Context: an optimization exercise on an open-source flow, tuned for small area and a short achievable clock period. The choices shown serve that exercise and are no tape-out recipe. RTL that was checked went through simulation tests only; none was proved equivalent to the original. Not every run is shown, and edits may drop behaviour that the tests do not exercise. Only the layout flow was run in runs 1, 7, 8 and 14 to 18; the RTL was not checked for function there. Power figures rest on the tool's default switching activity, not on a simulated workload.

**Run 1: M1 wires**

(1 px per um) Supply wires on this layer in gray.
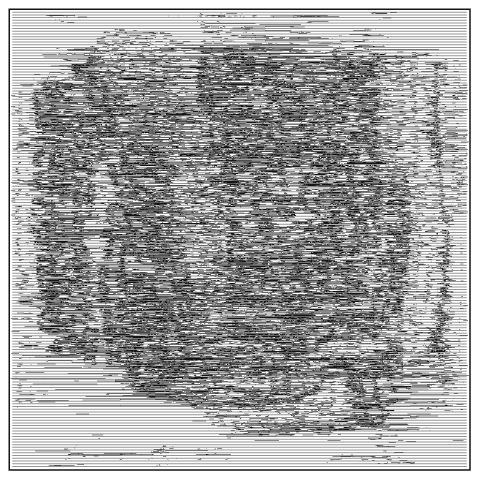
**Run 1: placement view**

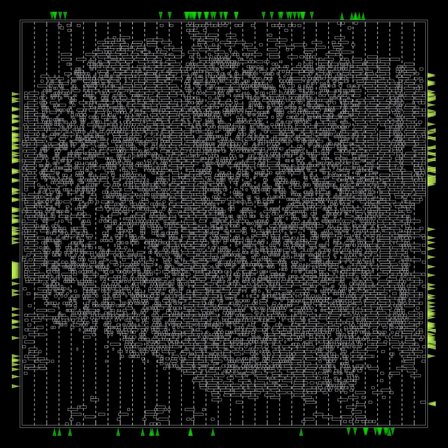
**Run 1: routed clock nets over the placement**

(1 px per um)
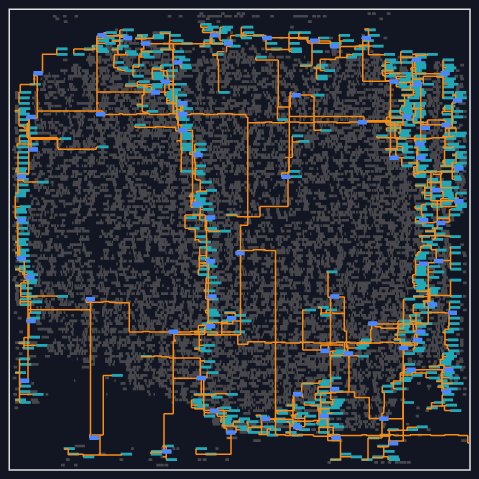
**Run 1: a small window of the routed layout**

Window x 324 to 364, y 324 to 364 um. Cells in gray, sequential cells in the stronger gray; small squares are vias.
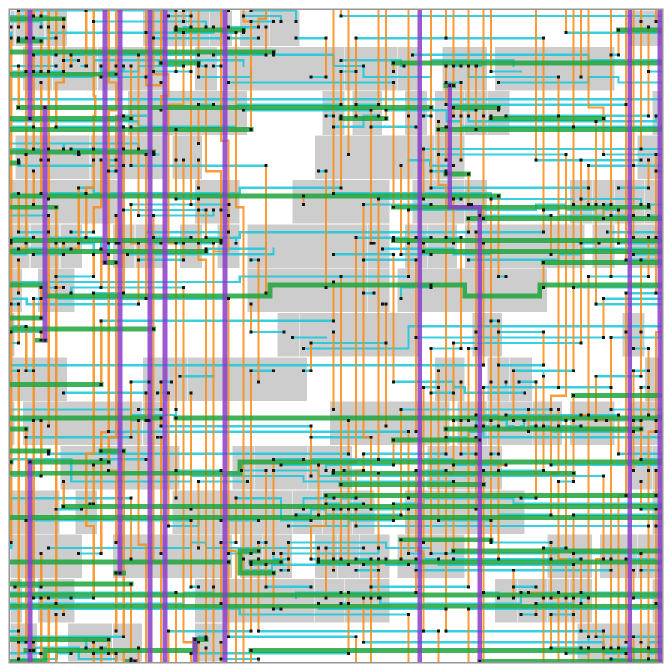
--- flow/design.v: outline only ---
// module mult: 6567 lines
module mult(clock, reset, enable, mplier, mcand, ROB_num_in, dest_PRN_in, start,
            product, ROB_num_out, dest_PRN_out, done);
  // ...
==> flow/run.sh <==
#!/bin/bash
# synth_recipe.tcl (not shown) runs the flow's synth.tcl, then flattens the netlist and writes it again
# the make line also repeats each setting of config.mk as NAME=value (left out here)
make -C /OpenROAD-flow-scripts/flow DESIGN_CONFIG=/design/flow/config.mk WORK_HOME=/design/flow/orfs CLKGATE_MAP_FILE= SYNTH_SCRIPT=/design/flow/synth_recipe.tcl finish
==> flow/config.mk <==
export PLATFORM = sky130hd
export DESIGN_NAME = mult
export DESIGN_NICKNAME = mult
export VERILOG_FILES = /design/flow/design.v
export SDC_FILE = /design/flow/constraint.sdc
export NUM_CORES = 4
export LEC_CHECK = 0
export CAP_MARGIN = 20
export CORE_MARGIN = 2
export CORE_UTILIZATION = 40
export SLEW_MARGIN = 20
==> flow/constraint.sdc <==
create_clock -name core_clock -period 8.0 [get_ports {clock}]
set_input_delay 1.6000 -clock core_clock [delete_from_list [all_inputs] [get_ports {clock}]]
set_output_delay 1.6000 -clock core_clock [all_outputs]
set_load 0.01 [all_outputs]
==> reports/results.ini, run 1 <==
[timing]
hold_viol=0
drv_slew=0
period_minus_slack_ps=5490
rsz0062_at_grt=false
relSlewSlack_pct=15.3
fin_crit_sh_pct=68.6
layout_setup_ws_ps=2510
maxClockFrequency_mhz=182
fin_tns_setup_ps=0
worst_slew_pin_slew_ps=1270
finalSetupViolCount=0

[cts]
cts_setup_buffers=0
root_buffer=clkbuf_16
cts_tree=done
cts.path.max_buffers=3
cts_resized=0
clkTransAtPathRegs_ps=80
cts_hold_buf=0
cts_htree_levels=3
numClockSinks=628
cts_made_buffers=81

[flow_run]
cap_violations=0

[synthesis]
syn_area_um2=82900
yosysWarnings=1
ys_types=74
synthTopCellsByArea=edfxtp_1, fa_1, a21oi_1
synthCells=9992
ys_ff_latch=628
yosys.area.top_type_share_pct=22.6
ys_top_cells_by_count=nand2_1, clkbuf_1, a21oi_1
yosys.area.top_type=edfxtp_1
synth_flop_cell=edfxtp_1
synth_edf_count=624
async_reset_ff_share_pct=0
syn_avg_cell_area_um2=8.29
synth.most_common_cell=nand2_1
ys_seq_area_share_pct=22.7

[final_layout]
fin_cells=12000
final_nets=10400
num-fill-cells=20300
layout_commonest_cell=nand2_1
multi_input_area_um2=56100
final_cell_mix=nand2_1, a21oi_1, fa_1, inv_1, nor2_1
area_growth_pct=6.99
drive_gt1_share_pct=4.80
seqCellArea_um2=18800

[placement]
port_buffers=222
place_hpwl_um=244000
gp_congestion=0.983
dpl_worst_slack_ps=2630

[floorplan]
die_w_um=459
io_pins=223
initial_core_util_pct=40.1
die_y_um=459
fp.coreArea_um2=206000
die_area_um2=211000

[global_routing]
grt_pass1_wl_um=506000
grt_util_all_layers_pct=32.2
busiest_layer=met2
grt_max_degree=178
grtUsageMet2_pct=47.4
grt_use_met3_pct=8.23
grt-ovfl-total=0
antenna_found_initial=19
grt_pass1_vias=71700

[power_and_ir_drop]
p_comb_mw=25.3
power_mw=36.6
p_sw_share_pct=49.4
p_sw_mw=18.1
intPower_mw=18.6
p_leak_nw=33.0
p_seq_share_pct=20.5
seq_power_mw=7.52
power-top-group=combinational logic
ir_drop_uv=313
p_per_area_nw_per_um2=413
combPwrFrac_pct=69.1

[critical_path]
path_depth=14
cp_num_buf_inv=6
cp_cell_sequence=buf_4 -> buf_4 -> nor2_4 -> buf_4 -> buf_4 -> a211oi_1 -> nor2_1 -> a221oi_1 -> fa_1 -> fa_1 -> inv_1 -> fa_1 -> inv_1 -> fa_1
crit_path_end_kind=flip-flop
crit_family=adder cells
max_stage_delay_ps=720
crit_type=reg -> reg
worst-r2r-setup-slack_ps=2510
cp_slowest_cell=buf_4
cp.arrival_ps=5980
cp_max_fo=70
worstPathRequired_ps=8490
reg2regPathDepth=14

[drt]
met2_wirelength_um=148000
met3_wirelength_um=44500
top_layer=met5
drt_iter0_drc=13000
wire_per_inst_um=29.1
drc=0
wl_met1_um=133000
dr.pass1.iters=8
ant_nets=0
vias_per_cell=6.56

[worst_hold_path]
hold_depth=0
hp-class=reg -> reg

[status]
status=complete, no violations

Notes on 'M1 wires' above:
- nets with wire on the layer: 9,572
- wire length on this layer: 133 mm
- longest straight run: 153 um
- main direction: horizontal
- share of all routed wire: 38%
DRT Wirelength: 350,000 um
met1 usage: 42.7%
total number of vias: 78,800

Notes on 'placement view' above:
Row Count: 167
n_taps: 2,704

Notes on 'routed clock nets over the placement' above:
- clock wires: orange (length 11,100 um)
- cells driving clock nets: blue (count 81)
- flip-flops: cyan (count 628)
- routed clock nets: 82
Skew-Pair Late Insertion Delay: 780 ps
clock power share: 10.4%
Worst Skew: 55.9 ps
P_clk: 3.81 mW

Notes on 'a small window of the routed layout' above:
- met3: green
- met4: purple
- met2: orange
- met1: cyan
- cells with their middle in the window: 116
- sequential cells in the window: 0
- most frequent: nand2_1 (21), fa_1 (18), a21oi_1 (17)

==> run 1: worst reg2reg max path, delay by kind of cell, from the launching register on <==
| kind | cells | cell delay [ps] |
|---|---|---|
| simple gates | 2 | 140 |
| compound gates | 2 | 630 |
| buf+inv | 6 | 2040 |
| flops | 1 | 330 |
| fa+ha+maj | 4 | 2050 |
==> run 1: per-stage QoR <==
stage,cell area (um^2),hold WS (ps),utilization (%)
finish,88600,416,42.9
global route,88600,422,42.9
CTS,88600,416,42.9
detailed placement,85900,405,41.6
global placement,85800,401,41.6
floorplan,82900,400,-
==> run 1: final cells by class <==
cell class | count | share of cell area, %
Antenna cell | 5 | 0.0141
Tap cell | 2704 | 3.82
Inverter | 828 | 3.51
Multi-Input combinational cell | 7225 | 63.3
Sequential cell | 628 | 21.2
Clock buffer | 93 | 2.36
Timing Repair Buffer | 482 | 5.04
Clock inverter | 56 | 0.714
==> run 1: logic make-up (layout without fill, tap and decap cells) <==
kind of cell	count (synthesis)	after routing	share of synthesized area, %
compound gates	3429	3429	26.7
simple gates	2237	2237	11.3
buf+inv	2139	1459	9.69
fa+ha+maj	1266	1266	26.4
flops	628	628	22.7
xor+xnor	275	275	2.92
mux	18	18	0.228
other cells	0	5	0
--- run 2: outline of the changes from run 1 ---
flow/design.v: 6567 -> 3297 lines; modules unchanged: 0
  mult: edited, 6567 -> 3258 lines
  mult_fa: new, 6 lines
  mult_pgp: new, 6 lines
  mult_pgp_g: new, 5 lines
  mult_pgn: new, 6 lines
  mult_pgn_g: new, 5 lines
  mult_ha: new, 6 lines
  mult_bsel: new, 5 lines
==> module mult_bsel as of run 2 <==
module mult_bsel(one, two, neg, x0, x1, pp);
  input one, two, neg, x0, x1;
  output pp;
  assign pp = ((one & x0) | (two & x1)) ^ neg;
endmodule
==> module mult_pgp as of run 2 <==
module mult_pgp(gh, ph, gl, pl, g, p);
  input gh, ph, gl, pl;
  output g, p;
  assign g = ~(gh | (ph & gl));
  assign p = ~(ph & pl);
endmodule
==> module mult_pgn as of run 2 <==
module mult_pgn(gh, ph, gl, pl, g, p);
  input gh, ph, gl, pl;
  output g, p;
  assign g = ~(gh & (ph | gl));
  assign p = ~(ph | pl);
endmodule
==> module mult_pgn_g as of run 2 <==
module mult_pgn_g(gh, ph, gl, g);
  input gh, ph, gl;
  output g;
  assign g = ~(gh & (ph | gl));
endmodule
==> module mult_pgp_g as of run 2 <==
module mult_pgp_g(gh, ph, gl, g);
  input gh, ph, gl;
  output g;
  assign g = ~(gh | (ph & gl));
endmodule
==> module mult_fa as of run 2 <==
module mult_fa(a, b, ci, s, co);
  input a, b, ci;
  output s, co;
  assign s  = a ^ b ^ ci;
  assign co = (a & b) | (a & ci) | (b & ci);
endmodule
==> module mult_ha as of run 2 <==
module mult_ha(a, b, s, co);
  input a, b;
  output s, co;
  assign s  = a ^ b;
  assign co = a & b;
endmodule
--- a/flow/config.mk
+++ b/flow/config.mk
@@ -8,4 +8,7 @@
 export CAP_MARGIN = 20
 export CORE_MARGIN = 2
-export CORE_UTILIZATION = 40
+export CORE_UTILIZATION = 35
+export SETUP_SLACK_MARGIN = 5
 export SLEW_MARGIN = 20
+export SYNTH_HIERARCHICAL = 1
+export SYNTH_MINIMUM_KEEP_SIZE = 0
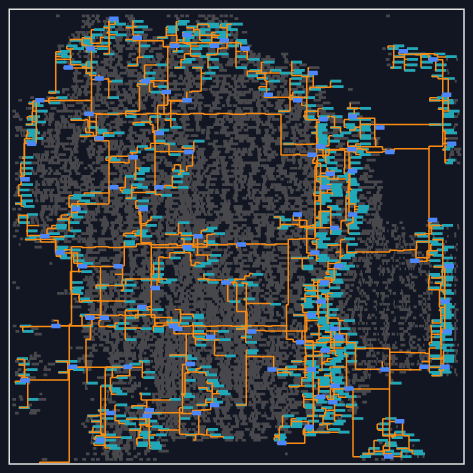
**Above:** run 2 (routed clock nets over the placement).
(1 px per um)
- clock wires: orange (length 13,100 um)
- flip-flops: cyan (count 780)
- cells driving clock nets: blue (count 99)
- routed clock nets: 100
- flops lie: widely spread
Skew-Pair Late Insertion Delay: 810 ps
Worst Skew: 45.5 ps

==> reports/results.ini, run 2 <==
[status]
status=complete, no violations

[final_layout]
final_cell_mix=a22oi_2, xnor2_1, edfxtp_1, fa_1, fa_2
num-fill-cells=17600
drive_gt1_share_pct=46.9
fin_cells=8473
multi_input_area_um2=49400
seqCellArea_um2=23400
final_nets=6885
final_util_pct=45.6
area_growth_pct=29.3

[global_routing]
busiest_layer=met2
grt_util_all_layers_pct=33.0
grt-ovfl-total=0
grt_pass1_wl_um=463000
grt_pass1_vias=54700
grtUsageMet2_pct=47.1
grt_max_degree=164
antenna_found_initial=25
grt_use_met3_pct=15.7

[timing]
period_minus_slack_ps=3250
finalSetupViolCount=0
worst_slew_pin_slew_ps=908
fin_crit_sh_pct=40.6
drv_slew=0
maxClockFrequency_mhz=308
relSlewSlack_pct=39.5
holdWs_ps=414
hold_viol=0
rsz0062_at_grt=true
fin_tns_setup_ps=0

[floorplan]
die_area_um2=206000
core.rowCount=164
die_y_um=453
io_pins=223
initial_core_util_pct=35.3
fp.coreArea_um2=200000

[critical_path]
cp.arrival_ps=3780
crit_path_end_kind=flip-flop
max_stage_delay_ps=610
worst-r2r-setup-slack_ps=4750
cp_max_fo=7
reg2regPathDepth=10
worstPathRequired_ps=8530
cp_cell_sequence=buf_12 -> buf_12 -> buf_16 -> buf_16 -> buf_4 -> a22oi_2 -> xnor2_2 -> fa_2 -> fa_2 -> fa_2
crit_type=reg -> reg
cp_slowest_cell=fa_2

[synthesis]
synth_fa_ha_area_share_pct=27.6
synth_top_family_by_area=adder cells
ys_types=25
async_reset_ff_share_pct=0
synthMuxAreaShare_pct=0.0567
ys_top_cells_by_count=xnor2_1, a22oi_2, fa_1
synthTopCellsByArea=edfxtp_1, fa_1, a22oi_2
synth.most_common_cell=xnor2_1
synth_simple_gate_area_share_pct=2.05
syn_area_um2=70700
ys_seq_area_share_pct=33.1
ys_ff_latch=780
yosys.area.top_type=edfxtp_1
synth_flop_cell=edfxtp_1
yosysWarnings=7
synth_edf_count=776
synth_compound_area_share_pct=22.0
syn_avg_cell_area_um2=14.8
synthXorXnorAreaFrac_pct=15.0
yosys.area.top_type_share_pct=33.0

[power_and_ir_drop]
p_seq_share_pct=20.7
p_sw_mw=21.5
combPwrFrac_pct=68.8
seq_power_mw=9.22
p_clk_share_pct=10.4
p_per_area_nw_per_um2=486
p_leak_nw=30.1
p_comb_mw=30.6
p_sw_share_pct=48.3
p_clk_mw=4.64
ir_drop_uv=562

[cts]
cts_htree_levels=3
cts.path.max_buffers=3
cts_made_buffers=99
clkTransAtPathRegs_ps=60
cts_tree=done
numClockSinks=780
root_buffer=clkbuf_16

[drt]
met2_wirelength_um=144000
vias_per_cell=6.47
met3_wirelength_um=57800
drc=0
drt_iter0_drc=7921
ant_nets=0
wl_met1_um=122000
wire_per_inst_um=42.6
top_layer=met5
dr.pass1.iters=7

[placement]
port_buffers=222
gp_congestion=0.924
placed_cell_area_um2=78700
place_hpwl_um=183000

[flow_run]
cap_violations=0

[worst_hold_path]
hp-class=reg -> reg

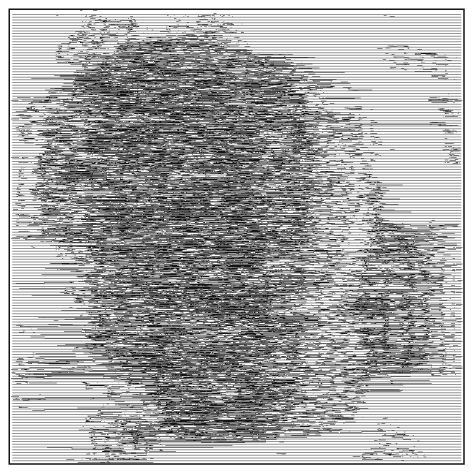
**Above:** run 2 (M1 wires).
(1 px per um) Supply wires on this layer in gray.
- longest straight run: 114 um
- share of all routed wire: 34%
- main direction: horizontal
- wire length on this layer: 122 mm
total number of vias: 54,800
DRT Wirelength: 361,000 um
met1 usage: 38.7%

run 2: changes by cell type after synthesis, moves of 524 or more:
cell / change
clkbuf_1: -1064
a22oi_2: +1024
a21oi_1: -996
xnor2_1: +973
nand2_1: -938
inv_1: -790
o21ai_0: -525
nor2_1: -524
run 2: worst max-delay path: cells and delay by family, from the launching register on:
kind,cells,cell delay [ps]
fa+ha+maj,3,1450
buf+inv,5,780
flops,1,420
compound gates,1,200
xor+xnor,1,100
run 2: stage by stage:
step | setup WS [ps] | total power, mW
after floorplan | 3780 | 24.2
after global placement | 3770 | 36.1
after detailed placement | 3780 | 36.6
after CTS | 4850 | 42.4
after global routing | 4720 | 46.1
final | 4750 | 44.4
run 2: what timing repair did:
item | 4_1_cts | 5_1_grt
gates cloned | 85 | 27
buffers inserted | 137 | 170
hold buffers | 0 | 0
resized for setup | 753 | 335
pin swaps | 44 | 258
endpoints found under the setup margin | 474 | 172
run 2: area by class of cell:
class / count / area share, %
flip-flops and latches: 780 / 25.6
repair buffers: 832 / 13.0
clock inverters: 72 / 0.824
well taps: 2656 / 3.64
diodes: 10 / 0.0274
clock buffers: 111 / 2.76
inverters: 16 / 0.0657
multi-input cells: 3996 / 54.1
--- run 3 (diff from run 2) ---
--- a/flow/config.mk
+++ b/flow/config.mk
@@ -7,8 +7,8 @@
 export LEC_CHECK = 0
 export CAP_MARGIN = 20
 export CORE_MARGIN = 2
-export CORE_UTILIZATION = 35
-export SETUP_SLACK_MARGIN = 5
+export CORE_UTILIZATION = 40
+export SETUP_SLACK_MARGIN = 4.5
 export SLEW_MARGIN = 20
 export SYNTH_HIERARCHICAL = 1
 export SYNTH_MINIMUM_KEEP_SIZE = 0
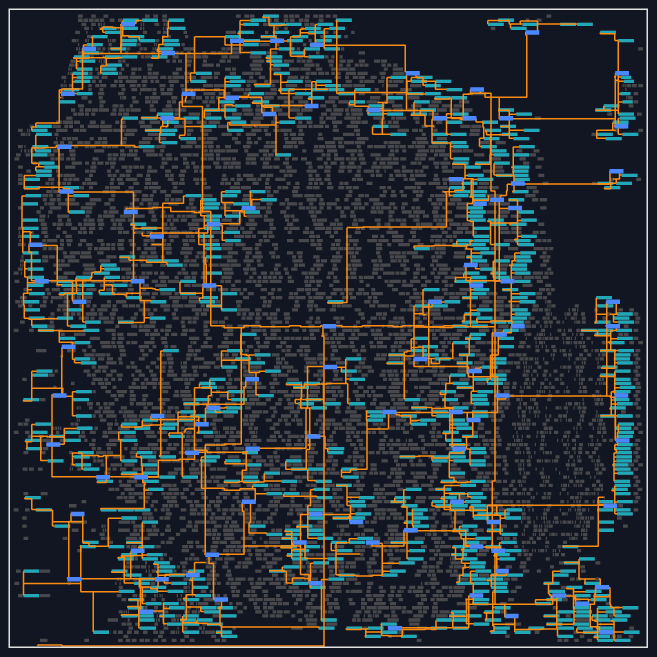
**Above:** run 3 (routed clock nets over the placement).
(1.5 px per um)
- flip-flops: cyan (count 780)
- cells driving clock nets: blue (count 97)
- clock wires: orange (length 12,700 um)
- routed clock nets: 98
- flops lie: widely spread
Skew-Pair Late Insertion Delay: 770 ps
clock power share: 10.9%
Worst Skew: 70.4 ps
P_clk: 4.48 mW

==> reports/results.ini, run 3 <==
[status]
status=complete, no violations

[floorplan]
io_pins=223
core.rowCount=154
fp.coreArea_um2=176000
die_area_um2=180000
die_y_um=424
die_w_um=424
initial_core_util_pct=40.2
tapCellCount=2340

[placement]
place_hpwl_um=180000
port_buffers=222
gp_congestion=0.947
dpl_worst_slack_ps=4110

[synthesis]
synth.most_common_cell=xnor2_1
synthXorXnorAreaFrac_pct=15.0
ys_top_cells_by_count=xnor2_1, a22oi_2, fa_1
async_reset_ff_share_pct=0
synth_flop_cell=edfxtp_1
synth_compound_area_share_pct=22.0
ys_types=25
ys_seq_area_share_pct=33.1
synthTopCellsByArea=edfxtp_1, fa_1, a22oi_2
synth_simple_gate_area_share_pct=2.05
yosysWarnings=7
synth_fa_ha_area_share_pct=27.6
synth_edf_count=776
ys_ff_latch=780
syn_area_um2=70700
synthCells=4782
syn_avg_cell_area_um2=14.8
yosys.area.top_type=edfxtp_1
synth_top_family_by_area=adder cells
yosys.area.top_type_share_pct=33.0

[worst_hold_path]
hold_depth=0
hp-class=reg -> reg

[final_layout]
num-fill-cells=15500
clk_share_pct=3.87
drive_gt1_share_pct=37.1
n_clock_buffer=115
final_cell_mix=xnor2_1, a22oi_2, edfxtp_1, fa_1, fa_2
multi_input_comb_cells=3996
buffers=433
final_nets=6484
seq-cell-share_pct=28.5
multi_input_area_um2=48100
area_growth_pct=16.2
layout.buffer.nonclock.area_share_pct=5.38
final_util_pct=46.7
inv_count=16
dominant-cell-class=multi-input gates
multi_input_area_share_pct=58.6
layout_commonest_cell=xnor2_1
seq_cells=780

[timing]
maxClockFrequency_mhz=282
fin_tns_setup_ps=0
relSlewSlack_pct=15.3
period_minus_slack_ps=3550
fin_crit_sh_pct=44.4
finalSetupViolCount=0
rsz0062_at_grt=true
worst_slew_pin_slew_ps=1270
hold_viol=0
layout_setup_ws_ps=4450

[critical_path]
start_kind=flip-flop
reg2regPathDepth=6
cp_common_cell=fa_1
crit_path_end_kind=flip-flop
worstPathRequired_ps=8480
cp_slowest_cell=fa_1
cp_max_fo=36
worst-r2r-setup-slack_ps=4450
max_stage_delay_ps=720
crit_type=reg -> reg

[global_routing]
use_met1_pct=39.5
grtUsageMet2_pct=48.0
grt_util_all_layers_pct=31.0
grt_max_degree=168
grt_pass1_wl_um=394000
antenna_found_initial=11
grt-ovfl-total=0
grt_use_met3_pct=9.32
busiest_layer=met2

[drt]
top_layer=met5
wl_met1_um=107000
ant_nets=0
drc=0
wire_per_inst_um=36.2
via_count=48500
drt_iter0_drc=5532
dr.pass1.iters=6
wl_um=280000
vias_per_cell=6.25
met3_wirelength_um=31900

[cts]
root_buffer=clkbuf_16
clkTransAtPathRegs_ps=80
cts_htree_levels=3
cts_hold_buf=0
numClockSinks=780
cts_tree=done
cts.path.max_buffers=3
cts_made_buffers=97

[power_and_ir_drop]
p_leak_nw=25.5
p_per_area_nw_per_um2=498
ir_drop_uv=445
power_mw=40.9

[flow_run]
cap_violations=0

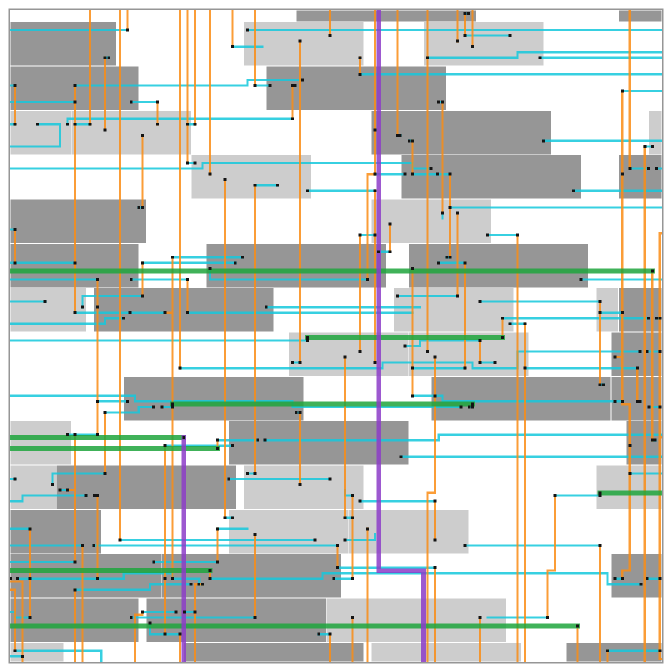
**Above:** run 3 (a small window of the routed layout).
Window x 298 to 338, y 298 to 338 um. Cells in gray, sequential cells in the stronger gray; small squares are vias.
- met4: purple
- met3: green
- met2: orange
- met1: cyan
- sequential cells in the window: 19
- cells with their middle in the window: 34
- most frequent: edfxtp_1 (19), fa_1 (12)

## run 3: cell counts after synthesis
Identical to the previous run, type by type.
## run 3: repair_timing
action                                 CTS  global route
cloned                                   0             0
endpoints found under the hold margin    0             0
gates resized for setup                 92            51
pin swaps                                0             0
buffers inserted                         9            11
setup endpoints to repair              227            50
## run 3: cell families (layout without fill, tap and decap cells)
logic type / after synthesis / after routing
AOI/OAI and AO/OA: 1371 / 1371
and+or+nand+nor: 381 / 381
other: 1 / 20
buffers and inverters: 21 / 628
adders and majority gates: 1015 / 1015
xor gates and xnor gates: 1209 / 1209
muxes: 4 / 4
DFF: 780 / 780
## run 3: stage by stage
stage | area (um^2) | std cells
after global routing | 82100 | 7744
after CTS | 81900 | 7733
after floorplan | 71600 | 4797
after global placement | 78300 | 7545
after detailed placement | 78300 | 7545
final | 82100 | 7748
## run 3: critical path: cells and delay by family (launching register included)
kind	cells	cell delay [ps]
AOI/OAI and AO/OA	1	180
xor gates and xnor gates	1	190
buffers and inverters	1	560
DFF	1	580
adders and majority gates	3	1680
## run 3: power by group
group,internal (mW),switching (mW)
Clock,2.56,1.92
Sequential,8.29,0.965
Combinational,10.7,16.5
--- run 4 (diff from run 3) ---
--- a/flow/config.mk
+++ b/flow/config.mk
@@ -8,7 +8,7 @@
 export CAP_MARGIN = 20
 export CORE_MARGIN = 2
 export CORE_UTILIZATION = 40
-export SETUP_SLACK_MARGIN = 4.5
+export SETUP_SLACK_MARGIN = 4.8
 export SLEW_MARGIN = 20
 export SYNTH_HIERARCHICAL = 1
 export SYNTH_MINIMUM_KEEP_SIZE = 0
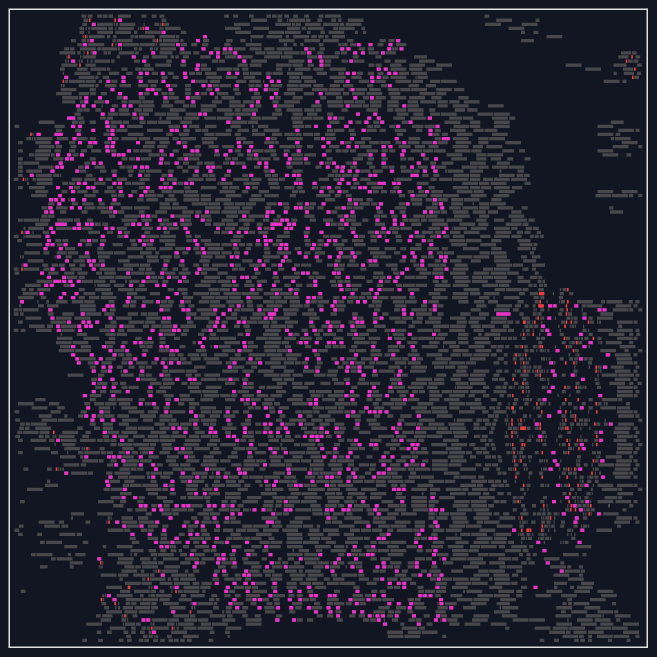
**Above:** run 4 (gate families picked out).
(1.5 px per um)
- XOR/XNOR gates: magenta (cells 1,209; most used xnor2_1)
- NOR gates: red (cells 140; most used nor2_1; where widely spread)
Post-Layout Cell Count: 7,788
most common cell after layout, fill and taps aside: xnor2_1

==> reports/results.ini, run 4 <==
[power_and_ir_drop]
power_mw=41.9
p_leak_nw=26.6
seq_power_mw=9.18
p_sw_share_pct=47.5
p_seq_share_pct=21.9
intPower_mw=22.0
p_sw_mw=19.9

[synthesis]
yosysWarnings=7
ys_top_cells_by_count=xnor2_1, a22oi_2, fa_1
synthCells=4782
synthTopCellsByArea=edfxtp_1, fa_1, a22oi_2
ys_ff_latch=780
synth.most_common_cell=xnor2_1
async_reset_ff_share_pct=0
syn_area_um2=70700

[drt]
vias_per_cell=6.38
drc=0
drt_iter0_drc=6125
wire_per_inst_um=38.7

[final_layout]
multi_input_area_um2=48400
stdcell_area_um2=84300
final_nets=6528
seqCellArea_um2=23400
drive_gt1_share_pct=38.3
final_util_pct=47.9
final_cell_mix=xnor2_1, a22oi_2, edfxtp_1, fa_1, fa_2

[global_routing]
antenna_found_initial=13
grt_pass1_wl_um=406000
grt_pass1_vias=52500
grt_max_degree=185

[cts]
numClockSinks=780
cts_resized=357
clkTransAtPathRegs_ps=60
cts_htree_levels=3
cts_setup_buffers=23
cts_tree=done
cts.path.max_buffers=3

[worst_hold_path]
hold_depth=0

[floorplan]
die_w_um=424
die_area_um2=180000
io_pins=223
initial_core_util_pct=40.2
die_y_um=424

[placement]
port_buffers=222
place_hpwl_um=178000
gp_congestion=0.968

[timing]
worst_slew_pin_slew_ps=1030
hold_viol=0
relSlewSlack_pct=31.5
holdWs_ps=417
period_minus_slack_ps=3250

[critical_path]
worstPathRequired_ps=8480
cp_num_buf_inv=1
max_stage_delay_ps=610
crit_family=adder cells
path_depth=6
cp_common_cell=fa_1
reg2regPathDepth=6
cp_max_fo=28

[flow_run]
cap_violations=0

[status]
status=complete, no violations

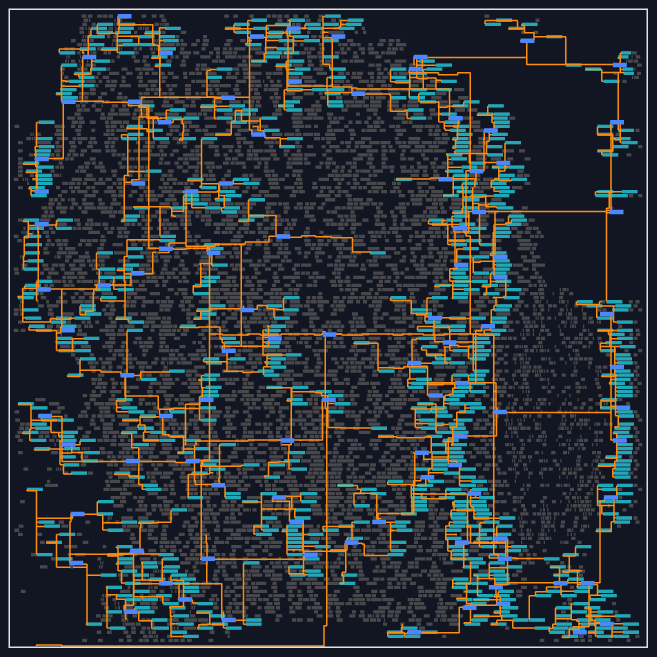
**Above:** run 4 (routed clock nets over the placement).
(1.5 px per um)
- flip-flops: cyan (count 780)
- cells driving clock nets: blue (count 97)
- clock wires: orange (length 12,500 um)
- flops lie: widely spread
Skew-Pair Late Insertion Delay: 780 ps
clock power share: 10.7%
P_clk: 4.47 mW

-- run 4: cell types whose count changed in the layout (fill, tap and decap cells not counted), sizes merged --
cell           delta
clkbuf           +20
clkdlybuf4s15     -1
dlygate4sd2      +77
clkdlybuf4s50    -77
clkinvlp          -4
clkinv            +8
bufbuf           +14
inv               -2
buf               +6
diode             -1
-- run 4: cells by family after synthesis --
kind of cell / count (synthesis) / synth area share, %
AOI/OAI and AO/OA: 1371 / 22.0
other: 1 / 0.00531
xor gates and xnor gates: 1209 / 15.0
muxes: 4 / 0.0567
and+or+nand+nor: 381 / 2.05
buffers and inverters: 21 / 0.122
adders and majority gates: 1015 / 27.6
DFF: 780 / 33.1
-- run 4: layer usage --
metal / vias up / track usage, % / wire (um)
met4: 10 / 19.5 / 23400
li1: 19000 / - / -
met2: 3687 / 49.0 / 130000
met5: - / 0.556 / 130
met3: 1180 / 9.83 / 36700
met1: 25800 / 40.3 / 111000
-- run 4: area by class of cell --
type                       count  area share [%]
tap                         2340            3.47
multi-input combinational   3996            57.4
antenna                        3         0.00891
timing repair buffer         477            7.50
sequential                   780            27.7
clock inverter                66           0.815
inverter                      16          0.0713
clock buffer                 110            2.96
--- run 5 (diff from run 4) ---
==> flow/config.mk (replaced) <==
export PLATFORM = sky130hd
export DESIGN_NAME = mult
export DESIGN_NICKNAME = mult
export VERILOG_FILES = /design/flow/design.v
export SDC_FILE = /design/flow/constraint.sdc
export NUM_CORES = 4
export LEC_CHECK = 0
export CAP_MARGIN = 0
export CORE_MARGIN = 2
export CORE_UTILIZATION = 50
export PLACE_DENSITY = 0.7
export SETUP_SLACK_MARGIN = 4.8
export SLEW_MARGIN = 0
export SYNTH_HIERARCHICAL = 1
export SYNTH_MINIMUM_KEEP_SIZE = 0
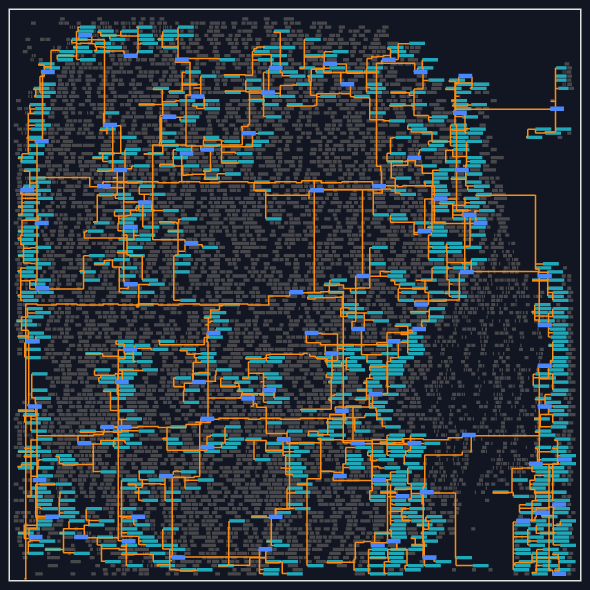
**Above:** run 5 (routed clock nets over the placement).
(1.5 px per um)
- cells driving clock nets: blue (count 92)
- clock wires: orange (length 11,600 um)
- flip-flops: cyan (count 780)
- flops lie: widely spread
clock power share: 10.6%
Worst Skew: 45.5 ps
P_clk: 4.40 mW

==> reports/results.ini, run 5 <==
[global_routing]
antenna_found_initial=8
grt_pass1_wl_um=389000
grt_util_all_layers_pct=38.0
grt_max_degree=178

[cts]
numClockSinks=780
root_buffer=clkbuf_16
cts_tree=done
clkTransAtPathRegs_ps=60
cts_made_buffers=92
clk_latency_ps=760

[drt]
wl_um=287000
vias_per_cell=6.92
wire_per_inst_um=39.3
ant_nets=0
drt_iter0_drc=6638
drc=0

[final_layout]
area_growth_pct=18.0
final_cell_mix=xnor2_1, a22oi_2, edfxtp_1, fa_1, fa_2
final_nets=6519
fin_cells=7315
final_util_pct=59.6
layout_commonest_cell=xnor2_1
drive_gt1_share_pct=38.3

[critical_path]
cp_slowest_cell=fa_2
worstPathRequired_ps=8490
max_stage_delay_ps=620
reg2regPathDepth=6
worst-r2r-setup-slack_ps=4750
cp_common_cell=fa_2
cp.arrival_ps=3740
crit_path_end_kind=flip-flop
start_kind=flip-flop

[synthesis]
ys_ff_latch=780
synth_edf_count=776
yosys.area.top_type_share_pct=33.0
synthTopCellsByArea=edfxtp_1, fa_1, a22oi_2
async_reset_ff_share_pct=0
syn_area_um2=70700
synthCells=4782
ys_types=25

[placement]
place_hpwl_um=169000
placed_cells=7069
dpl_worst_slack_ps=3940

[power_and_ir_drop]
p_sw_mw=19.6
power_mw=41.4
p_leak_nw=26.5
intPower_mw=21.8
ir_drop_uv=723
p_sw_share_pct=47.3
seq_power_mw=9.23
power-top-group=combinational logic

[floorplan]
die_y_um=380
fp.coreArea_um2=140000

[timing]
finalSetupViolCount=0
rsz0062_at_grt=true
hold_viol=0
fin_crit_sh_pct=40.6
worst_slew_pin_slew_ps=1070
maxClockFrequency_mhz=308
drv_slew=0
relSlewSlack_pct=28.8

[flow_run]
cap_violations=0

[status]
status=complete, no violations

[worst_hold_path]
hp-class=reg -> reg

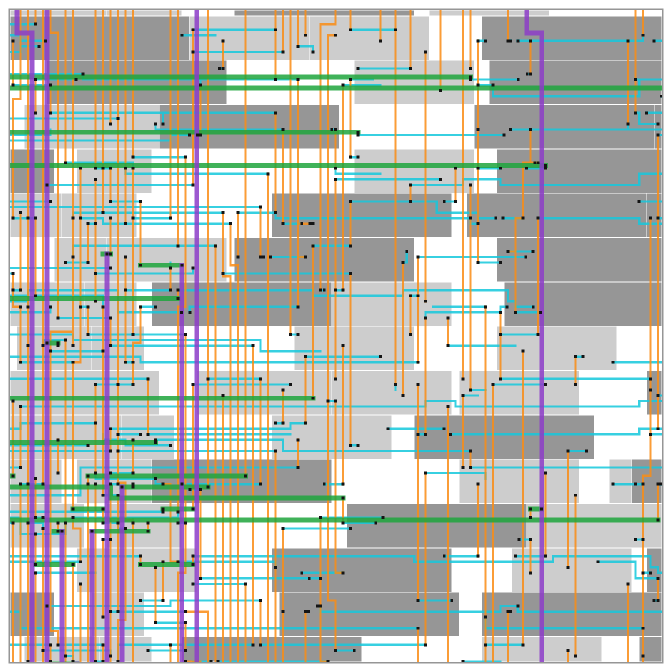
**Above:** run 5 (a small window of the routed layout).
Window x 265 to 305, y 265 to 305 um. Cells in gray, sequential cells in the stronger gray; small squares are vias.
- met4: purple
- met2: orange
- met1: cyan
- met3: green
- most frequent: edfxtp_1 (20), fa_1 (16)
- cells with their middle in the window: 57
- sequential cells in the window: 20

-- run 5: cell counts after synthesis --
Identical to the previous run, type by type.
-- run 5: cell type report --
| cell class | instances | area, um^2 |
|---|---|---|
| Clock inverter | 64 | 754 |
| Tap cell | 1876 | 2350 |
| Fill cell | 11000 | 56400 |
| Multi-Input combinational cell | 3996 | 48400 |
| Clock buffer | 104 | 2350 |
| Sequential cell | 780 | 23400 |
| Antenna cell | 6 | 15.0 |
| Timing Repair Buffer | 473 | 6140 |
| Inverter | 16 | 60.1 |
-- run 5: kinds of logic after synthesis --
group	synth area share [%]
compound gates	22.0
xor+xnor	15.0
fa+ha+maj	27.6
buf+inv	0.122
flops	33.1
mux	0.0567
other cells	0.00531
simple gates	2.05
-- run 5: repair_timing --
item	CTS	global route
pin swaps	4	8
setup buffers	22	16
cloned	12	22
endpoints found under the setup margin	423	79
endpoints found under the hold margin	0	0
gates resized for setup	353	104
-- run 5: metal layers --
layer  track usage (%)  vias up  share of wire (%)
li1                  -    19000                  -
met4              22.3       16                8.3
met3              14.1     1386                 15
met5            0.0992        -              0.058
met2              56.0     4545                 42
met1              48.0    25700                 35
--- run 6 (diff from run 5) ---
--- a/flow/config.mk
+++ b/flow/config.mk
@@ -9,7 +9,7 @@
 export CORE_MARGIN = 2
 export CORE_UTILIZATION = 50
 export PLACE_DENSITY = 0.7
-export SETUP_SLACK_MARGIN = 4.8
+export SETUP_SLACK_MARGIN = 4.7
 export SLEW_MARGIN = 0
 export SYNTH_HIERARCHICAL = 1
 export SYNTH_MINIMUM_KEEP_SIZE = 0
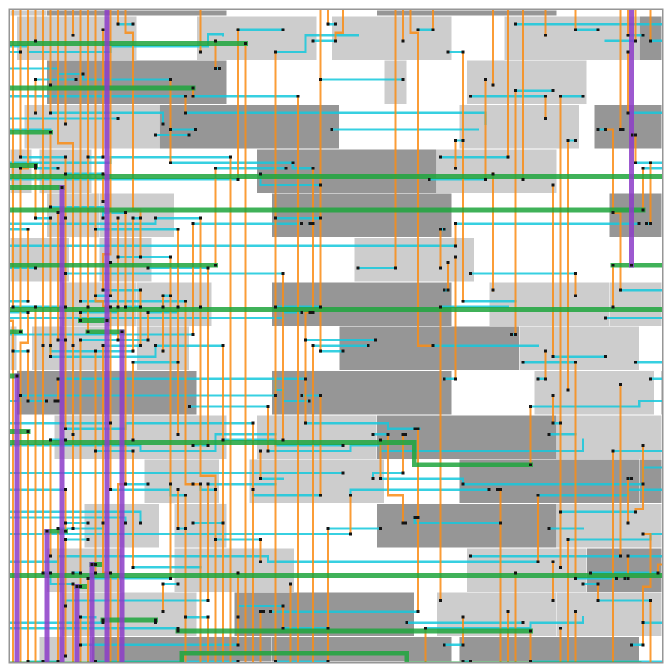
**Above:** run 6 (a small window of the routed layout).
Window x 265 to 305, y 265 to 305 um. Cells in gray, sequential cells in the stronger gray; small squares are vias.
- met2: orange
- met1: cyan
- met3: green
- met4: purple
- most frequent: fa_1 (18), edfxtp_1 (15)
- cells with their middle in the window: 52
- sequential cells in the window: 15

==> reports/results.ini, run 6 <==
[status]
status=complete, no violations

[placement]
dpl_worst_slack_ps=3990
placed_cells=7069
gp_congestion=0.947
port_buffers=222

[drt]
top_layer=met5
wire_per_inst_um=37.1
met2_wirelength_um=117000
drc=0
wl_met1_um=96700
ant_nets=0
met3_wirelength_um=37400
vias_per_cell=6.79

[final_layout]
seq_cells=780
inv_count=16
n_clock_buffer=110
seqCellArea_um2=23400
seq-cell-share_pct=28.4
final_nets=6482
multi_input_area_um2=48300
layout_commonest_cell=xnor2_1
final_cell_mix=xnor2_1, a22oi_2, edfxtp_1, fa_1, fa_2
area_growth_pct=16.5
clk_share_pct=3.88
stdcell_area_um2=82400
antenna-diode-count=2
drive_gt1_share_pct=37.5
multi_input_comb_cells=3996

[cts]
cts_made_buffers=94
cts_htree_levels=3
numClockSinks=780
cts_hold_buf=0
clk_latency_ps=750
root_buffer=clkbuf_16
cts_tree=done

[critical_path]
reg2regPathDepth=6
crit_path_end_kind=flip-flop
worstPathRequired_ps=8480
worst-r2r-setup-slack_ps=4670
crit_type=reg -> reg
start_kind=flip-flop

[synthesis]
synth_edf_count=776
ys_ff_latch=780
ys_types=25
synth_flop_cell=edfxtp_1
synth_top_family_by_area=adder cells
syn_avg_cell_area_um2=14.8
synthXorXnorAreaFrac_pct=15.0
yosys.area.top_type_share_pct=33.0
async_reset_ff_share_pct=0
synthTopCellsByArea=edfxtp_1, fa_1, a22oi_2
yosysWarnings=7

[timing]
finalSetupViolCount=0
fin_tns_setup_ps=0
layout_setup_ws_ps=4670
rsz0062_at_grt=false
drv_slew=0
period_minus_slack_ps=3330
hold_viol=0
fin_worst_skew_ps=40.3
fin_crit_sh_pct=41.6

[power_and_ir_drop]
ir_drop_uv=469
p_per_area_nw_per_um2=502
p_leak_nw=25.8
combPwrFrac_pct=66.8
p_seq_share_pct=22.3
p_sw_mw=19.5
p_clk_share_pct=10.9
power_mw=41.3

[worst_hold_path]
hold_depth=0

[floorplan]
io_pins=223
initial_core_util_pct=50.5
tapCellCount=1876
die_w_um=380
core.rowCount=137
die_area_um2=144000

[global_routing]
grt_pass1_wl_um=381000
grt_pass1_vias=52600
grt_util_all_layers_pct=37.0
busiest_layer=met2
grt_max_degree=159
grtUsageMet2_pct=55.6
grt-ovfl-total=0

[flow_run]
cap_violations=0

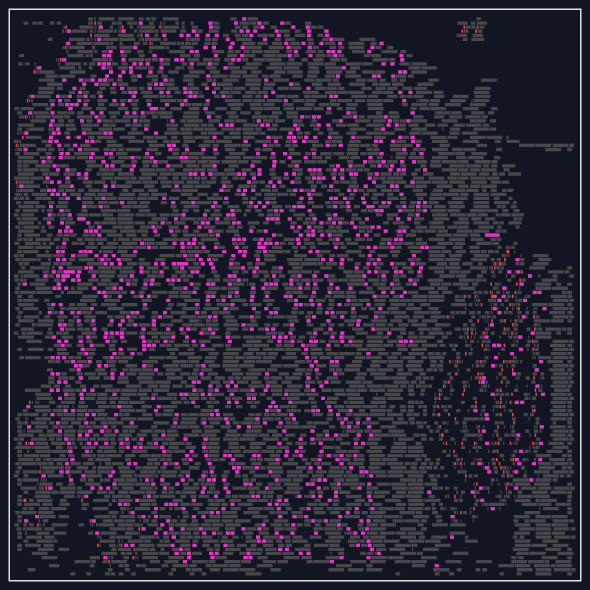
**Above:** run 6 (gate families picked out).
(1.5 px per um)
- XOR/XNOR gates: magenta (cells 1,209; most used xnor2_1)
- NOR gates: red (cells 140; most used nor2_1; where widely spread)
Post-Layout Cell Count: 7,271
fraction of standard cell area in multi-input logic: 58.6%

run 6: cell counts after synthesis:
Identical to the previous run, type by type.
run 6: critical path: stages, from the launching register on:
cell and delay (ps):
edfxtp_1 330, buf_4 440, a22oi_2 170, xnor2_1 600, fa_1 590, fa_2 450
fa_2 470
run 6: logic make-up after synthesis:
| group | count (synthesis) |
|---|---|
| AO/OA/AOI/OAI | 1371 |
| XOR/XNOR | 1209 |
| adder cells (fa/ha/maj) | 1015 |
| flip-flops | 780 |
| AND/OR/NAND/NOR | 381 |
| buffers and inverters | 21 |
| multiplexers | 4 |
| other | 1 |
run 6: power groups by stage:
stage / sequential, mW / combinational (mW) / clock, mW
2_1_floorplan: 9.76 / 14.5 / 0
3_3_place_gp: 9.27 / 25.4 / 0
3_5_place_dp: 9.33 / 26.2 / 0
4_1_cts: 9.21 / 26.6 / 4.57
5_1_grt: 9.37 / 29.4 / 4.70
6_report: 9.20 / 27.6 / 4.52
run 6: repair_timing:
action,CTS,global route
gates resized for setup,209,91
hold endpoints to repair,0,0
setup buffers,22,6
pin swaps,0,6
cloned,1,4
setup endpoints to repair,338,72
==> run 7: too many edits to list; what changed since run 6 <==
flow/design.v: 3297 -> 3378 lines; modules unchanged: 7
  mult: edited, 3258 -> 3339 lines
==> flow/config.mk (replaced) <==
export PLATFORM = sky130hd
export DESIGN_NAME = mult
export DESIGN_NICKNAME = mult
export VERILOG_FILES = /design/flow/design.v
export SDC_FILE = /design/flow/constraint.sdc
export NUM_CORES = 4
export LEC_CHECK = 0
export CAP_MARGIN = 20
export CORE_MARGIN = 2
export CORE_UTILIZATION = 40
export SETUP_SLACK_MARGIN = 4.8
export SLEW_MARGIN = 20
export SYNTH_HIERARCHICAL = 1
export SYNTH_MINIMUM_KEEP_SIZE = 0
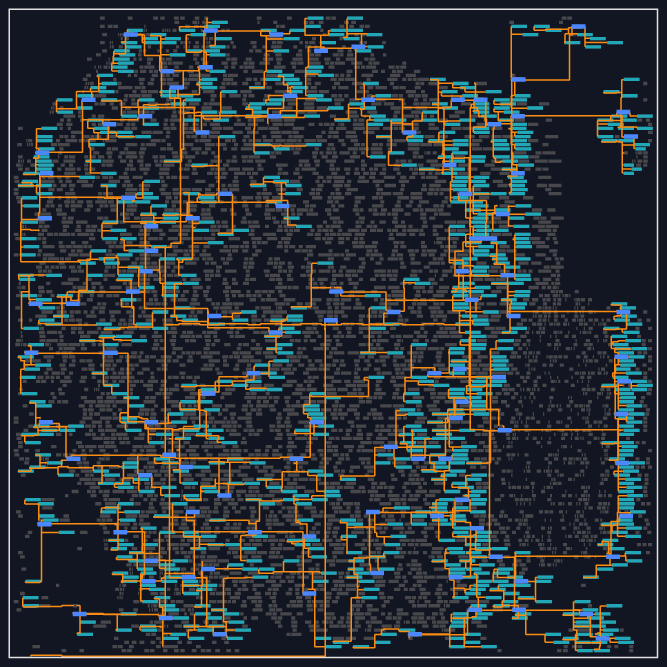
**Above:** run 7 (routed clock nets over the placement).
(1.5 px per um)
- clock wires: orange (length 13,700 um)
- flip-flops: cyan (count 857)
- cells driving clock nets: blue (count 107)
- flops lie: widely spread
- routed clock nets: 108
P_clk: 5.03 mW
Worst Skew: 47.2 ps
clock power share: 10.8%

==> reports/results.ini, run 7 <==
[status]
status=complete, no violations

[worst_hold_path]
hold_depth=0
hp-class=reg -> reg

[power_and_ir_drop]
intPower_mw=24.0
ir_drop_uv=539
power-top-group=combinational logic
p_seq_share_pct=21.6
p_leak_nw=26.8
p_comb_mw=31.4
seq_power_mw=10.0
p_sw_share_pct=48.4

[floorplan]
fp.coreArea_um2=181000
initial_core_util_pct=40.3
core.rowCount=156
die_area_um2=186000
die_w_um=431

[global_routing]
grt_max_degree=171
use_met1_pct=39.5
antenna_found_initial=12
grt_pass1_wl_um=410000
busiest_layer=met2
grtUsageMet2_pct=49.3
grt_util_all_layers_pct=31.4
grt-ovfl-total=0

[synthesis]
async_reset_ff_share_pct=0
ys_ff_latch=857
yosysWarnings=7
ys_types=25
yosys.area.top_type=edfxtp_1
syn_avg_cell_area_um2=15.0
synth.most_common_cell=xnor2_1
synth_flop_cell=edfxtp_1
synthTopCellsByArea=edfxtp_1, fa_1, a22oi_2
ys_seq_area_share_pct=35.2
synth_edf_count=853

[final_layout]
stdcell_area_um2=85700
num-fill-cells=15700
seqCellArea_um2=25700

[cts]
cts_tree=done
cts_htree_levels=3
clkTransAtPathRegs_ps=60
numClockSinks=857
cts_made_buffers=107

[placement]
placed_cells=7653
gp_congestion=0.929
port_buffers=222
place_hpwl_um=188000

[drt]
drc=0
dr.pass1.iters=5
wl_met1_um=111000
vias_per_cell=6.29
via_count=49600
drt_iter0_drc=5784
top_layer=met5
met3_wirelength_um=32400

[timing]
fin_tns_setup_ps=0
rsz0062_at_grt=true
fin_crit_sh_pct=40.7
worst_slew_pin_slew_ps=1220
relSlewSlack_pct=18.4
holdWs_ps=416
finalSetupViolCount=0

[critical_path]
cp_num_buf_inv=0
start_kind=flip-flop
cp_max_fo=14
cp_common_cell=fa_2
cp.arrival_ps=3740
cp_cell_sequence=a22oi_2 -> xnor2_1 -> fa_2 -> fa_2 -> fa_2
worst-r2r-setup-slack_ps=4750
crit_family=adder cells
path_depth=5

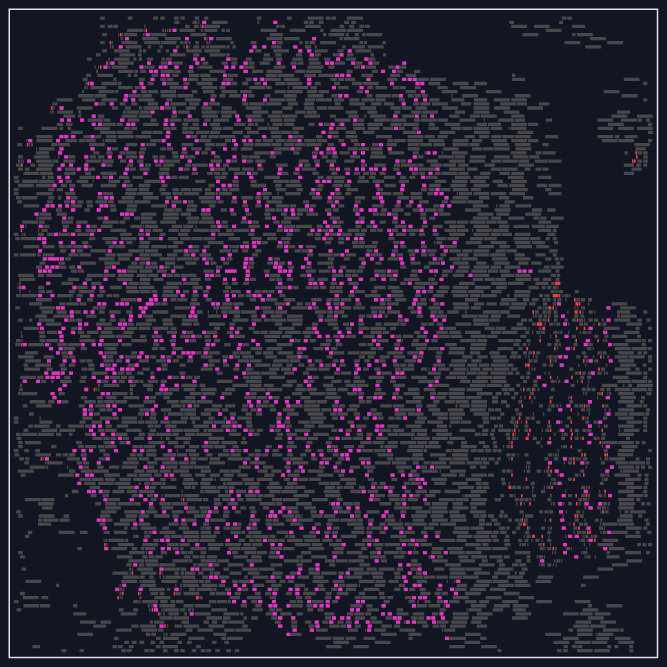
**Above:** run 7 (gate families picked out).
(1.5 px per um)
- NOR gates: red (cells 140; most used nor2_1)
- XOR/XNOR gates: magenta (cells 1,209; most used xnor2_1)
Post-Layout Cell Count: 7,885
fraction of standard cell area in multi-input logic: 56.6%

run 7: cell count changes after synthesis, sizes merged:
cell / delta
edfxtp: +77
run 7: cell families (layout without fill, tap and decap cells):
group / after synthesis / in the layout / share of synthesized area [%]
compound gates: 1371 / 1371 / 21.4
other cells: 1 / 19 / 0.00514
fa+ha+maj: 1015 / 1015 / 26.7
xor+xnor: 1209 / 1209 / 14.6
mux: 4 / 4 / 0.0549
simple gates: 381 / 381 / 1.98
flops: 857 / 857 / 35.2
buf+inv: 21 / 659 / 0.118
run 7: area by class of cell:
type	instances	share of cell area, %
inverters	16	0.0701
flip-flops and latches	857	30.0
clock buffers	128	3.27
clock inverters	72	0.898
multi-input cells	3996	56.6
repair buffers	443	5.72
diodes	3	0.00876
well taps	2370	3.46
run 7: through the flow:
stage                     utilization, %  setup slack (ps)
after floorplan                        -              3840
after global placement              44.5              4270
after detailed placement            44.5              4220
after CTS                           47.1              4730
after global routing                47.4              4660
final                               47.4              4750
run 7: repair_timing:
item / 4_1_cts / 5_1_grt
setup endpoints to repair: 429 / 42
gates resized for setup: 315 / 91
cloned: 0 / 2
buffers inserted: 13 / 13
pin swaps: 15 / 11
--- run 8: outline of the changes from run 7 ---
flow/design.v: 3378 -> 3292 lines; modules unchanged: 7
  mult: edited, 3339 -> 3248 lines
  mult_x2: new, 5 lines
==> module mult_x2 as of run 8 <==
module mult_x2(a, b, y);
  input a, b;
  output y;
  assign y = a ^ b;
endmodule
==> flow/flow/run.sh (new file) <==
#!/bin/bash
# Layout flow: the standard ORFS flow (standard.sh, unchanged synthesis and
# steps), except that buffer_ports uses sky130_fd_sc_hd__buf_2 for the port
# buffers instead of its default cell.  All tool output goes to
# standard_flow.log; ORFS's per-step logs are under orfs/logs/.
set -euo pipefail
bash standard.sh "BUFFER_PORTS_ARGS=-buffer_cell sky130_fd_sc_hd__buf_2" finish > standard_flow.log 2>&1
==> flow/standard.sh (new file) <==
#!/bin/bash
# synth_recipe.tcl (not shown) runs the flow's synth.tcl, then flattens the netlist and writes it again
# the make line also repeats each setting of config.mk as NAME=value (left out here)
make -C /OpenROAD-flow-scripts/flow DESIGN_CONFIG=/design/flow/config.mk WORK_HOME=/design/flow/orfs CLKGATE_MAP_FILE= SYNTH_SCRIPT=/design/flow/synth_recipe.tcl "${@:-finish}"
--- a/flow/config.mk
+++ b/flow/config.mk
@@ -6,9 +6,12 @@
 export NUM_CORES = 4
 export LEC_CHECK = 0
-export CAP_MARGIN = 20
+export CAP_MARGIN = 0
 export CORE_MARGIN = 2
-export CORE_UTILIZATION = 40
+export CORE_UTILIZATION = 50
+export CTS_CLUSTER_DIAMETER = 100
+export CTS_CLUSTER_SIZE = 20
+export PLACE_DENSITY = 0.7
 export SETUP_SLACK_MARGIN = 4.8
-export SLEW_MARGIN = 20
+export SLEW_MARGIN = 60
 export SYNTH_HIERARCHICAL = 1
 export SYNTH_MINIMUM_KEEP_SIZE = 0
removed: flow/run.sh
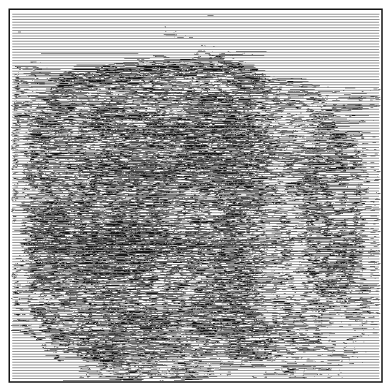
**Above:** run 8 (M1 wires).
(1 px per um) Supply wires on this layer in gray.
- main direction: horizontal
- nets with wire on the layer: 5,876
DRT Wirelength: 264,000 um
met1 usage: 44.9%
total number of vias: 51,600

==> reports/results.ini, run 8 <==
[status]
status=complete, no violations

[power_and_ir_drop]
p_seq_share_pct=25.0
power-top-group=combinational logic
ir_drop_uv=591
power_mw=37.0
p_clk_mw=2.76
p_clk_share_pct=7.5
p_comb_mw=25.0
p_sw_mw=17.6
p_sw_share_pct=47.7
combPwrFrac_pct=67.6
p_per_area_nw_per_um2=502
seq_power_mw=9.23

[timing]
hold_viol=0
finalSetupViolCount=0
layout_setup_ws_ps=4690
fin_worst_skew_ps=35.5
worst_slew_pin_slew_ps=659
drv_slew=0
rsz0062_at_grt=false
maxClockFrequency_mhz=302
period_minus_slack_ps=3310
fin_crit_sh_pct=41.3
relSlewSlack_pct=56.1

[drt]
wl_met1_um=85400
vias_per_cell=7.26
top_layer=met5
drc=0
wire_per_inst_um=37.1
met3_wirelength_um=47000
dr.pass1.iters=11
drt_iter0_drc=9453
ant_nets=0
met2_wirelength_um=108000

[critical_path]
crit_type=reg -> reg
path_depth=6
worst-r2r-setup-slack_ps=4690
cp_common_cell=fa_1
max_stage_delay_ps=520
cp_max_fo=36
reg2regPathDepth=6
start_kind=flip-flop
cp_num_buf_inv=1
cp.arrival_ps=3760
cp_cell_sequence=buf_6 -> a22oi_1 -> xnor2_1 -> fa_1 -> fa_1 -> fa_1
cp_slowest_cell=fa_1
crit_path_end_kind=flip-flop
crit_family=adder cells

[synthesis]
synth_compound_area_share_pct=15.5
yosys.area.top_type=edfxtp_1
synth_fa_ha_area_share_pct=28.9
synthCells=5339
ys_top_cells_by_count=xnor2_1, a22oi_1, fa_1
syn_area_um2=67500
synthXorXnorAreaFrac_pct=15.7
ys_seq_area_share_pct=34.3
synthTopCellsByArea=edfxtp_1, fa_1, xnor2_1
ys_types=31
synthMuxAreaShare_pct=0.0760
async_reset_ff_share_pct=0
yosys.area.top_type_share_pct=34.1
synth_simple_gate_area_share_pct=2.16
synth_top_family_by_area=adder cells
yosysWarnings=7
synth.most_common_cell=xnor2_1
synth_edf_count=767
synth_flop_cell=edfxtp_1
syn_avg_cell_area_um2=12.6

[final_layout]
drive_gt1_share_pct=15.4
area_growth_pct=9.04
layout_commonest_cell=xnor2_1
final_nets=6461
num-fill-cells=10900
final_cell_mix=xnor2_1, a22oi_1, fa_1, edfxtp_1, nand2_1
seqCellArea_um2=23100
multi_input_area_um2=42200
stdcell_area_um2=73600

[global_routing]
grt_use_met3_pct=18.9
grt_pass1_wl_um=370000
grt_max_degree=94
antenna_found_initial=11
grt-ovfl-total=0
grtUsageMet2_pct=53.9
busiest_layer=met2
grt_util_all_layers_pct=37.6
grt_pass1_vias=53500

[placement]
place_hpwl_um=157000
gp_congestion=1.00
port_buffers=222
placed_cell_area_um2=70900

[cts]
clk_latency_ps=710
root_buffer=clkbuf_16
cts_made_buffers=49
cts.path.max_buffers=3
cts_tree=done
numClockSinks=771
cts_htree_levels=2

[floorplan]
fp.coreArea_um2=134000
die_area_um2=138000
die_w_um=371
io_pins=223
core.rowCount=134
initial_core_util_pct=50.5
die_y_um=371

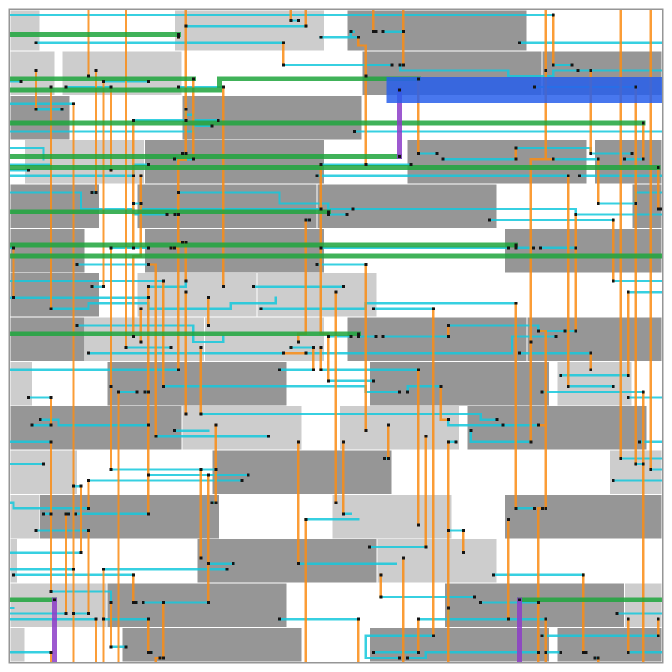
**Above:** run 8 (a small window of the routed layout).
Window x 259 to 299, y 259 to 299 um. Cells in gray, sequential cells in the stronger gray; small squares are vias.
- met3: green
- met1: cyan
- met4: purple
- met5: blue
- met2: orange
- sequential cells in the window: 25
- most frequent: edfxtp_1 (25), fa_1 (12), ha_1 (2)
- cells with their middle in the window: 40

-- run 8: what timing repair did --
action | in CTS | in global routing
gates cloned | 1 | 5
resized for setup | 42 | 53
pin swaps | 0 | 1
endpoints found under the setup margin | 228 | 116
hold buffers | 0 | 0
endpoints found under the hold margin | 0 | 0
buffers inserted | 9 | 15
-- run 8: cell type report --
cell class / count / area share (%)
diodes: 11 / 0.0374
clock buffers: 62 / 1.73
clock inverters: 17 / 0.313
inverters: 16 / 0.0816
multi-input cells: 3999 / 57.4
flip-flops and latches: 771 / 31.4
well taps: 1768 / 3.01
repair buffers: 465 / 6.03
-- run 8: cell families after synthesis --
kind of cell	Yosys count
mux	5
compound gates	1370
xor+xnor	1208
other cells	1
flops	771
simple gates	384
buf+inv	586
fa+ha+maj	1014
-- run 8: through the flow --
step	instances	util, %	hold slack, ps
after floorplan	5356	-	400
after global placement	6920	52.2	400
after detailed placement	6972	53.0	405
after CTS	7061	54.4	422
after global routing	7099	55.0	429
final	7109	55.1	414
-- run 8: worst reg2reg max path, stage by stage (launching register included) --
cell and delay [ps]:
edfxtp_1 360, buf_6 380, a22oi_1 380, xnor2_1 450, fa_1 520, fa_1 480, fa_1 500
==> run 9: too many edits to list; what changed since run 8 <==
flow/design.v: 3292 -> 3300 lines; modules unchanged: 8
  mult: edited, 3248 -> 3256 lines
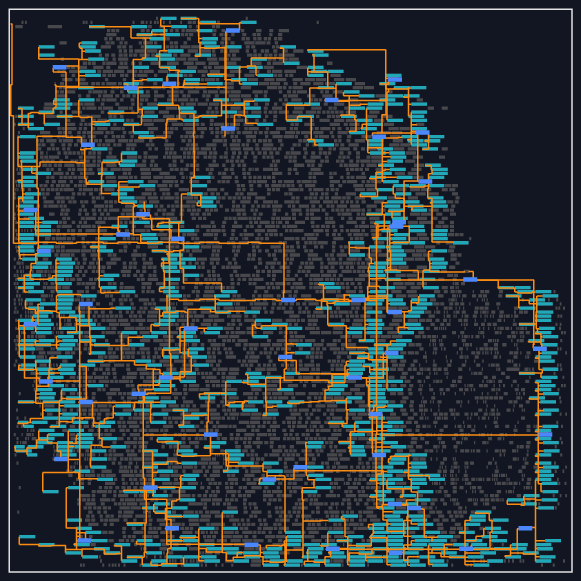
**Above:** run 9 (routed clock nets over the placement).
(1.5 px per um)
- flip-flops: cyan (count 807)
- clock wires: orange (length 10,500 um)
- cells driving clock nets: blue (count 50)
- routed clock nets: 51
- flops lie: widely spread
Skew-Pair Late Insertion Delay: 710 ps
P_clk: 2.72 mW

==> reports/results.ini, run 9 <==
[final_layout]
seq-cell-share_pct=32.6
final_util_pct=54.7
final_cell_mix=xnor2_1, a22oi_1, fa_1, edfxtp_1, nand2_1
drive_gt1_share_pct=15.6
stdcell_area_um2=74100
multi_input_comb_cells=3998
area_growth_pct=8.23
layout.buffer.nonclock.area_share_pct=5.37
buffers=476
multi_input_area_share_pct=56.9
layout_commonest_cell=xnor2_1
antenna-diode-count=5
num-fill-cells=11200
seqCellArea_um2=24200
n_clock_buffer=59
dominant-cell-class=multi-input gates
multi_input_area_um2=42200
fin_cells=7161
clk_share_pct=1.98
inv_count=17

[timing]
hold_viol=0
layout_setup_ws_ps=4770
drv_slew=0
rsz0062_at_grt=true
period_minus_slack_ps=3230
fin_tns_setup_ps=0
finalSetupViolCount=0
maxClockFrequency_mhz=310
fin_crit_sh_pct=40.3
holdWs_ps=424
relSlewSlack_pct=52.5

[worst_hold_path]
hold_depth=0
hp-class=reg -> reg

[cts]
root_buffer=clkbuf_16
cts.path.max_buffers=3
cts_made_buffers=50
cts_tree=done
clkTransAtPathRegs_ps=80
cts_htree_levels=2
cts_hold_buf=0
numClockSinks=807
cts_setup_buffers=3

[power_and_ir_drop]
ir_drop_uv=1290
p_leak_nw=25.4
combPwrFrac_pct=68.1
p_per_area_nw_per_um2=509
p_sw_mw=18.1
p_sw_share_pct=47.9
p_seq_share_pct=24.7
p_clk_share_pct=7.2
power_mw=37.8

[synthesis]
syn_area_um2=68500
synthTopCellsByArea=edfxtp_1, fa_1, xnor2_1
yosysWarnings=7
synth_flop_cell=edfxtp_1
yosys.area.top_type=edfxtp_1
ys_types=31
ys_top_cells_by_count=xnor2_1, a22oi_1, fa_1
synthCells=5365
ys_ff_latch=807
async_reset_ff_share_pct=0
ys_seq_area_share_pct=35.3
yosys.area.top_type_share_pct=35.2
syn_avg_cell_area_um2=12.8
synth_edf_count=803

[critical_path]
cp_max_fo=1
worstPathRequired_ps=8350
reg2regPathDepth=5
start_kind=flip-flop
worst-r2r-setup-slack_ps=4770
crit_type=reg -> reg

[global_routing]
grt_max_degree=79
grt_pass1_wl_um=368000
antenna_found_initial=18
grt_pass1_vias=52800
grt-ovfl-total=0

[placement]
placed_cell_area_um2=72100
port_buffers=222
dpl_worst_slack_ps=4030
place_hpwl_um=163000
gp_congestion=0.952
placed_cells=7053

[floorplan]
core.rowCount=135
io_pins=223
tapCellCount=1781
die_y_um=374
fp.coreArea_um2=136000
die_area_um2=140000

[drt]
via_count=50900
drt_iter0_drc=8791
drc=0
ant_nets=0
wire_per_inst_um=36.4
dr.pass1.iters=10
vias_per_cell=7.11
wl_um=260000

[flow_run]
cap_violations=0

[status]
status=complete, no violations

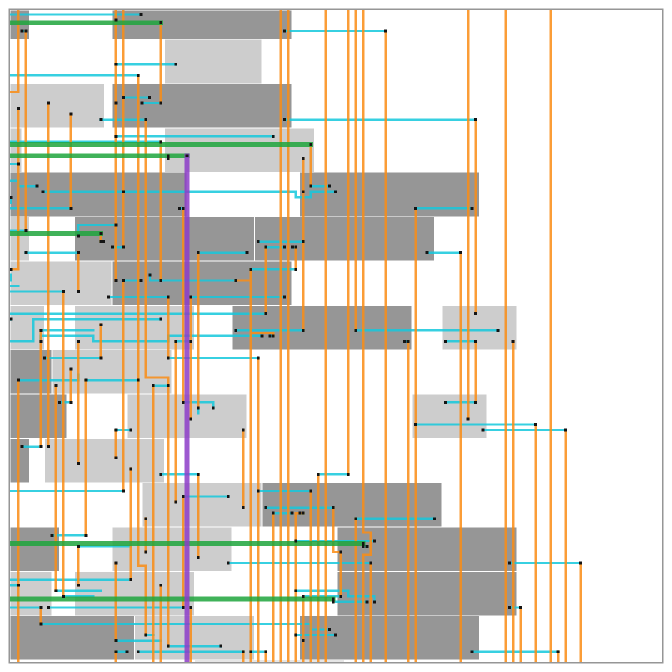
**Above:** run 9 (a small window of the routed layout).
Window x 261 to 301, y 261 to 301 um. Cells in gray, sequential cells in the stronger gray; small squares are vias.
- met1: cyan
- met3: green
- met2: orange
- met4: purple
- sequential cells in the window: 13
- most frequent: edfxtp_1 (13), fa_1 (10), ha_1 (2)
- cells with their middle in the window: 27

==> run 9: power by group through the flow <==
stage	combinational, mW	sequential (mW)	clock [mW]
after CTS	24.5	9.33	2.76
after global placement	23.3	9.45	0
after global routing	27.4	9.48	2.90
after floorplan	14.2	9.16	0
after detailed placement	24.2	9.43	0
final	25.7	9.34	2.72
==> run 9: cell families after synthesis <==
group                      count (synthesis)  synth area share (%)
and+or+nand+nor                          383                  2.13
muxes                                      3                0.0438
buffers and inverters                    577                  3.27
adders and majority gates               1014                  28.5
xor gates and xnor gates                1209                  15.5
other                                      1               0.00547
AOI/OAI and AO/OA                       1371                  15.3
DFF                                      807                  35.3
==> run 9: routing by layer <==
layer | vias up | global-route usage, % | wire (um)
met1 | 25000 | 45.3 | 87200
met5 | - | 0.720 | 324
met4 | 32 | 20.8 | 20000
met3 | 1583 | 17.8 | 46400
met2 | 5358 | 51.7 | 106000
li1 | 18900 | - | -
==> run 9: critical path, stage by stage (launching register included) <==
cell and delay [ps]:
edfxtp_1 470, fa_1 520, fa_1 390, fa_1 440, fa_2 550, fa_2 520
==> run 10: too many edits to list; what changed since run 9 <==
flow/design.v: 3300 -> 3155 lines; modules unchanged: 8
  mult: edited, 3256 -> 3111 lines
--- a/flow/config.mk
+++ b/flow/config.mk
@@ -13,5 +13,5 @@
 export PLACE_DENSITY = 0.7
 export SETUP_SLACK_MARGIN = 4.8
-export SLEW_MARGIN = 60
+export SLEW_MARGIN = 40
 export SYNTH_HIERARCHICAL = 1
 export SYNTH_MINIMUM_KEEP_SIZE = 0
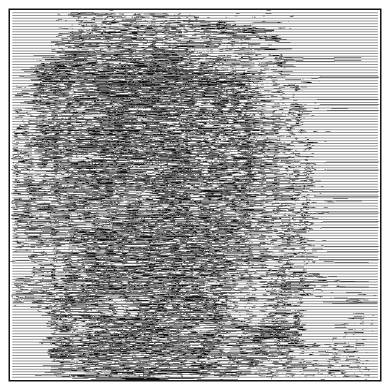
**Above:** run 10 (M1 wires).
(1 px per um) Supply wires on this layer in gray.
- nets with wire on the layer: 5,652
- share of all routed wire: 34%
- wire length on this layer: 82.6 mm
- longest straight run: 73.1 um
- main direction: horizontal
met1 usage: 44.0%
DRT Wirelength: 247,000 um

==> reports/results.ini, run 10 <==
[global_routing]
grt_pass1_vias=49100
antenna_found_initial=14

[timing]
worst_slew_pin_slew_ps=980
fin_crit_sh_pct=41.3
holdWs_ps=423
relSlewSlack_pct=34.6
fin_tns_setup_ps=0
period_minus_slack_ps=3300
maxClockFrequency_mhz=303
hold_viol=0
finalSetupViolCount=0

[critical_path]
cp_common_cell=fa_1
max_stage_delay_ps=980
crit_family=adder cells
path_depth=5
start_kind=flip-flop
cp_max_fo=13
cp_slowest_cell=edfxtp_1
cp.arrival_ps=3710
worst-r2r-setup-slack_ps=4700
cp_cell_sequence=a22oi_1 -> xnor2_1 -> fa_1 -> fa_1 -> fa_1
crit_type=reg -> reg

[floorplan]
io_pins=223
die_y_um=370
die_area_um2=137000

[power_and_ir_drop]
ir_drop_uv=519
p_per_area_nw_per_um2=478
power_mw=34.5
p_sw_share_pct=45.3
p_leak_nw=24.8
combPwrFrac_pct=64.9
p_sw_mw=15.6
p_seq_share_pct=27.1
p_clk_share_pct=8.0
seq_power_mw=9.36

[placement]
place_hpwl_um=154000
gp_congestion=0.960
placed_cells=6736
dpl_worst_slack_ps=4140

[cts]
cts_resized=40
clk_latency_ps=720
cts_setup_buffers=11
root_buffer=clkbuf_16
cts.path.max_buffers=3
cts_hold_buf=0

[flow_run]
cap_violations=0

[final_layout]
drive_gt1_share_pct=13.7
num-fill-cells=10900
final_util_pct=54.2

[synthesis]
ys_types=31
syn_area_um2=67000
yosys.area.top_type=edfxtp_1
synth_fa_ha_area_share_pct=29.1
synth_compound_area_share_pct=14.0
ys_seq_area_share_pct=36.1
ys_top_cells_by_count=xnor2_1, a22oi_1, fa_1
yosys.area.top_type_share_pct=36.0
synthCells=5107
async_reset_ff_share_pct=0
synthTopCellsByArea=edfxtp_1, fa_1, xnor2_1
synth_top_family_by_area=adder cells
syn_avg_cell_area_um2=13.1
synth_edf_count=803
synth_simple_gate_area_share_pct=1.46

[drt]
vias_per_cell=7.04
via_count=48300
ant_nets=0
drc=0
drt_iter0_drc=8547

[status]
status=complete, no violations

[worst_hold_path]
hold_depth=0
hp-class=reg -> reg

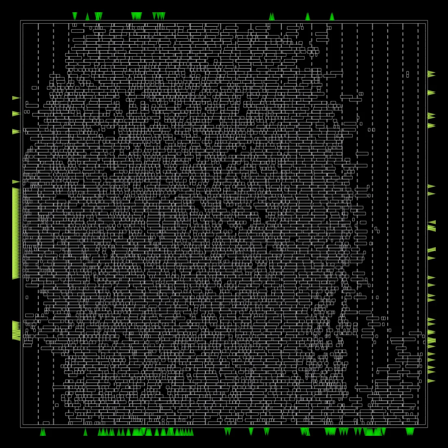
**Above:** run 10 (placement view).
Post-Layout Cell Count: 6,858
Core Area: 133,000 um^2

run 10: changes by cell type after synthesis:
cell and change:
a21oi_2 -54, buf_1 -8, buf_2 +2, buf_6 -1, clkbuf_1 +5, clkbuf_2 +2
nand2_1 -75, nor2_1 -54, o21ai_1 -21, o21ai_2 -54, xnor2_1 +16, xnor2_2 +3
xor2_1 -19
run 10: final cells by class:
type,instances,area (um^2),share of cell area [%]
Tap cell,1768,2210,3.06
Clock inverter,15,233,0.322
Multi-Input combinational cell,3735,40700,56.4
Timing Repair Buffer,444,3500,4.85
Clock buffer,59,1270,1.76
Inverter,17,63.8,0.0883
Antenna cell,13,32.5,0.0450
Sequential cell,807,24200,33.5
run 10: cell families after synthesis:
family                   after synthesis
AO/OA/AOI/OAI                       1242
XOR/XNOR                            1209
adder cells (fa/ha/maj)             1014
buffers and inverters                577
flip-flops                           807
multiplexers                           3
other                                  1
AND/OR/NAND/NOR                      254
run 10: routing by layer:
layer  wire length (um)  up-vias  track usage [%]
met2             102000     5064             50.6
met1              82600    23900             44.0
met3              42600     1399             17.2
met5                157        -            0.874
li1                   -    17900                -
met4              18800       10             20.9
--- run 11 (diff from run 10) ---
--- a/flow/config.mk
+++ b/flow/config.mk
@@ -12,6 +12,6 @@
 export CTS_CLUSTER_SIZE = 20
 export PLACE_DENSITY = 0.7
 export SETUP_SLACK_MARGIN = 4.8
-export SLEW_MARGIN = 40
+export SLEW_MARGIN = 60
 export SYNTH_HIERARCHICAL = 1
 export SYNTH_MINIMUM_KEEP_SIZE = 0
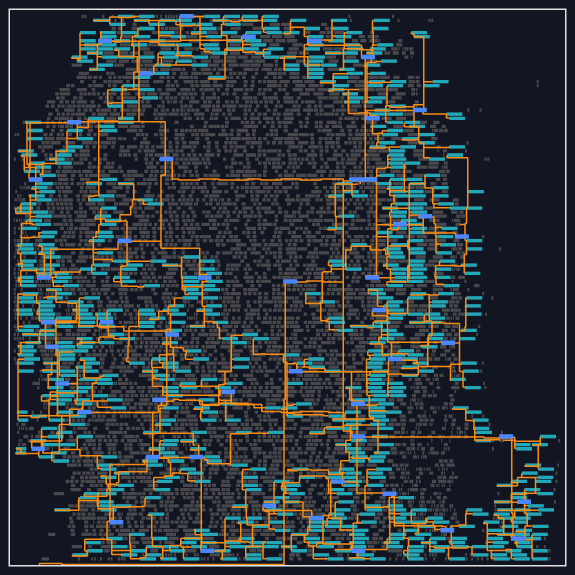
**Above:** run 11 (routed clock nets over the placement).
(1.5 px per um)
- clock wires: orange (length 10,400 um)
- flip-flops: cyan (count 807)
- cells driving clock nets: blue (count 49)
- routed clock nets: 50
- flops lie: widely spread
Worst Skew: 71.9 ps
Skew-Pair Late Insertion Delay: 730 ps

==> reports/results.ini, run 11 <==
[global_routing]
use_met1_pct=44.2
grtUsageMet2_pct=50.8
grt_max_degree=77
grt_pass1_vias=49200
busiest_layer=met2
grt_use_met3_pct=17.4
grt_pass1_wl_um=348000

[timing]
layout_setup_ws_ps=4740
drv_slew=0
worst_slew_pin_slew_ps=704
period_minus_slack_ps=3260
finalSetupViolCount=0
hold_viol=0
fin_crit_sh_pct=40.7
relSlewSlack_pct=53.1
holdWs_ps=395
maxClockFrequency_mhz=307

[critical_path]
crit_family=adder cells
crit_path_end_kind=flip-flop
cp.arrival_ps=3670
worstPathRequired_ps=8410
reg2regPathDepth=6
cp_slowest_cell=edfxtp_1
cp_num_buf_inv=1
cp_common_cell=fa_1
start_kind=flip-flop
cp_max_fo=10
path_depth=6
cp_cell_sequence=buf_4 -> a22oi_1 -> xnor2_1 -> fa_1 -> fa_1 -> fa_1
max_stage_delay_ps=590
crit_type=reg -> reg

[cts]
cts_tree=done
cts_htree_levels=2
cts.path.max_buffers=3
root_buffer=clkbuf_16
clkTransAtPathRegs_ps=100
numClockSinks=807
cts_hold_buf=0

[synthesis]
yosys.area.top_type=edfxtp_1
yosysWarnings=7
ys_seq_area_share_pct=36.1
ys_top_cells_by_count=xnor2_1, a22oi_1, fa_1
synth_flop_cell=edfxtp_1
yosys.area.top_type_share_pct=36.0
async_reset_ff_share_pct=0
syn_avg_cell_area_um2=13.1
syn_area_um2=67000
synth.most_common_cell=xnor2_1
ys_ff_latch=807
synth_edf_count=803
ys_types=31
synthTopCellsByArea=edfxtp_1, fa_1, xnor2_1
synthCells=5107

[power_and_ir_drop]
intPower_mw=18.9
p_seq_share_pct=27.0
p_comb_mw=22.4
p_leak_nw=25.1
power_mw=34.5
seq_power_mw=9.33
p_sw_mw=15.6
combPwrFrac_pct=65.0
ir_drop_uv=542
p_clk_mw=2.74
p_per_area_nw_per_um2=474
p_sw_share_pct=45.2
p_clk_share_pct=7.9

[drt]
ant_nets=0
met3_wirelength_um=42800
wl_met1_um=82600
drt_iter0_drc=8654
wire_per_inst_um=35.6
top_layer=met5
drc=0
vias_per_cell=7.06
met2_wirelength_um=103000
wl_um=246000
dr.pass1.iters=10

[placement]
placed_cells=6799
place_hpwl_um=159000
placed_cell_area_um2=70800
gp_congestion=0.960
port_buffers=222

[final_layout]
drive_gt1_share_pct=14.9
fin_cells=6908
final_util_pct=54.7
final_cell_mix=xnor2_1, a22oi_1, fa_1, edfxtp_1, buf_2
final_nets=6260
layout_commonest_cell=xnor2_1

[floorplan]
core.rowCount=134
die_y_um=370
die_w_um=370
io_pins=223
die_area_um2=137000
fp.coreArea_um2=133000

[status]
status=complete, no violations

[worst_hold_path]
hold_depth=0
hp-class=reg -> reg

[flow_run]
cap_violations=0

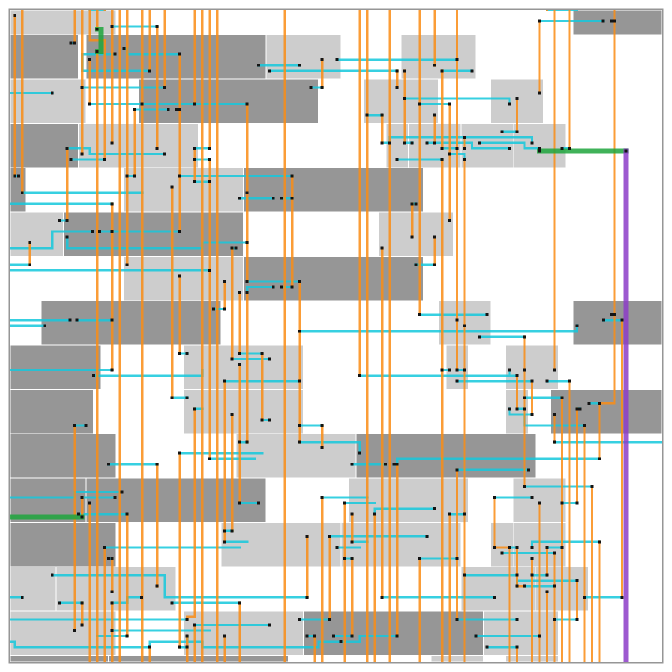
**Above:** run 11 (a small window of the routed layout).
Window x 258 to 298, y 258 to 298 um. Cells in gray, sequential cells in the stronger gray; small squares are vias.
- met4: purple
- met3: green
- met2: orange
- met1: cyan
- most frequent: fa_1 (14), edfxtp_1 (13), ha_1 (6)
- sequential cells in the window: 13
- cells with their middle in the window: 46

-- run 11: cell counts after synthesis --
Identical to the previous run, type by type.
-- run 11: final cells by class --
| cell class | instances | area, um^2 |
|---|---|---|
| inverter | 17 | 63.8 |
| timing repair buffer | 491 | 4070 |
| antenna | 19 | 47.5 |
| tap | 1768 | 2210 |
| fill | 10800 | 60400 |
| sequential | 807 | 24200 |
| multi-input combinational | 3735 | 40800 |
| clock buffer | 58 | 1270 |
| clock inverter | 13 | 203 |
-- run 11: what timing repair did --
action                                  CTS  global route
setup buffers                             0             9
pin swaps                                 4             7
gates resized for setup                  26            36
gates cloned                              0             0
endpoints found under the setup margin  143            75
-- run 11: cells by family (layout without fill, tap and decap cells) --
logic type / Yosys count / in the layout / synth area share (%)
xor gates and xnor gates: 1209 / 1209 / 15.9
other: 1 / 32 / 0.00560
and+or+nand+nor: 254 / 254 / 1.46
AOI/OAI and AO/OA: 1242 / 1242 / 14.0
muxes: 3 / 3 / 0.0448
buffers and inverters: 577 / 579 / 3.34
DFF: 807 / 807 / 36.1
adders and majority gates: 1014 / 1014 / 29.1
--- run 12 (diff from run 11) ---
--- a/flow/config.mk
+++ b/flow/config.mk
@@ -11,7 +11,7 @@
 export CTS_CLUSTER_DIAMETER = 100
 export CTS_CLUSTER_SIZE = 20
 export PLACE_DENSITY = 0.7
-export SETUP_SLACK_MARGIN = 4.8
+export SETUP_SLACK_MARGIN = 5
 export SLEW_MARGIN = 60
 export SYNTH_HIERARCHICAL = 1
 export SYNTH_MINIMUM_KEEP_SIZE = 0
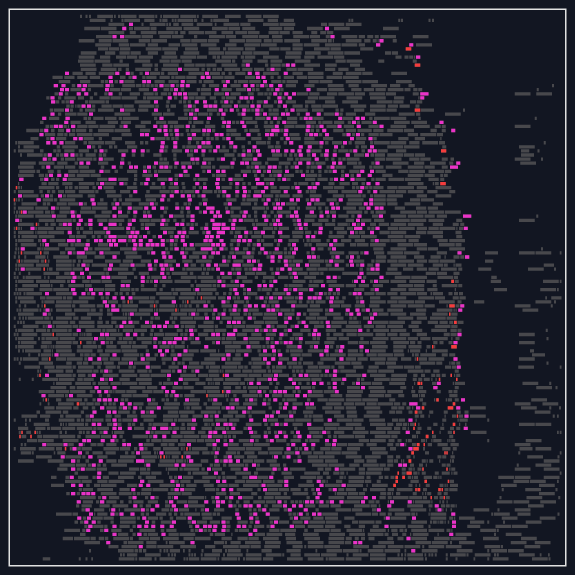
**Above:** run 12 (gate families picked out).
(1.5 px per um)
- NOR gates: red (cells 86; most used nor2_1)
- XOR/XNOR gates: magenta (cells 1,209; most used xnor2_1)
fraction of standard cell area in multi-input logic: 55.5%
Post-Layout Cell Count: 6,979

==> reports/results.ini, run 12 <==
[power_and_ir_drop]
power-top-group=combinational logic
p_sw_mw=16.3
intPower_mw=19.5
p_seq_share_pct=26.2
p_per_area_nw_per_um2=476
p_comb_mw=23.6
combPwrFrac_pct=66.0
ir_drop_uv=447

[final_layout]
seqCellArea_um2=24200
layout.buffer.nonclock.area_share_pct=7.21
inv_count=17
seq-cell-share_pct=32.2
area_growth_pct=12.0
final_nets=6327
multi_input_area_um2=41600
num-fill-cells=10600
final_cell_mix=xnor2_1, a22oi_1, fa_1, edfxtp_1, buf_2
seq_cells=807
dominant-cell-class=multi-input gates
multi_input_comb_cells=3735
drive_gt1_share_pct=19.5
n_clock_buffer=60

[timing]
rsz0062_at_grt=true
layout_setup_ws_ps=4880
fin_tns_setup_ps=0
fin_crit_sh_pct=38.9
worst_slew_pin_slew_ps=643
period_minus_slack_ps=3120
holdWs_ps=423
fin_worst_skew_ps=57.2
finalSetupViolCount=0
drv_slew=0
relSlewSlack_pct=57.2
maxClockFrequency_mhz=321

[cts]
cts_tree=done
root_buffer=clkbuf_16
cts_htree_levels=2
cts.path.max_buffers=3
numClockSinks=807
clkTransAtPathRegs_ps=100

[drt]
top_layer=met5
met2_wirelength_um=105000
drt_iter0_drc=9029
vias_per_cell=7.19
ant_nets=0
dr.pass1.iters=11
wl_met1_um=85100
wire_per_inst_um=37.9

[flow_run]
cap_violations=0

[critical_path]
worst-r2r-setup-slack_ps=4880
cp_max_fo=32
cp.arrival_ps=3560
crit_type=reg -> reg

[status]
status=complete, no violations

[global_routing]
use_met1_pct=44.5
grt_util_all_layers_pct=37.1
grt_pass1_wl_um=360000

[placement]
place_hpwl_um=158000
gp_congestion=0.925
port_buffers=222
dpl_worst_slack_ps=4440

[floorplan]
fp.coreArea_um2=133000
core.rowCount=134
initial_core_util_pct=50.3
tapCellCount=1768

[synthesis]
synth_flop_cell=edfxtp_1
async_reset_ff_share_pct=0
syn_avg_cell_area_um2=13.1
ys_ff_latch=807
synth.most_common_cell=xnor2_1
ys_top_cells_by_count=xnor2_1, a22oi_1, fa_1
ys_seq_area_share_pct=36.1
yosysWarnings=7

[worst_hold_path]
hold_depth=0
hp-class=reg -> reg

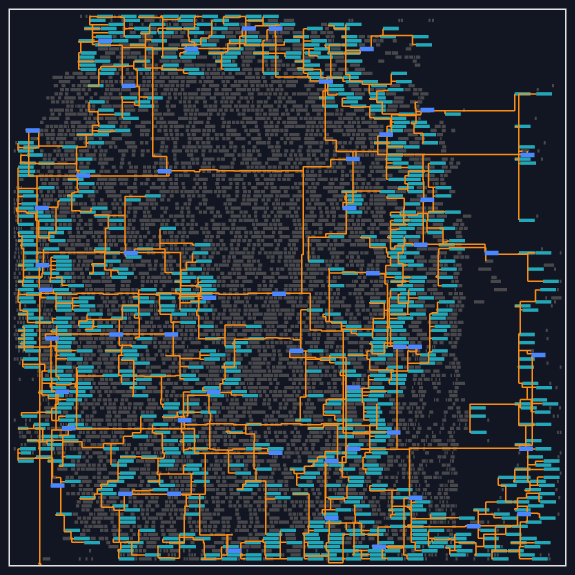
**Above:** run 12 (routed clock nets over the placement).
(1.5 px per um)
- flip-flops: cyan (count 807)
- cells driving clock nets: blue (count 51)
- clock wires: orange (length 10,900 um)
- flops lie: widely spread
Skew-Pair Late Insertion Delay: 740 ps
P_clk: 2.80 mW

-- run 12: cell count changes in the layout (fill, tap and decap cells not counted), moves of 19 or more --
| cell | change |
|---|---|
| a22oi_1 | -71 |
| a22oi_2 | +71 |
| buf_12 | +23 |
| clkbuf_16 | +19 |
| fa_1 | -61 |
| fa_2 | +61 |
| nor2_1 | -28 |
-- run 12: what timing repair did --
item,CTS,global route
gates cloned,8,15
hold endpoints to repair,0,0
setup buffers,23,46
pin swaps,25,84
resized for setup,117,257
setup endpoints to repair,237,184
-- run 12: worst max-delay path: stages (launching register included) --
cell and delay [ps]:
edfxtp_1 390, buf_6 370, a22oi_1 180, xnor2_1 320, fa_1 510, fa_1 530, fa_1 480
-- run 12: cell families after synthesis --
family                     share of synthesized area (%)
AOI/OAI and AO/OA                                   14.0
xor gates and xnor gates                            15.9
adders and majority gates                           29.1
DFF                                                 36.1
buffers and inverters                               3.34
and+or+nand+nor                                     1.46
muxes                                             0.0448
other                                            0.00560
-- run 12: metrics by stage --
stage	util [%]	total power [mW]	instance area (um^2)
after CTS	54.9	34.4	73200
after global placement	52.0	30.2	69400
after floorplan	-	22.2	67000
after detailed placement	53.1	31.1	70700
final	56.3	35.8	75100
after global routing	56.3	37.7	75000
--- run 13 (diff from run 12) ---
--- a/flow/config.mk
+++ b/flow/config.mk
@@ -11,7 +11,7 @@
 export CTS_CLUSTER_DIAMETER = 100
 export CTS_CLUSTER_SIZE = 20
 export PLACE_DENSITY = 0.7
-export SETUP_SLACK_MARGIN = 5
+export SETUP_SLACK_MARGIN = 4.9
 export SLEW_MARGIN = 60
 export SYNTH_HIERARCHICAL = 1
 export SYNTH_MINIMUM_KEEP_SIZE = 0
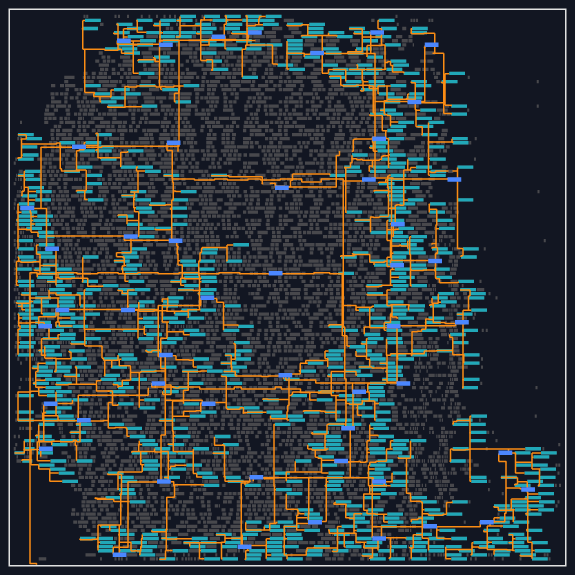
**Above:** run 13 (routed clock nets over the placement).
(1.5 px per um)
- flip-flops: cyan (count 807)
- clock wires: orange (length 10,600 um)
- cells driving clock nets: blue (count 50)
- flops lie: widely spread
Worst Skew: 52.0 ps
clock power share: 7.7%
P_clk: 2.74 mW

==> reports/results.ini, run 13 <==
[status]
status=complete, no violations

[timing]
worst_slew_pin_slew_ps=700
finalSetupViolCount=0
drv_slew=0
rsz0062_at_grt=true
period_minus_slack_ps=3210
maxClockFrequency_mhz=312
relSlewSlack_pct=53.3

[power_and_ir_drop]
ir_drop_uv=703
p_per_area_nw_per_um2=489

[final_layout]
num-fill-cells=10800
layout.buffer.nonclock.area_share_pct=5.72
n_clock_buffer=51
multi_input_area_share_pct=56.1
seq-cell-share_pct=33.0
seqCellArea_um2=24200
multi_input_area_um2=41100
buffers=495
final_nets=6265
antenna-diode-count=13
dominant-cell-class=multi-input gates
clk_share_pct=1.99
inv_count=17
final_cell_mix=xnor2_1, a22oi_1, fa_1, edfxtp_1, buf_2
drive_gt1_share_pct=16.4
area_growth_pct=9.33
seq_cells=807
multi_input_comb_cells=3735

[critical_path]
cp.arrival_ps=3610
cp_common_cell=fa_2
worstPathRequired_ps=8410
reg2regPathDepth=5
cp_max_fo=1
crit_type=reg -> reg
start_kind=flip-flop
path_depth=5
cp_num_buf_inv=0
cp_slowest_cell=fa_1
crit_family=adder cells

[floorplan]
initial_core_util_pct=50.3
die_y_um=370
core.rowCount=134
fp.coreArea_um2=133000
tapCellCount=1768
die_area_um2=137000
die_w_um=370
io_pins=223

[global_routing]
antenna_found_initial=14
grt_max_degree=79
grt_pass1_vias=50200
grt_util_all_layers_pct=36.1
grt_pass1_wl_um=353000

[synthesis]
syn_area_um2=67000
synthCells=5107
synth_compound_area_share_pct=14.0
synthXorXnorAreaFrac_pct=15.9
yosys.area.top_type=edfxtp_1
synthTopCellsByArea=edfxtp_1, fa_1, xnor2_1
yosys.area.top_type_share_pct=36.0
yosysWarnings=7
ys_types=31
synth_simple_gate_area_share_pct=1.46
async_reset_ff_share_pct=0
ys_seq_area_share_pct=36.1
synth_fa_ha_area_share_pct=29.1
synthMuxAreaShare_pct=0.0448
synth_top_family_by_area=adder cells
synth_flop_cell=edfxtp_1
syn_avg_cell_area_um2=13.1
ys_ff_latch=807

[worst_hold_path]
hold_depth=0
hp-class=reg -> reg

[drt]
via_count=49000
vias_per_cell=7.10
dr.pass1.iters=13
drc=0
drt_iter0_drc=8666

[placement]
place_hpwl_um=159000
gp_congestion=0.945
port_buffers=222

[cts]
clk_latency_ps=740
root_buffer=clkbuf_16
cts_made_buffers=50
cts_htree_levels=2
clkTransAtPathRegs_ps=90
cts.path.max_buffers=3

[flow_run]
cap_violations=0

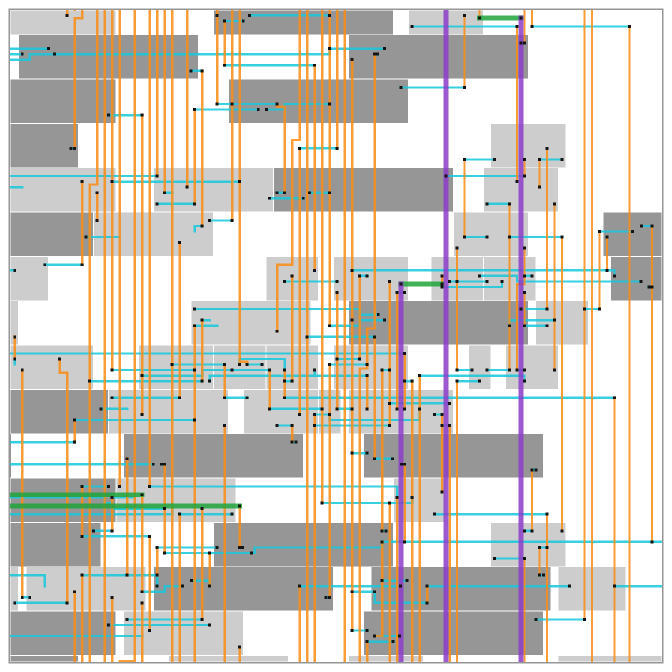
**Above:** run 13 (a small window of the routed layout).
Window x 258 to 298, y 258 to 298 um. Cells in gray, sequential cells in the stronger gray; small squares are vias.
- met2: orange
- met4: purple
- met1: cyan
- met3: green
- sequential cells in the window: 17
- most frequent: edfxtp_1 (17), fa_1 (10), ha_1 (9)
- cells with their middle in the window: 49

## run 13: cell counts after synthesis
Identical to the previous run, type by type.
## run 13: per-stage QoR
step                      std cells  utilization, %  instance area [um^2]  power, mW  setup slack (ps)
after floorplan                5119               -                 67000       22.2              4900
after global placement         6700            52.0                 69400       30.6              4150
after detailed placement       6790            53.0                 70700       31.6              4230
after CTS                      6862            54.4                 72500       34.7              4850
after global routing           6891            54.9                 73200       37.7              4820
final                          6900            54.9                 73200       35.8              4790
## run 13: power by group
part | leakage [nW] | switching (mW) | internal [mW] | total (mW)
Combinational | 16.6 | 14.0 | 9.77 | 23.7
Sequential | 7.86 | 0.953 | 8.41 | 9.37
Clock | 0.703 | 1.58 | 1.17 | 2.74
## run 13: what timing repair did
item	4_1_cts	5_1_grt
hold buffers	0	0
pin swaps	25	34
gates resized for setup	62	105
gates cloned	1	4
setup buffers	6	17
endpoints found under the setup margin	221	102
## run 13: layer usage
layer / up-vias / global-route usage [%] / part of all wire [%]
li1: 18000 / - / -
met1: 24200 / 44.5 / 33
met2: 5377 / 51.3 / 42
met3: 1375 / 17.4 / 18
met4: 14 / 21.4 / 7.5
met5: - / 0.175 / 0.11
--- run 14: outline of the changes from run 13 ---
flow/design.v: 3155 -> 3157 lines; modules unchanged: 8
  mult: edited, 3111 -> 3113 lines
--- a/flow/config.mk
+++ b/flow/config.mk
@@ -12,5 +12,5 @@
 export CTS_CLUSTER_SIZE = 20
 export PLACE_DENSITY = 0.7
-export SETUP_SLACK_MARGIN = 4.9
+export SETUP_SLACK_MARGIN = 4.8
 export SLEW_MARGIN = 60
 export SYNTH_HIERARCHICAL = 1
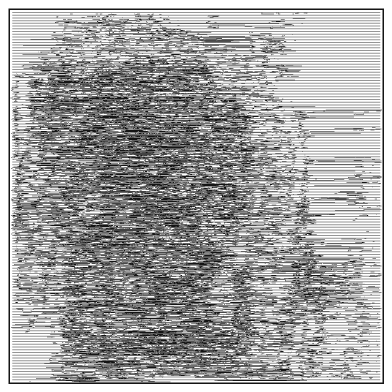
**Above:** run 14 (M1 wires).
(1 px per um) Supply wires on this layer in gray.
- main direction: horizontal
- longest straight run: 159 um
- nets with wire on the layer: 5,749
- wire length on this layer: 87.3 mm
- share of all routed wire: 33%
total number of vias: 49,700
DRT Wirelength: 263,000 um
met1 usage: 45.7%

==> reports/results.ini, run 14 <==
[cts]
cts.path.max_buffers=3
numClockSinks=839
cts_tree=done
clkTransAtPathRegs_ps=80
cts_hold_buf=0
root_buffer=clkbuf_16
cts_htree_levels=2
cts_made_buffers=52

[critical_path]
crit_type=reg -> reg
cp_common_cell=fa_1
worstPathRequired_ps=8450
cp.arrival_ps=3740
max_stage_delay_ps=570
crit_family=adder cells
cp_cell_sequence=buf_4 -> a22oi_1 -> xnor2_1 -> fa_1 -> fa_1 -> fa_1
path_depth=6
cp_num_buf_inv=1
worst-r2r-setup-slack_ps=4710
cp_max_fo=30
crit_path_end_kind=flip-flop
cp_slowest_cell=fa_1
start_kind=flip-flop

[synthesis]
syn_area_um2=67900
async_reset_ff_share_pct=0
yosysWarnings=7
ys_top_cells_by_count=xnor2_1, a22oi_1, fa_1
synthCells=5125
yosys.area.top_type_share_pct=36.9
ys_ff_latch=839
synth_flop_cell=edfxtp_1
synth.most_common_cell=xnor2_1
yosys.area.top_type=edfxtp_1

[power_and_ir_drop]
p_leak_nw=25.3
ir_drop_uv=951
p_per_area_nw_per_um2=482

[global_routing]
grt_pass1_wl_um=368000
grt_util_all_layers_pct=38.0
antenna_found_initial=19
grt-ovfl-total=0
grt_max_degree=120
grt_pass1_vias=50200

[final_layout]
clk_share_pct=2.10
layout_commonest_cell=xnor2_1
buffers=499
final_nets=6303
area_growth_pct=8.59
layout.buffer.nonclock.area_share_pct=5.35
antenna-diode-count=9
drive_gt1_share_pct=15.0
multi_input_area_share_pct=55.3
final_util_pct=54.5
seqCellArea_um2=25200
num-fill-cells=11100
n_clock_buffer=55
dominant-cell-class=multi-input gates
seq_cells=839
seq-cell-share_pct=34.1
fin_cells=6953
multi_input_comb_cells=3735
inv_count=17
multi_input_area_um2=40700

[placement]
gp_congestion=0.984
placed_cell_area_um2=71700
port_buffers=222
place_hpwl_um=166000
dpl_worst_slack_ps=4550

[floorplan]
fp.coreArea_um2=135000
die_w_um=372
tapCellCount=1781
die_y_um=372
io_pins=223
initial_core_util_pct=50.2
core.rowCount=135

[drt]
drt_iter0_drc=9207
drc=0
vias_per_cell=7.14
dr.pass1.iters=15
wire_per_inst_um=37.9
ant_nets=0

[timing]
layout_setup_ws_ps=4710
fin_tns_setup_ps=0
holdWs_ps=387
maxClockFrequency_mhz=304
hold_viol=0
finalSetupViolCount=0
fin_crit_sh_pct=41.1
period_minus_slack_ps=3290
relSlewSlack_pct=53.4

[worst_hold_path]
hp-class=reg -> reg
hold_depth=0

[status]
status=complete, no violations

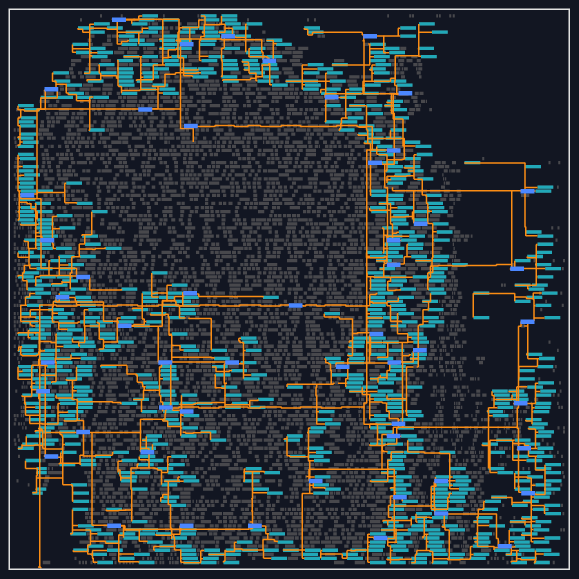
**Above:** run 14 (routed clock nets over the placement).
(1.5 px per um)
- cells driving clock nets: blue (count 52)
- clock wires: orange (length 10,400 um)
- flip-flops: cyan (count 839)
- flops lie: widely spread
P_clk: 2.81 mW
Skew-Pair Late Insertion Delay: 750 ps
Worst Skew: 87.2 ps

run 14: cell count changes after synthesis:
cell and change:
edfxtp_1 +32, clkbuf_1 -17, buf_1 +8, buf_2 -3, xnor2_1 +3, xnor2_2 -3, clkbuf_2 -2, buf_4 +1
buf_6 -1
run 14: what timing repair did:
| action | 4_1_cts | 5_1_grt |
|---|---|---|
| setup endpoints to repair | 128 | 52 |
| pin swaps | 0 | 4 |
| setup buffers | 7 | 4 |
| gates resized for setup | 6 | 34 |
run 14: cells by family after synthesis:
family,share of synthesized area (%)
other,0.00553
muxes,0.0443
buffers and inverters,3.21
adders and majority gates,28.7
xor gates and xnor gates,15.6
AOI/OAI and AO/OA,13.9
DFF,37.1
and+or+nand+nor,1.44
run 14: per-layer routing:
layer / share of wire, % / global-route usage [%] / up-vias
met4: 9.3 / 25.7 / 30
met5: 0.16 / 1.26 / -
met2: 40 / 51.7 / 5444
met1: 33 / 45.7 / 24300
li1: - / - / 18200
met3: 18 / 20.8 / 1742
run 14: where the power goes:
part	leakage (nW)	switching [mW]	internal (mW)	total, mW
combinational	16.4	13.8	9.46	23.3
sequential	8.16	0.850	8.58	9.43
clock	0.752	1.56	1.26	2.81
total	25.3	16.2	19.3	35.5
## Run 15: large edit since run 14, in outline
flow/design.v: 3157 -> 3297 lines; modules unchanged: 7
  mult: edited, 3113 -> 3258 lines
  removed: mult_x2
==> flow/run.sh (new file) <==
#!/bin/bash
# synth_recipe.tcl (not shown) runs the flow's synth.tcl, then flattens the netlist and writes it again
# the make line also repeats each setting of config.mk as NAME=value (left out here)
make -C /OpenROAD-flow-scripts/flow DESIGN_CONFIG=/design/flow/config.mk WORK_HOME=/design/flow/orfs CLKGATE_MAP_FILE= SYNTH_SCRIPT=/design/flow/synth_recipe.tcl finish
--- a/flow/config.mk
+++ b/flow/config.mk
@@ -13,5 +13,5 @@
 export PLACE_DENSITY = 0.7
 export SETUP_SLACK_MARGIN = 4.8
-export SLEW_MARGIN = 60
+export SLEW_MARGIN = 0
 export SYNTH_HIERARCHICAL = 1
 export SYNTH_MINIMUM_KEEP_SIZE = 0
removed: flow/flow/run.sh
removed: flow/standard.sh
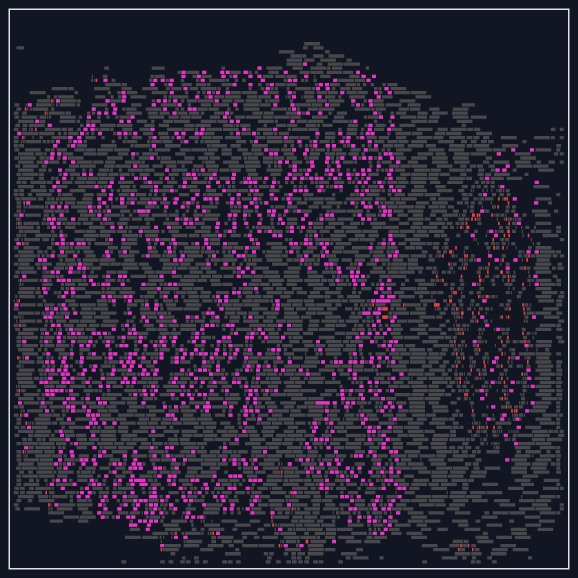
**Above:** run 15 (gate families picked out).
(1.5 px per um)
- NOR gates: red (cells 140; most used nor2_1)
- XOR/XNOR gates: magenta (cells 1,209; most used xnor2_1)
Post-Layout Cell Count: 7,080
fraction of standard cell area in multi-input logic: 56.9%

==> reports/results.ini, run 15 <==
[placement]
dpl_worst_slack_ps=4010
placed_cell_area_um2=71200
place_hpwl_um=154000
port_buffers=222
gp_congestion=0.978
placed_cells=6948

[synthesis]
async_reset_ff_share_pct=0
synthMuxAreaShare_pct=0.0591
yosys.area.top_type=edfxtp_1
synth_fa_ha_area_share_pct=28.8
synth_simple_gate_area_share_pct=2.15
synth_compound_area_share_pct=15.4
synthCells=5346
ys_ff_latch=780
syn_avg_cell_area_um2=12.7
yosys.area.top_type_share_pct=34.4
synth.most_common_cell=xnor2_1
synth_edf_count=776
synthTopCellsByArea=edfxtp_1, fa_1, xnor2_1
syn_area_um2=67700

[cts]
root_buffer=clkbuf_16
numClockSinks=780
cts_htree_levels=2
clkTransAtPathRegs_ps=90
cts_made_buffers=50
cts.path.max_buffers=3

[global_routing]
busiest_layer=met2
grt_pass1_vias=53000
grt_pass1_wl_um=375000
grt_max_degree=166
grt_util_all_layers_pct=38.2
grtUsageMet2_pct=54.5
grt-ovfl-total=0
grt_use_met3_pct=19.3
antenna_found_initial=9

[power_and_ir_drop]
seq_power_mw=9.23
power-top-group=combinational logic
p_per_area_nw_per_um2=512
p_sw_share_pct=48.3
p_seq_share_pct=24.2
power_mw=38.1
combPwrFrac_pct=68.3
p_sw_mw=18.4
p_comb_mw=26.1
p_leak_nw=25.2
intPower_mw=19.7

[critical_path]
reg2regPathDepth=11
worst-r2r-setup-slack_ps=4610
crit_type=reg -> reg
start_kind=flip-flop
cp.arrival_ps=3860
cp_max_fo=4
worstPathRequired_ps=8470

[final_layout]
drive_gt1_share_pct=11.0
layout_commonest_cell=xnor2_1
final_nets=6421
final_util_pct=55.2
area_growth_pct=10.1
final_cell_mix=xnor2_1, a22oi_1, fa_1, edfxtp_1, nand2_1
num-fill-cells=11100

[drt]
wl_met1_um=86800
top_layer=met5
met3_wirelength_um=47200
wire_per_inst_um=37.4
drc=0
ant_nets=0
met2_wirelength_um=107000
dr.pass1.iters=15
via_count=51900
vias_per_cell=7.33

[worst_hold_path]
hold_depth=0
hp-class=reg -> reg

[status]
status=complete, no violations

[floorplan]
die_area_um2=138000
io_pins=223
initial_core_util_pct=50.2
die_w_um=372
die_y_um=372
core.rowCount=135

[timing]
rsz0062_at_grt=true
worst_slew_pin_slew_ps=998
hold_viol=0
holdWs_ps=419
layout_setup_ws_ps=4610
fin_crit_sh_pct=42.4
fin_tns_setup_ps=0
finalSetupViolCount=0
maxClockFrequency_mhz=295

[flow_run]
cap_violations=0

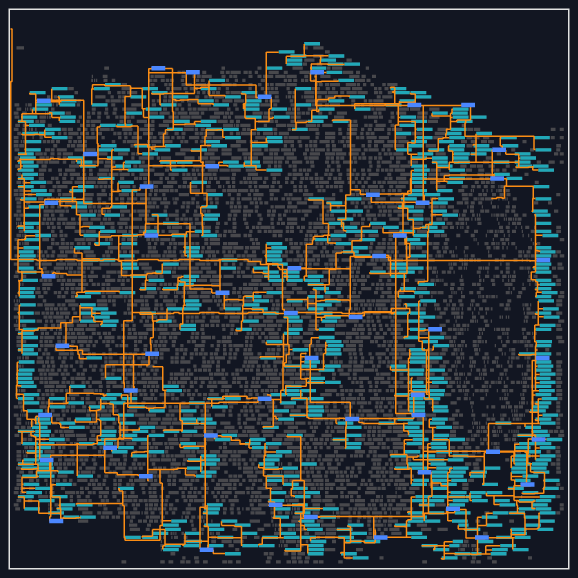
**Above:** run 15 (routed clock nets over the placement).
(1.5 px per um)
- clock wires: orange (length 10,700 um)
- cells driving clock nets: blue (count 50)
- flip-flops: cyan (count 780)
- routed clock nets: 51
Skew-Pair Late Insertion Delay: 740 ps
Worst Skew: 43.1 ps

[run 15: area by class of cell]
type	count	area [um^2]	area share (%)
Multi-Input combinational cell	3996	42400	56.9
Sequential cell	780	23400	31.4
Timing Repair Buffer	417	4870	6.54
Tap cell	1781	2230	2.99
Clock buffer	62	1310	1.75
Clock inverter	19	255	0.342
Inverter	16	60.1	0.0806
Antenna cell	9	22.5	0.0302
[run 15: what timing repair did]
| item | 4_1_cts | 5_1_grt |
|---|---|---|
| gates cloned | 1 | 3 |
| buffers inserted | 24 | 14 |
| pin swaps | 4 | 13 |
| hold buffers | 0 | 0 |
| gates resized for setup | 200 | 164 |
| endpoints found under the setup margin | 360 | 154 |
[run 15: worst max-delay path, cell delays in order, from the launching register on]
cell and delay [ps]:
edfxtp_1 590, ha_1 400, ha_1 420, nand2_1 170, nor2_2 270, nand2_1 170, nor2_2 220, nand2_1 120
o21ai_4 310, xnor2_4 170, xnor2_2 160, xnor2_1 130
--- run 16 (diff from run 15) ---
--- a/flow/config.mk
+++ b/flow/config.mk
@@ -8,8 +8,6 @@
 export CAP_MARGIN = 0
 export CORE_MARGIN = 2
 export CORE_UTILIZATION = 50
-export CTS_CLUSTER_DIAMETER = 100
-export CTS_CLUSTER_SIZE = 20
 export PLACE_DENSITY = 0.7
 export SETUP_SLACK_MARGIN = 4.8
 export SLEW_MARGIN = 0
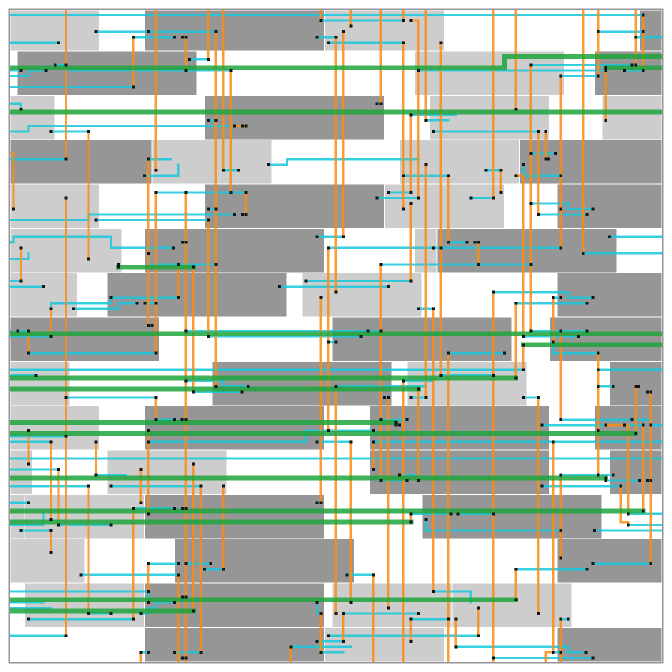
**Above:** run 16 (a small window of the routed layout).
Window x 259 to 299, y 259 to 299 um. Cells in gray, sequential cells in the stronger gray; small squares are vias.
- met1: cyan
- met2: orange
- met3: green
- sequential cells in the window: 25
- most frequent: edfxtp_1 (25), fa_1 (18), clkbuf_16 (2)
- cells with their middle in the window: 46

==> reports/results.ini, run 16 <==
[critical_path]
cp_num_buf_inv=0
start_kind=flip-flop
cp_max_fo=4
cp.arrival_ps=3870
reg2regPathDepth=11
crit_path_end_kind=flip-flop
worstPathRequired_ps=8480
path_depth=11
cp_common_cell=nand2_1

[synthesis]
synth_top_family_by_area=adder cells
yosys.area.top_type=edfxtp_1
syn_area_um2=67700
synth_fa_ha_area_share_pct=28.8
synth_flop_cell=edfxtp_1
synth.most_common_cell=xnor2_1
ys_types=30
syn_avg_cell_area_um2=12.7
synth_edf_count=776
synth_compound_area_share_pct=15.4
yosysWarnings=7
ys_seq_area_share_pct=34.5
ys_top_cells_by_count=xnor2_1, a22oi_1, fa_1
yosys.area.top_type_share_pct=34.4
synthMuxAreaShare_pct=0.0591

[final_layout]
final_util_pct=56.6
stdcell_area_um2=76400
final_nets=6469
drive_gt1_share_pct=12.3
fin_cells=7168
layout_commonest_cell=xnor2_1
area_growth_pct=12.8

[timing]
holdWs_ps=418
period_minus_slack_ps=3390
fin_tns_setup_ps=0
fin_crit_sh_pct=42.4
worst_slew_pin_slew_ps=1020
finalSetupViolCount=0
maxClockFrequency_mhz=295

[power_and_ir_drop]
p_leak_nw=26.0
p_per_area_nw_per_um2=525
power_mw=40.1

[placement]
gp_congestion=0.978
placed_cell_area_um2=71200
port_buffers=222
place_hpwl_um=154000

[floorplan]
io_pins=223
fp.coreArea_um2=135000
die_w_um=372
die_area_um2=138000
core.rowCount=135

[drt]
wire_per_inst_um=37.1
vias_per_cell=7.20
drt_iter0_drc=9741
dr.pass1.iters=11
drc=0

[flow_run]
cap_violations=0

[cts]
clk_latency_ps=770
cts_made_buffers=93
numClockSinks=780
root_buffer=clkbuf_16
cts_tree=done
clkTransAtPathRegs_ps=60

[global_routing]
grt-ovfl-total=0
antenna_found_initial=6
grt_max_degree=166
grt_util_all_layers_pct=38.5

[status]
status=complete, no violations

[worst_hold_path]
hold_depth=0

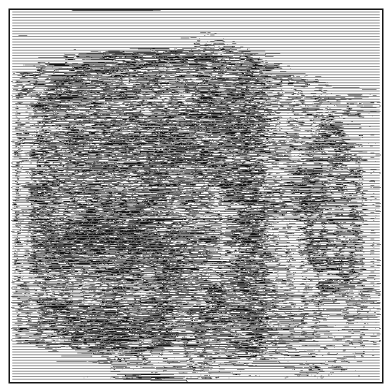
**Above:** run 16 (M1 wires).
(1 px per um) Supply wires on this layer in gray.
- share of all routed wire: 33%
- longest straight run: 87.4 um
- main direction: horizontal
- nets with wire on the layer: 5,852
- wire length on this layer: 87.2 mm
total number of vias: 51,600
met1 usage: 46.1%
DRT Wirelength: 266,000 um

## run 16: metal layers
layer	track usage [%]	part of all wire, %
met1	46.1	33
met3	20.5	18
met5	0.280	0.10
met2	54.4	40
met4	23.2	8.7
## run 16: cells by family (layout without fill, tap and decap cells)
| kind of cell | Yosys count | after routing |
|---|---|---|
| AO/OA/AOI/OAI | 1370 | 1370 |
| XOR/XNOR | 1209 | 1209 |
| adder cells (fa/ha/maj) | 1015 | 1015 |
| buffers and inverters | 585 | 608 |
| flip-flops | 780 | 780 |
| multiplexers | 4 | 4 |
| other | 1 | 19 |
| AND/OR/NAND/NOR | 382 | 382 |
## run 16: what timing repair did
action,CTS,global route
hold endpoints to repair,0,0
pin swaps,4,14
gates cloned,1,3
buffers inserted,26,17
setup endpoints to repair,369,161
resized for setup,207,162
## run 16: power by group
part	internal, mW	total, mW	switching [mW]
Sequential	8.28	9.24	0.955
Combinational	10.2	26.2	15.9
Clock	2.81	4.74	1.93
## run 16: final cells by class
class                      instances  area, um^2
clock inverter                    65        1010
multi-input combinational       3996       42400
timing repair buffer             422        4910
inverter                          16        60.1
antenna                            3        7.51
fill                           10900       58600
sequential                       780       23400
tap                             1781        2230
clock buffer                     105        2370
## Run 17: large edit since run 16, in outline
flow/design.v: 3297 -> 3295 lines; modules unchanged: 7
  mult: edited, 3258 -> 3256 lines
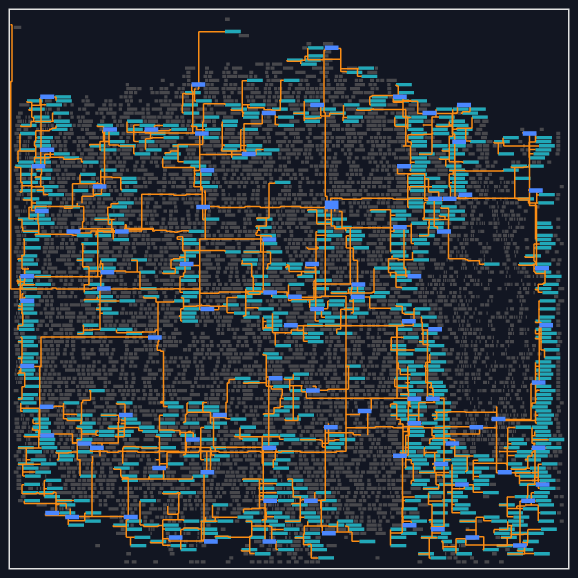
**Above:** run 17 (routed clock nets over the placement).
(1.5 px per um)
- flip-flops: cyan (count 780)
- cells driving clock nets: blue (count 93)
- clock wires: orange (length 11,400 um)
- routed clock nets: 94
- flops lie: widely spread
P_clk: 4.19 mW
Worst Skew: 42.3 ps
Skew-Pair Late Insertion Delay: 770 ps
clock power share: 10.4%

==> reports/results.ini, run 17 <==
[drt]
vias_per_cell=7.28
ant_nets=0
wl_met1_um=86500
met3_wirelength_um=47800
met2_wirelength_um=107000

[status]
status=complete, no violations

[synthesis]
synthCells=5346
synthMuxAreaShare_pct=0.0591
synth_flop_cell=edfxtp_1
ys_ff_latch=780
synth_top_family_by_area=adder cells
syn_avg_cell_area_um2=12.7
synthTopCellsByArea=edfxtp_1, fa_1, xnor2_1
yosys.area.top_type=edfxtp_1
yosysWarnings=7
synthXorXnorAreaFrac_pct=15.7

[floorplan]
die_area_um2=138000
initial_core_util_pct=50.2
die_w_um=372
core.rowCount=135

[cts]
cts_htree_levels=3
cts_made_buffers=93

[placement]
place_hpwl_um=152000
placed_cell_area_um2=71200
placed_cells=6946

[timing]
layout_setup_ws_ps=4550
hold_viol=0
drv_slew=0
finalSetupViolCount=0

[worst_hold_path]
hold_depth=0

[final_layout]
final_nets=6463
drive_gt1_share_pct=11.9
fin_cells=7178
area_growth_pct=11.8
final_util_pct=56.1
final_cell_mix=xnor2_1, a22oi_1, fa_1, edfxtp_1, nand2_1

[critical_path]
start_kind=flip-flop
crit_path_end_kind=flip-flop
reg2regPathDepth=13
max_stage_delay_ps=660
worstPathRequired_ps=8460
cp_max_fo=3
cp_cell_sequence=fa_2 -> fa_2 -> ha_4 -> nand2_4 -> nor2_4 -> buf_6 -> a21oi_4 -> o21ai_2 -> a21oi_2 -> o21ai_4 -> xnor2_4 -> xnor2_2 -> xnor2_2

[global_routing]
busiest_layer=met2
grt_pass1_vias=53700
grt_max_degree=161

[power_and_ir_drop]
p_leak_nw=25.7
ir_drop_uv=713

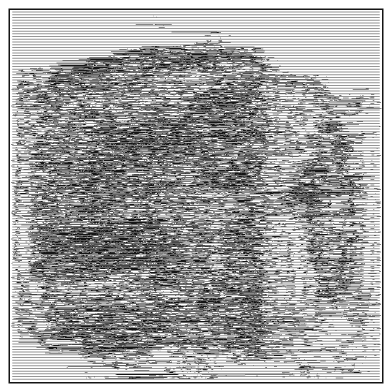
**Above:** run 17 (M1 wires).
(1 px per um) Supply wires on this layer in gray.
- main direction: horizontal
- share of all routed wire: 32%
- longest straight run: 89.7 um
total number of vias: 52,300
met1 usage: 45.1%
DRT Wirelength: 267,000 um

run 17: changes by cell type in the layout (fill, tap and decap cells not counted), moves of 6 or more:
cell / change
clkinvlp_4: +6
clkdlybuf4s50_1: -11
diode_2: +14
dlymetal6s2s_1: -12
dlygate4sd2_1: +23
bufinv_16: -17
run 17: critical path: cells and delay by family, from the launching register on:
kind            cells  cell delay [ps]
compound gates      4              480
xor+xnor            3              640
fa+ha+maj           3             1360
buf+inv             1              120
flops               1              400
simple gates        2              130
run 17: repair_timing:
| action | in CTS | in global routing |
|---|---|---|
| endpoints found under the setup margin | 343 | 144 |
| resized for setup | 220 | 136 |
| setup buffers | 19 | 20 |
| pin swaps | 10 | 8 |
| cloned | 0 | 4 |
| hold endpoints to repair | 0 | 0 |
run 17: area by class of cell:
type | count | area, um^2
inverter | 16 | 60.1
fill | 11000 | 59300
antenna | 17 | 42.5
timing repair buffer | 416 | 4670
multi-input combinational | 3996 | 42300
sequential | 780 | 23400
tap | 1781 | 2230
clock inverter | 65 | 597
clock buffer | 107 | 2380
run 17: power breakdown:
part	switching (mW)	internal [mW]	leakage, nW
Sequential	0.911	8.28	7.62
Combinational	16.6	10.2	16.6
Clock	1.92	2.27	1.42
Total	19.4	20.7	25.7
==> run 18: too many edits to list; what changed since run 17 <==
flow/design.v: 3295 -> 3137 lines; modules unchanged: 7
  mult: edited, 3256 -> 3093 lines
  mult_x2: new, 5 lines
==> module mult_x2 as of run 18 <==
module mult_x2(a, b, y);
  input a, b;
  output y;
  assign y = a ^ b;
endmodule
==> flow/flow/run.sh (new file) <==
#!/bin/bash
# Layout flow: the standard ORFS flow (standard.sh, unchanged synthesis and
# steps), except that buffer_ports uses sky130_fd_sc_hd__buf_2 for the port
# buffers instead of its default cell.  All tool output goes to
# standard_flow.log; ORFS's per-step logs are under orfs/logs/.
set -euo pipefail
bash standard.sh "BUFFER_PORTS_ARGS=-buffer_cell sky130_fd_sc_hd__buf_2" finish > standard_flow.log 2>&1
==> flow/standard.sh (new file) <==
#!/bin/bash
# synth_recipe.tcl (not shown) runs the flow's synth.tcl, then flattens the netlist and writes it again
# the make line also repeats each setting of config.mk as NAME=value (left out here)
make -C /OpenROAD-flow-scripts/flow DESIGN_CONFIG=/design/flow/config.mk WORK_HOME=/design/flow/orfs CLKGATE_MAP_FILE= SYNTH_SCRIPT=/design/flow/synth_recipe.tcl "${@:-finish}"
--- a/flow/config.mk
+++ b/flow/config.mk
@@ -9,7 +9,9 @@
 export CORE_MARGIN = 2
 export CORE_UTILIZATION = 50
+export CTS_CLUSTER_DIAMETER = 100
+export CTS_CLUSTER_SIZE = 20
 export PLACE_DENSITY = 0.7
 export SETUP_SLACK_MARGIN = 4.8
-export SLEW_MARGIN = 0
+export SLEW_MARGIN = 60
 export SYNTH_HIERARCHICAL = 1
 export SYNTH_MINIMUM_KEEP_SIZE = 0
removed: flow/run.sh
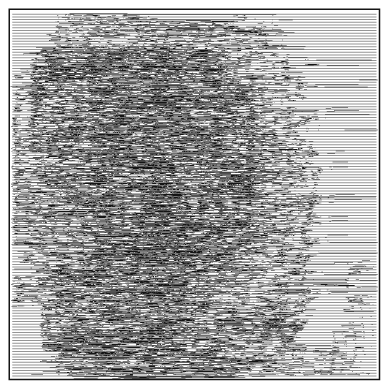
**Above:** run 18 (M1 wires).
(1 px per um) Supply wires on this layer in gray.
- main direction: horizontal
- nets with wire on the layer: 5,778
- wire length on this layer: 85.6 mm
- share of all routed wire: 34%
DRT Wirelength: 251,000 um
total number of vias: 48,600
met1 usage: 45.9%

==> reports/results.ini, run 18 <==
[status]
status=complete, no violations

[floorplan]
die_area_um2=136000
initial_core_util_pct=50.4
core.rowCount=133
io_pins=223
die_y_um=369

[timing]
finalSetupViolCount=0
fin_worst_skew_ps=84.5
drv_slew=0
worst_slew_pin_slew_ps=699
fin_crit_sh_pct=41.3
fin_tns_setup_ps=0
layout_setup_ws_ps=4690
relSlewSlack_pct=53.4
hold_viol=0
maxClockFrequency_mhz=302
rsz0062_at_grt=true
period_minus_slack_ps=3310

[placement]
placed_cell_area_um2=70200
port_buffers=222
placed_cells=6769
dpl_worst_slack_ps=3910
place_hpwl_um=162000
gp_congestion=0.956

[cts]
cts_htree_levels=2
cts_hold_buf=0
clkTransAtPathRegs_ps=100
clk_latency_ps=740
cts_made_buffers=50
cts.path.max_buffers=3
root_buffer=clkbuf_16
cts_tree=done
cts_resized=124
numClockSinks=790

[critical_path]
cp_max_fo=28
path_depth=11
start_kind=flip-flop
cp_cell_sequence=buf_6 -> a22oi_2 -> xnor2_1 -> fa_1 -> fa_2 -> xor2_1 -> xnor2_1 -> xnor2_1 -> xnor2_1 -> xnor2_1 -> xnor3_1
worstPathRequired_ps=8480
reg2regPathDepth=11
max_stage_delay_ps=510
crit_type=reg -> reg
cp.arrival_ps=3790
worst-r2r-setup-slack_ps=4690
crit_path_end_kind=flip-flop
cp_num_buf_inv=1
cp_common_cell=xnor2_1

[global_routing]
grt_util_all_layers_pct=36.0
grt_pass1_vias=48700
grt_pass1_wl_um=351000
grt-ovfl-total=0
grt_max_degree=77
antenna_found_initial=18

[drt]
ant_nets=0
wire_per_inst_um=36.1
vias_per_cell=7.00
drt_iter0_drc=8935
drc=0
dr.pass1.iters=8

[synthesis]
synth_compound_area_share_pct=14.2
syn_avg_cell_area_um2=13.1
ys_seq_area_share_pct=35.6
synth_simple_gate_area_share_pct=1.47
ys_types=30
syn_area_um2=66500
ys_ff_latch=790
synth_edf_count=786
synth_top_family_by_area=adder cells
synthTopCellsByArea=edfxtp_1, fa_1, xnor2_1
synthMuxAreaShare_pct=0.0452
ys_top_cells_by_count=xnor2_1, a22oi_1, fa_1
synth_flop_cell=edfxtp_1
async_reset_ff_share_pct=0
yosysWarnings=7
synthCells=5090
synthXorXnorAreaFrac_pct=16.0

[final_layout]
num-fill-cells=10700
final_cell_mix=xnor2_1, a22oi_1, fa_1, edfxtp_1, buf_2
layout_commonest_cell=xnor2_1
stdcell_area_um2=73800
drive_gt1_share_pct=17.1
fin_cells=6941

[power_and_ir_drop]
ir_drop_uv=481
power_mw=34.2
p_leak_nw=25.6

[flow_run]
cap_violations=0

[worst_hold_path]
hp-class=reg -> reg

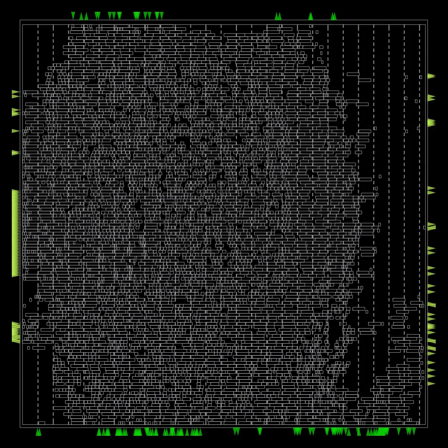
**Above:** run 18 (placement view).
Final Util: 56.0%
Seq area share: 32.1%

## run 18: where the power goes
part / internal (mW) / switching, mW / leakage, nW
combinational: 9.31 / 13.0 / 17.2
sequential: 8.23 / 0.915 / 7.70
clock: 1.19 / 1.56 / 0.718
## run 18: routing by layer
| metal | track usage [%] | part of all wire (%) | up-vias |
|---|---|---|---|
| met5 | 1.10 | 0.13 | - |
| met3 | 14.6 | 16 | 1351 |
| met4 | 20.7 | 8.2 | 14 |
| met1 | 45.9 | 34 | 24200 |
| met2 | 51.9 | 41 | 4977 |
| li1 | - | - | 18100 |
## run 18: area by class of cell
cell class | instances | area, um^2 | area share (%)
multi-input combinational | 3735 | 41000 | 55.6
sequential | 790 | 23700 | 32.1
timing repair buffer | 557 | 5330 | 7.22
tap | 1755 | 2200 | 2.97
clock buffer | 60 | 1290 | 1.75
clock inverter | 13 | 205 | 0.278
inverter | 17 | 63.8 | 0.0864
antenna | 14 | 35.0 | 0.0474
## run 18: cell families after synthesis
| kind of cell | count (synthesis) |
|---|---|
| xor+xnor | 1209 |
| simple gates | 254 |
| mux | 3 |
| flops | 790 |
| fa+ha+maj | 1014 |
| buf+inv | 577 |
| other cells | 1 |
| compound gates | 1242 |

## separate check: timing with driven ports
The results above use ideal ports. As a check the final layouts listed here were re-extracted and re-timed, cells and wires unchanged. Step 1, drivers: a clkbuf_16 drives clock and a buf_2 each remaining input, both assumed. Step 2, shift: input delay + t, output delay - t, t = (earliest + latest rising clock arrival at the registers) / 2. This alone moves slack from input paths to output paths. Three values: ideal ports, drivers, drivers and shift; two values: the first two.
run	t (ns)	setup WS [ns]	latest minus earliest clock arrival (ns)	worst register clock-pin slew, ns	cell pins on the clock port's net
run 1	0.851	2.512 / 2.512 / 2.512	0.057 / 0.057	0.08 / 0.08	1
run 2	0.881	4.752 / 4.741 / 4.230	0.055 / 0.055	0.07 / 0.07	1
run 3	0.821	4.451 / 4.451 / 4.261	0.072 / 0.073	0.08 / 0.08	1
run 4	0.835	4.748 / 4.724 / 4.278	0.052 / 0.052	0.07 / 0.07	1
run 5	0.823	4.754 / 4.699 / 4.306	0.049 / 0.049	0.07 / 0.07	1
run 6	0.802	4.672 / 4.671 / 4.445	0.047 / 0.047	0.07 / 0.07	1
run 7	0.840	4.748 / 4.748 / 4.428	0.055 / 0.055	0.07 / 0.07	1
run 8	0.777	4.694 / 4.694 / 4.199	0.036 / 0.036	0.10 / 0.10	1
run 9	0.764	4.775 / 4.775 / 4.255	0.076 / 0.076	0.10 / 0.10	1
run 10	0.770	4.696 / 4.696 / 4.116	0.074 / 0.075	0.09 / 0.09	1
run 11	0.777	4.743 / 4.743 / 4.243	0.073 / 0.073	0.10 / 0.10	1
run 12	0.797	4.885 / 4.874 / 4.353	0.061 / 0.061	0.10 / 0.10	1
run 13	0.795	4.792 / 4.792 / 4.398	0.057 / 0.057	0.10 / 0.10	1
run 14	0.797	4.712 / 4.712 / 4.351	0.092 / 0.092	0.10 / 0.10	1
run 15	0.799	4.610 / 4.610 / 4.342	0.051 / 0.051	0.10 / 0.10	1
run 16	0.816	4.612 / 4.612 / 4.319	0.066 / 0.066	0.07 / 0.07	1
run 17	0.832	4.550 / 4.550 / 4.453	0.042 / 0.042	0.07 / 0.07	1
run 18	0.781	4.693 / 4.693 / 4.211	0.089 / 0.089	0.10 / 0.10	1
After both steps setup and hold are still met in every run listed. The setup slack of run 10, which loses most, moves by 0.000 ns with the drivers and by -0.580 ns with both steps.
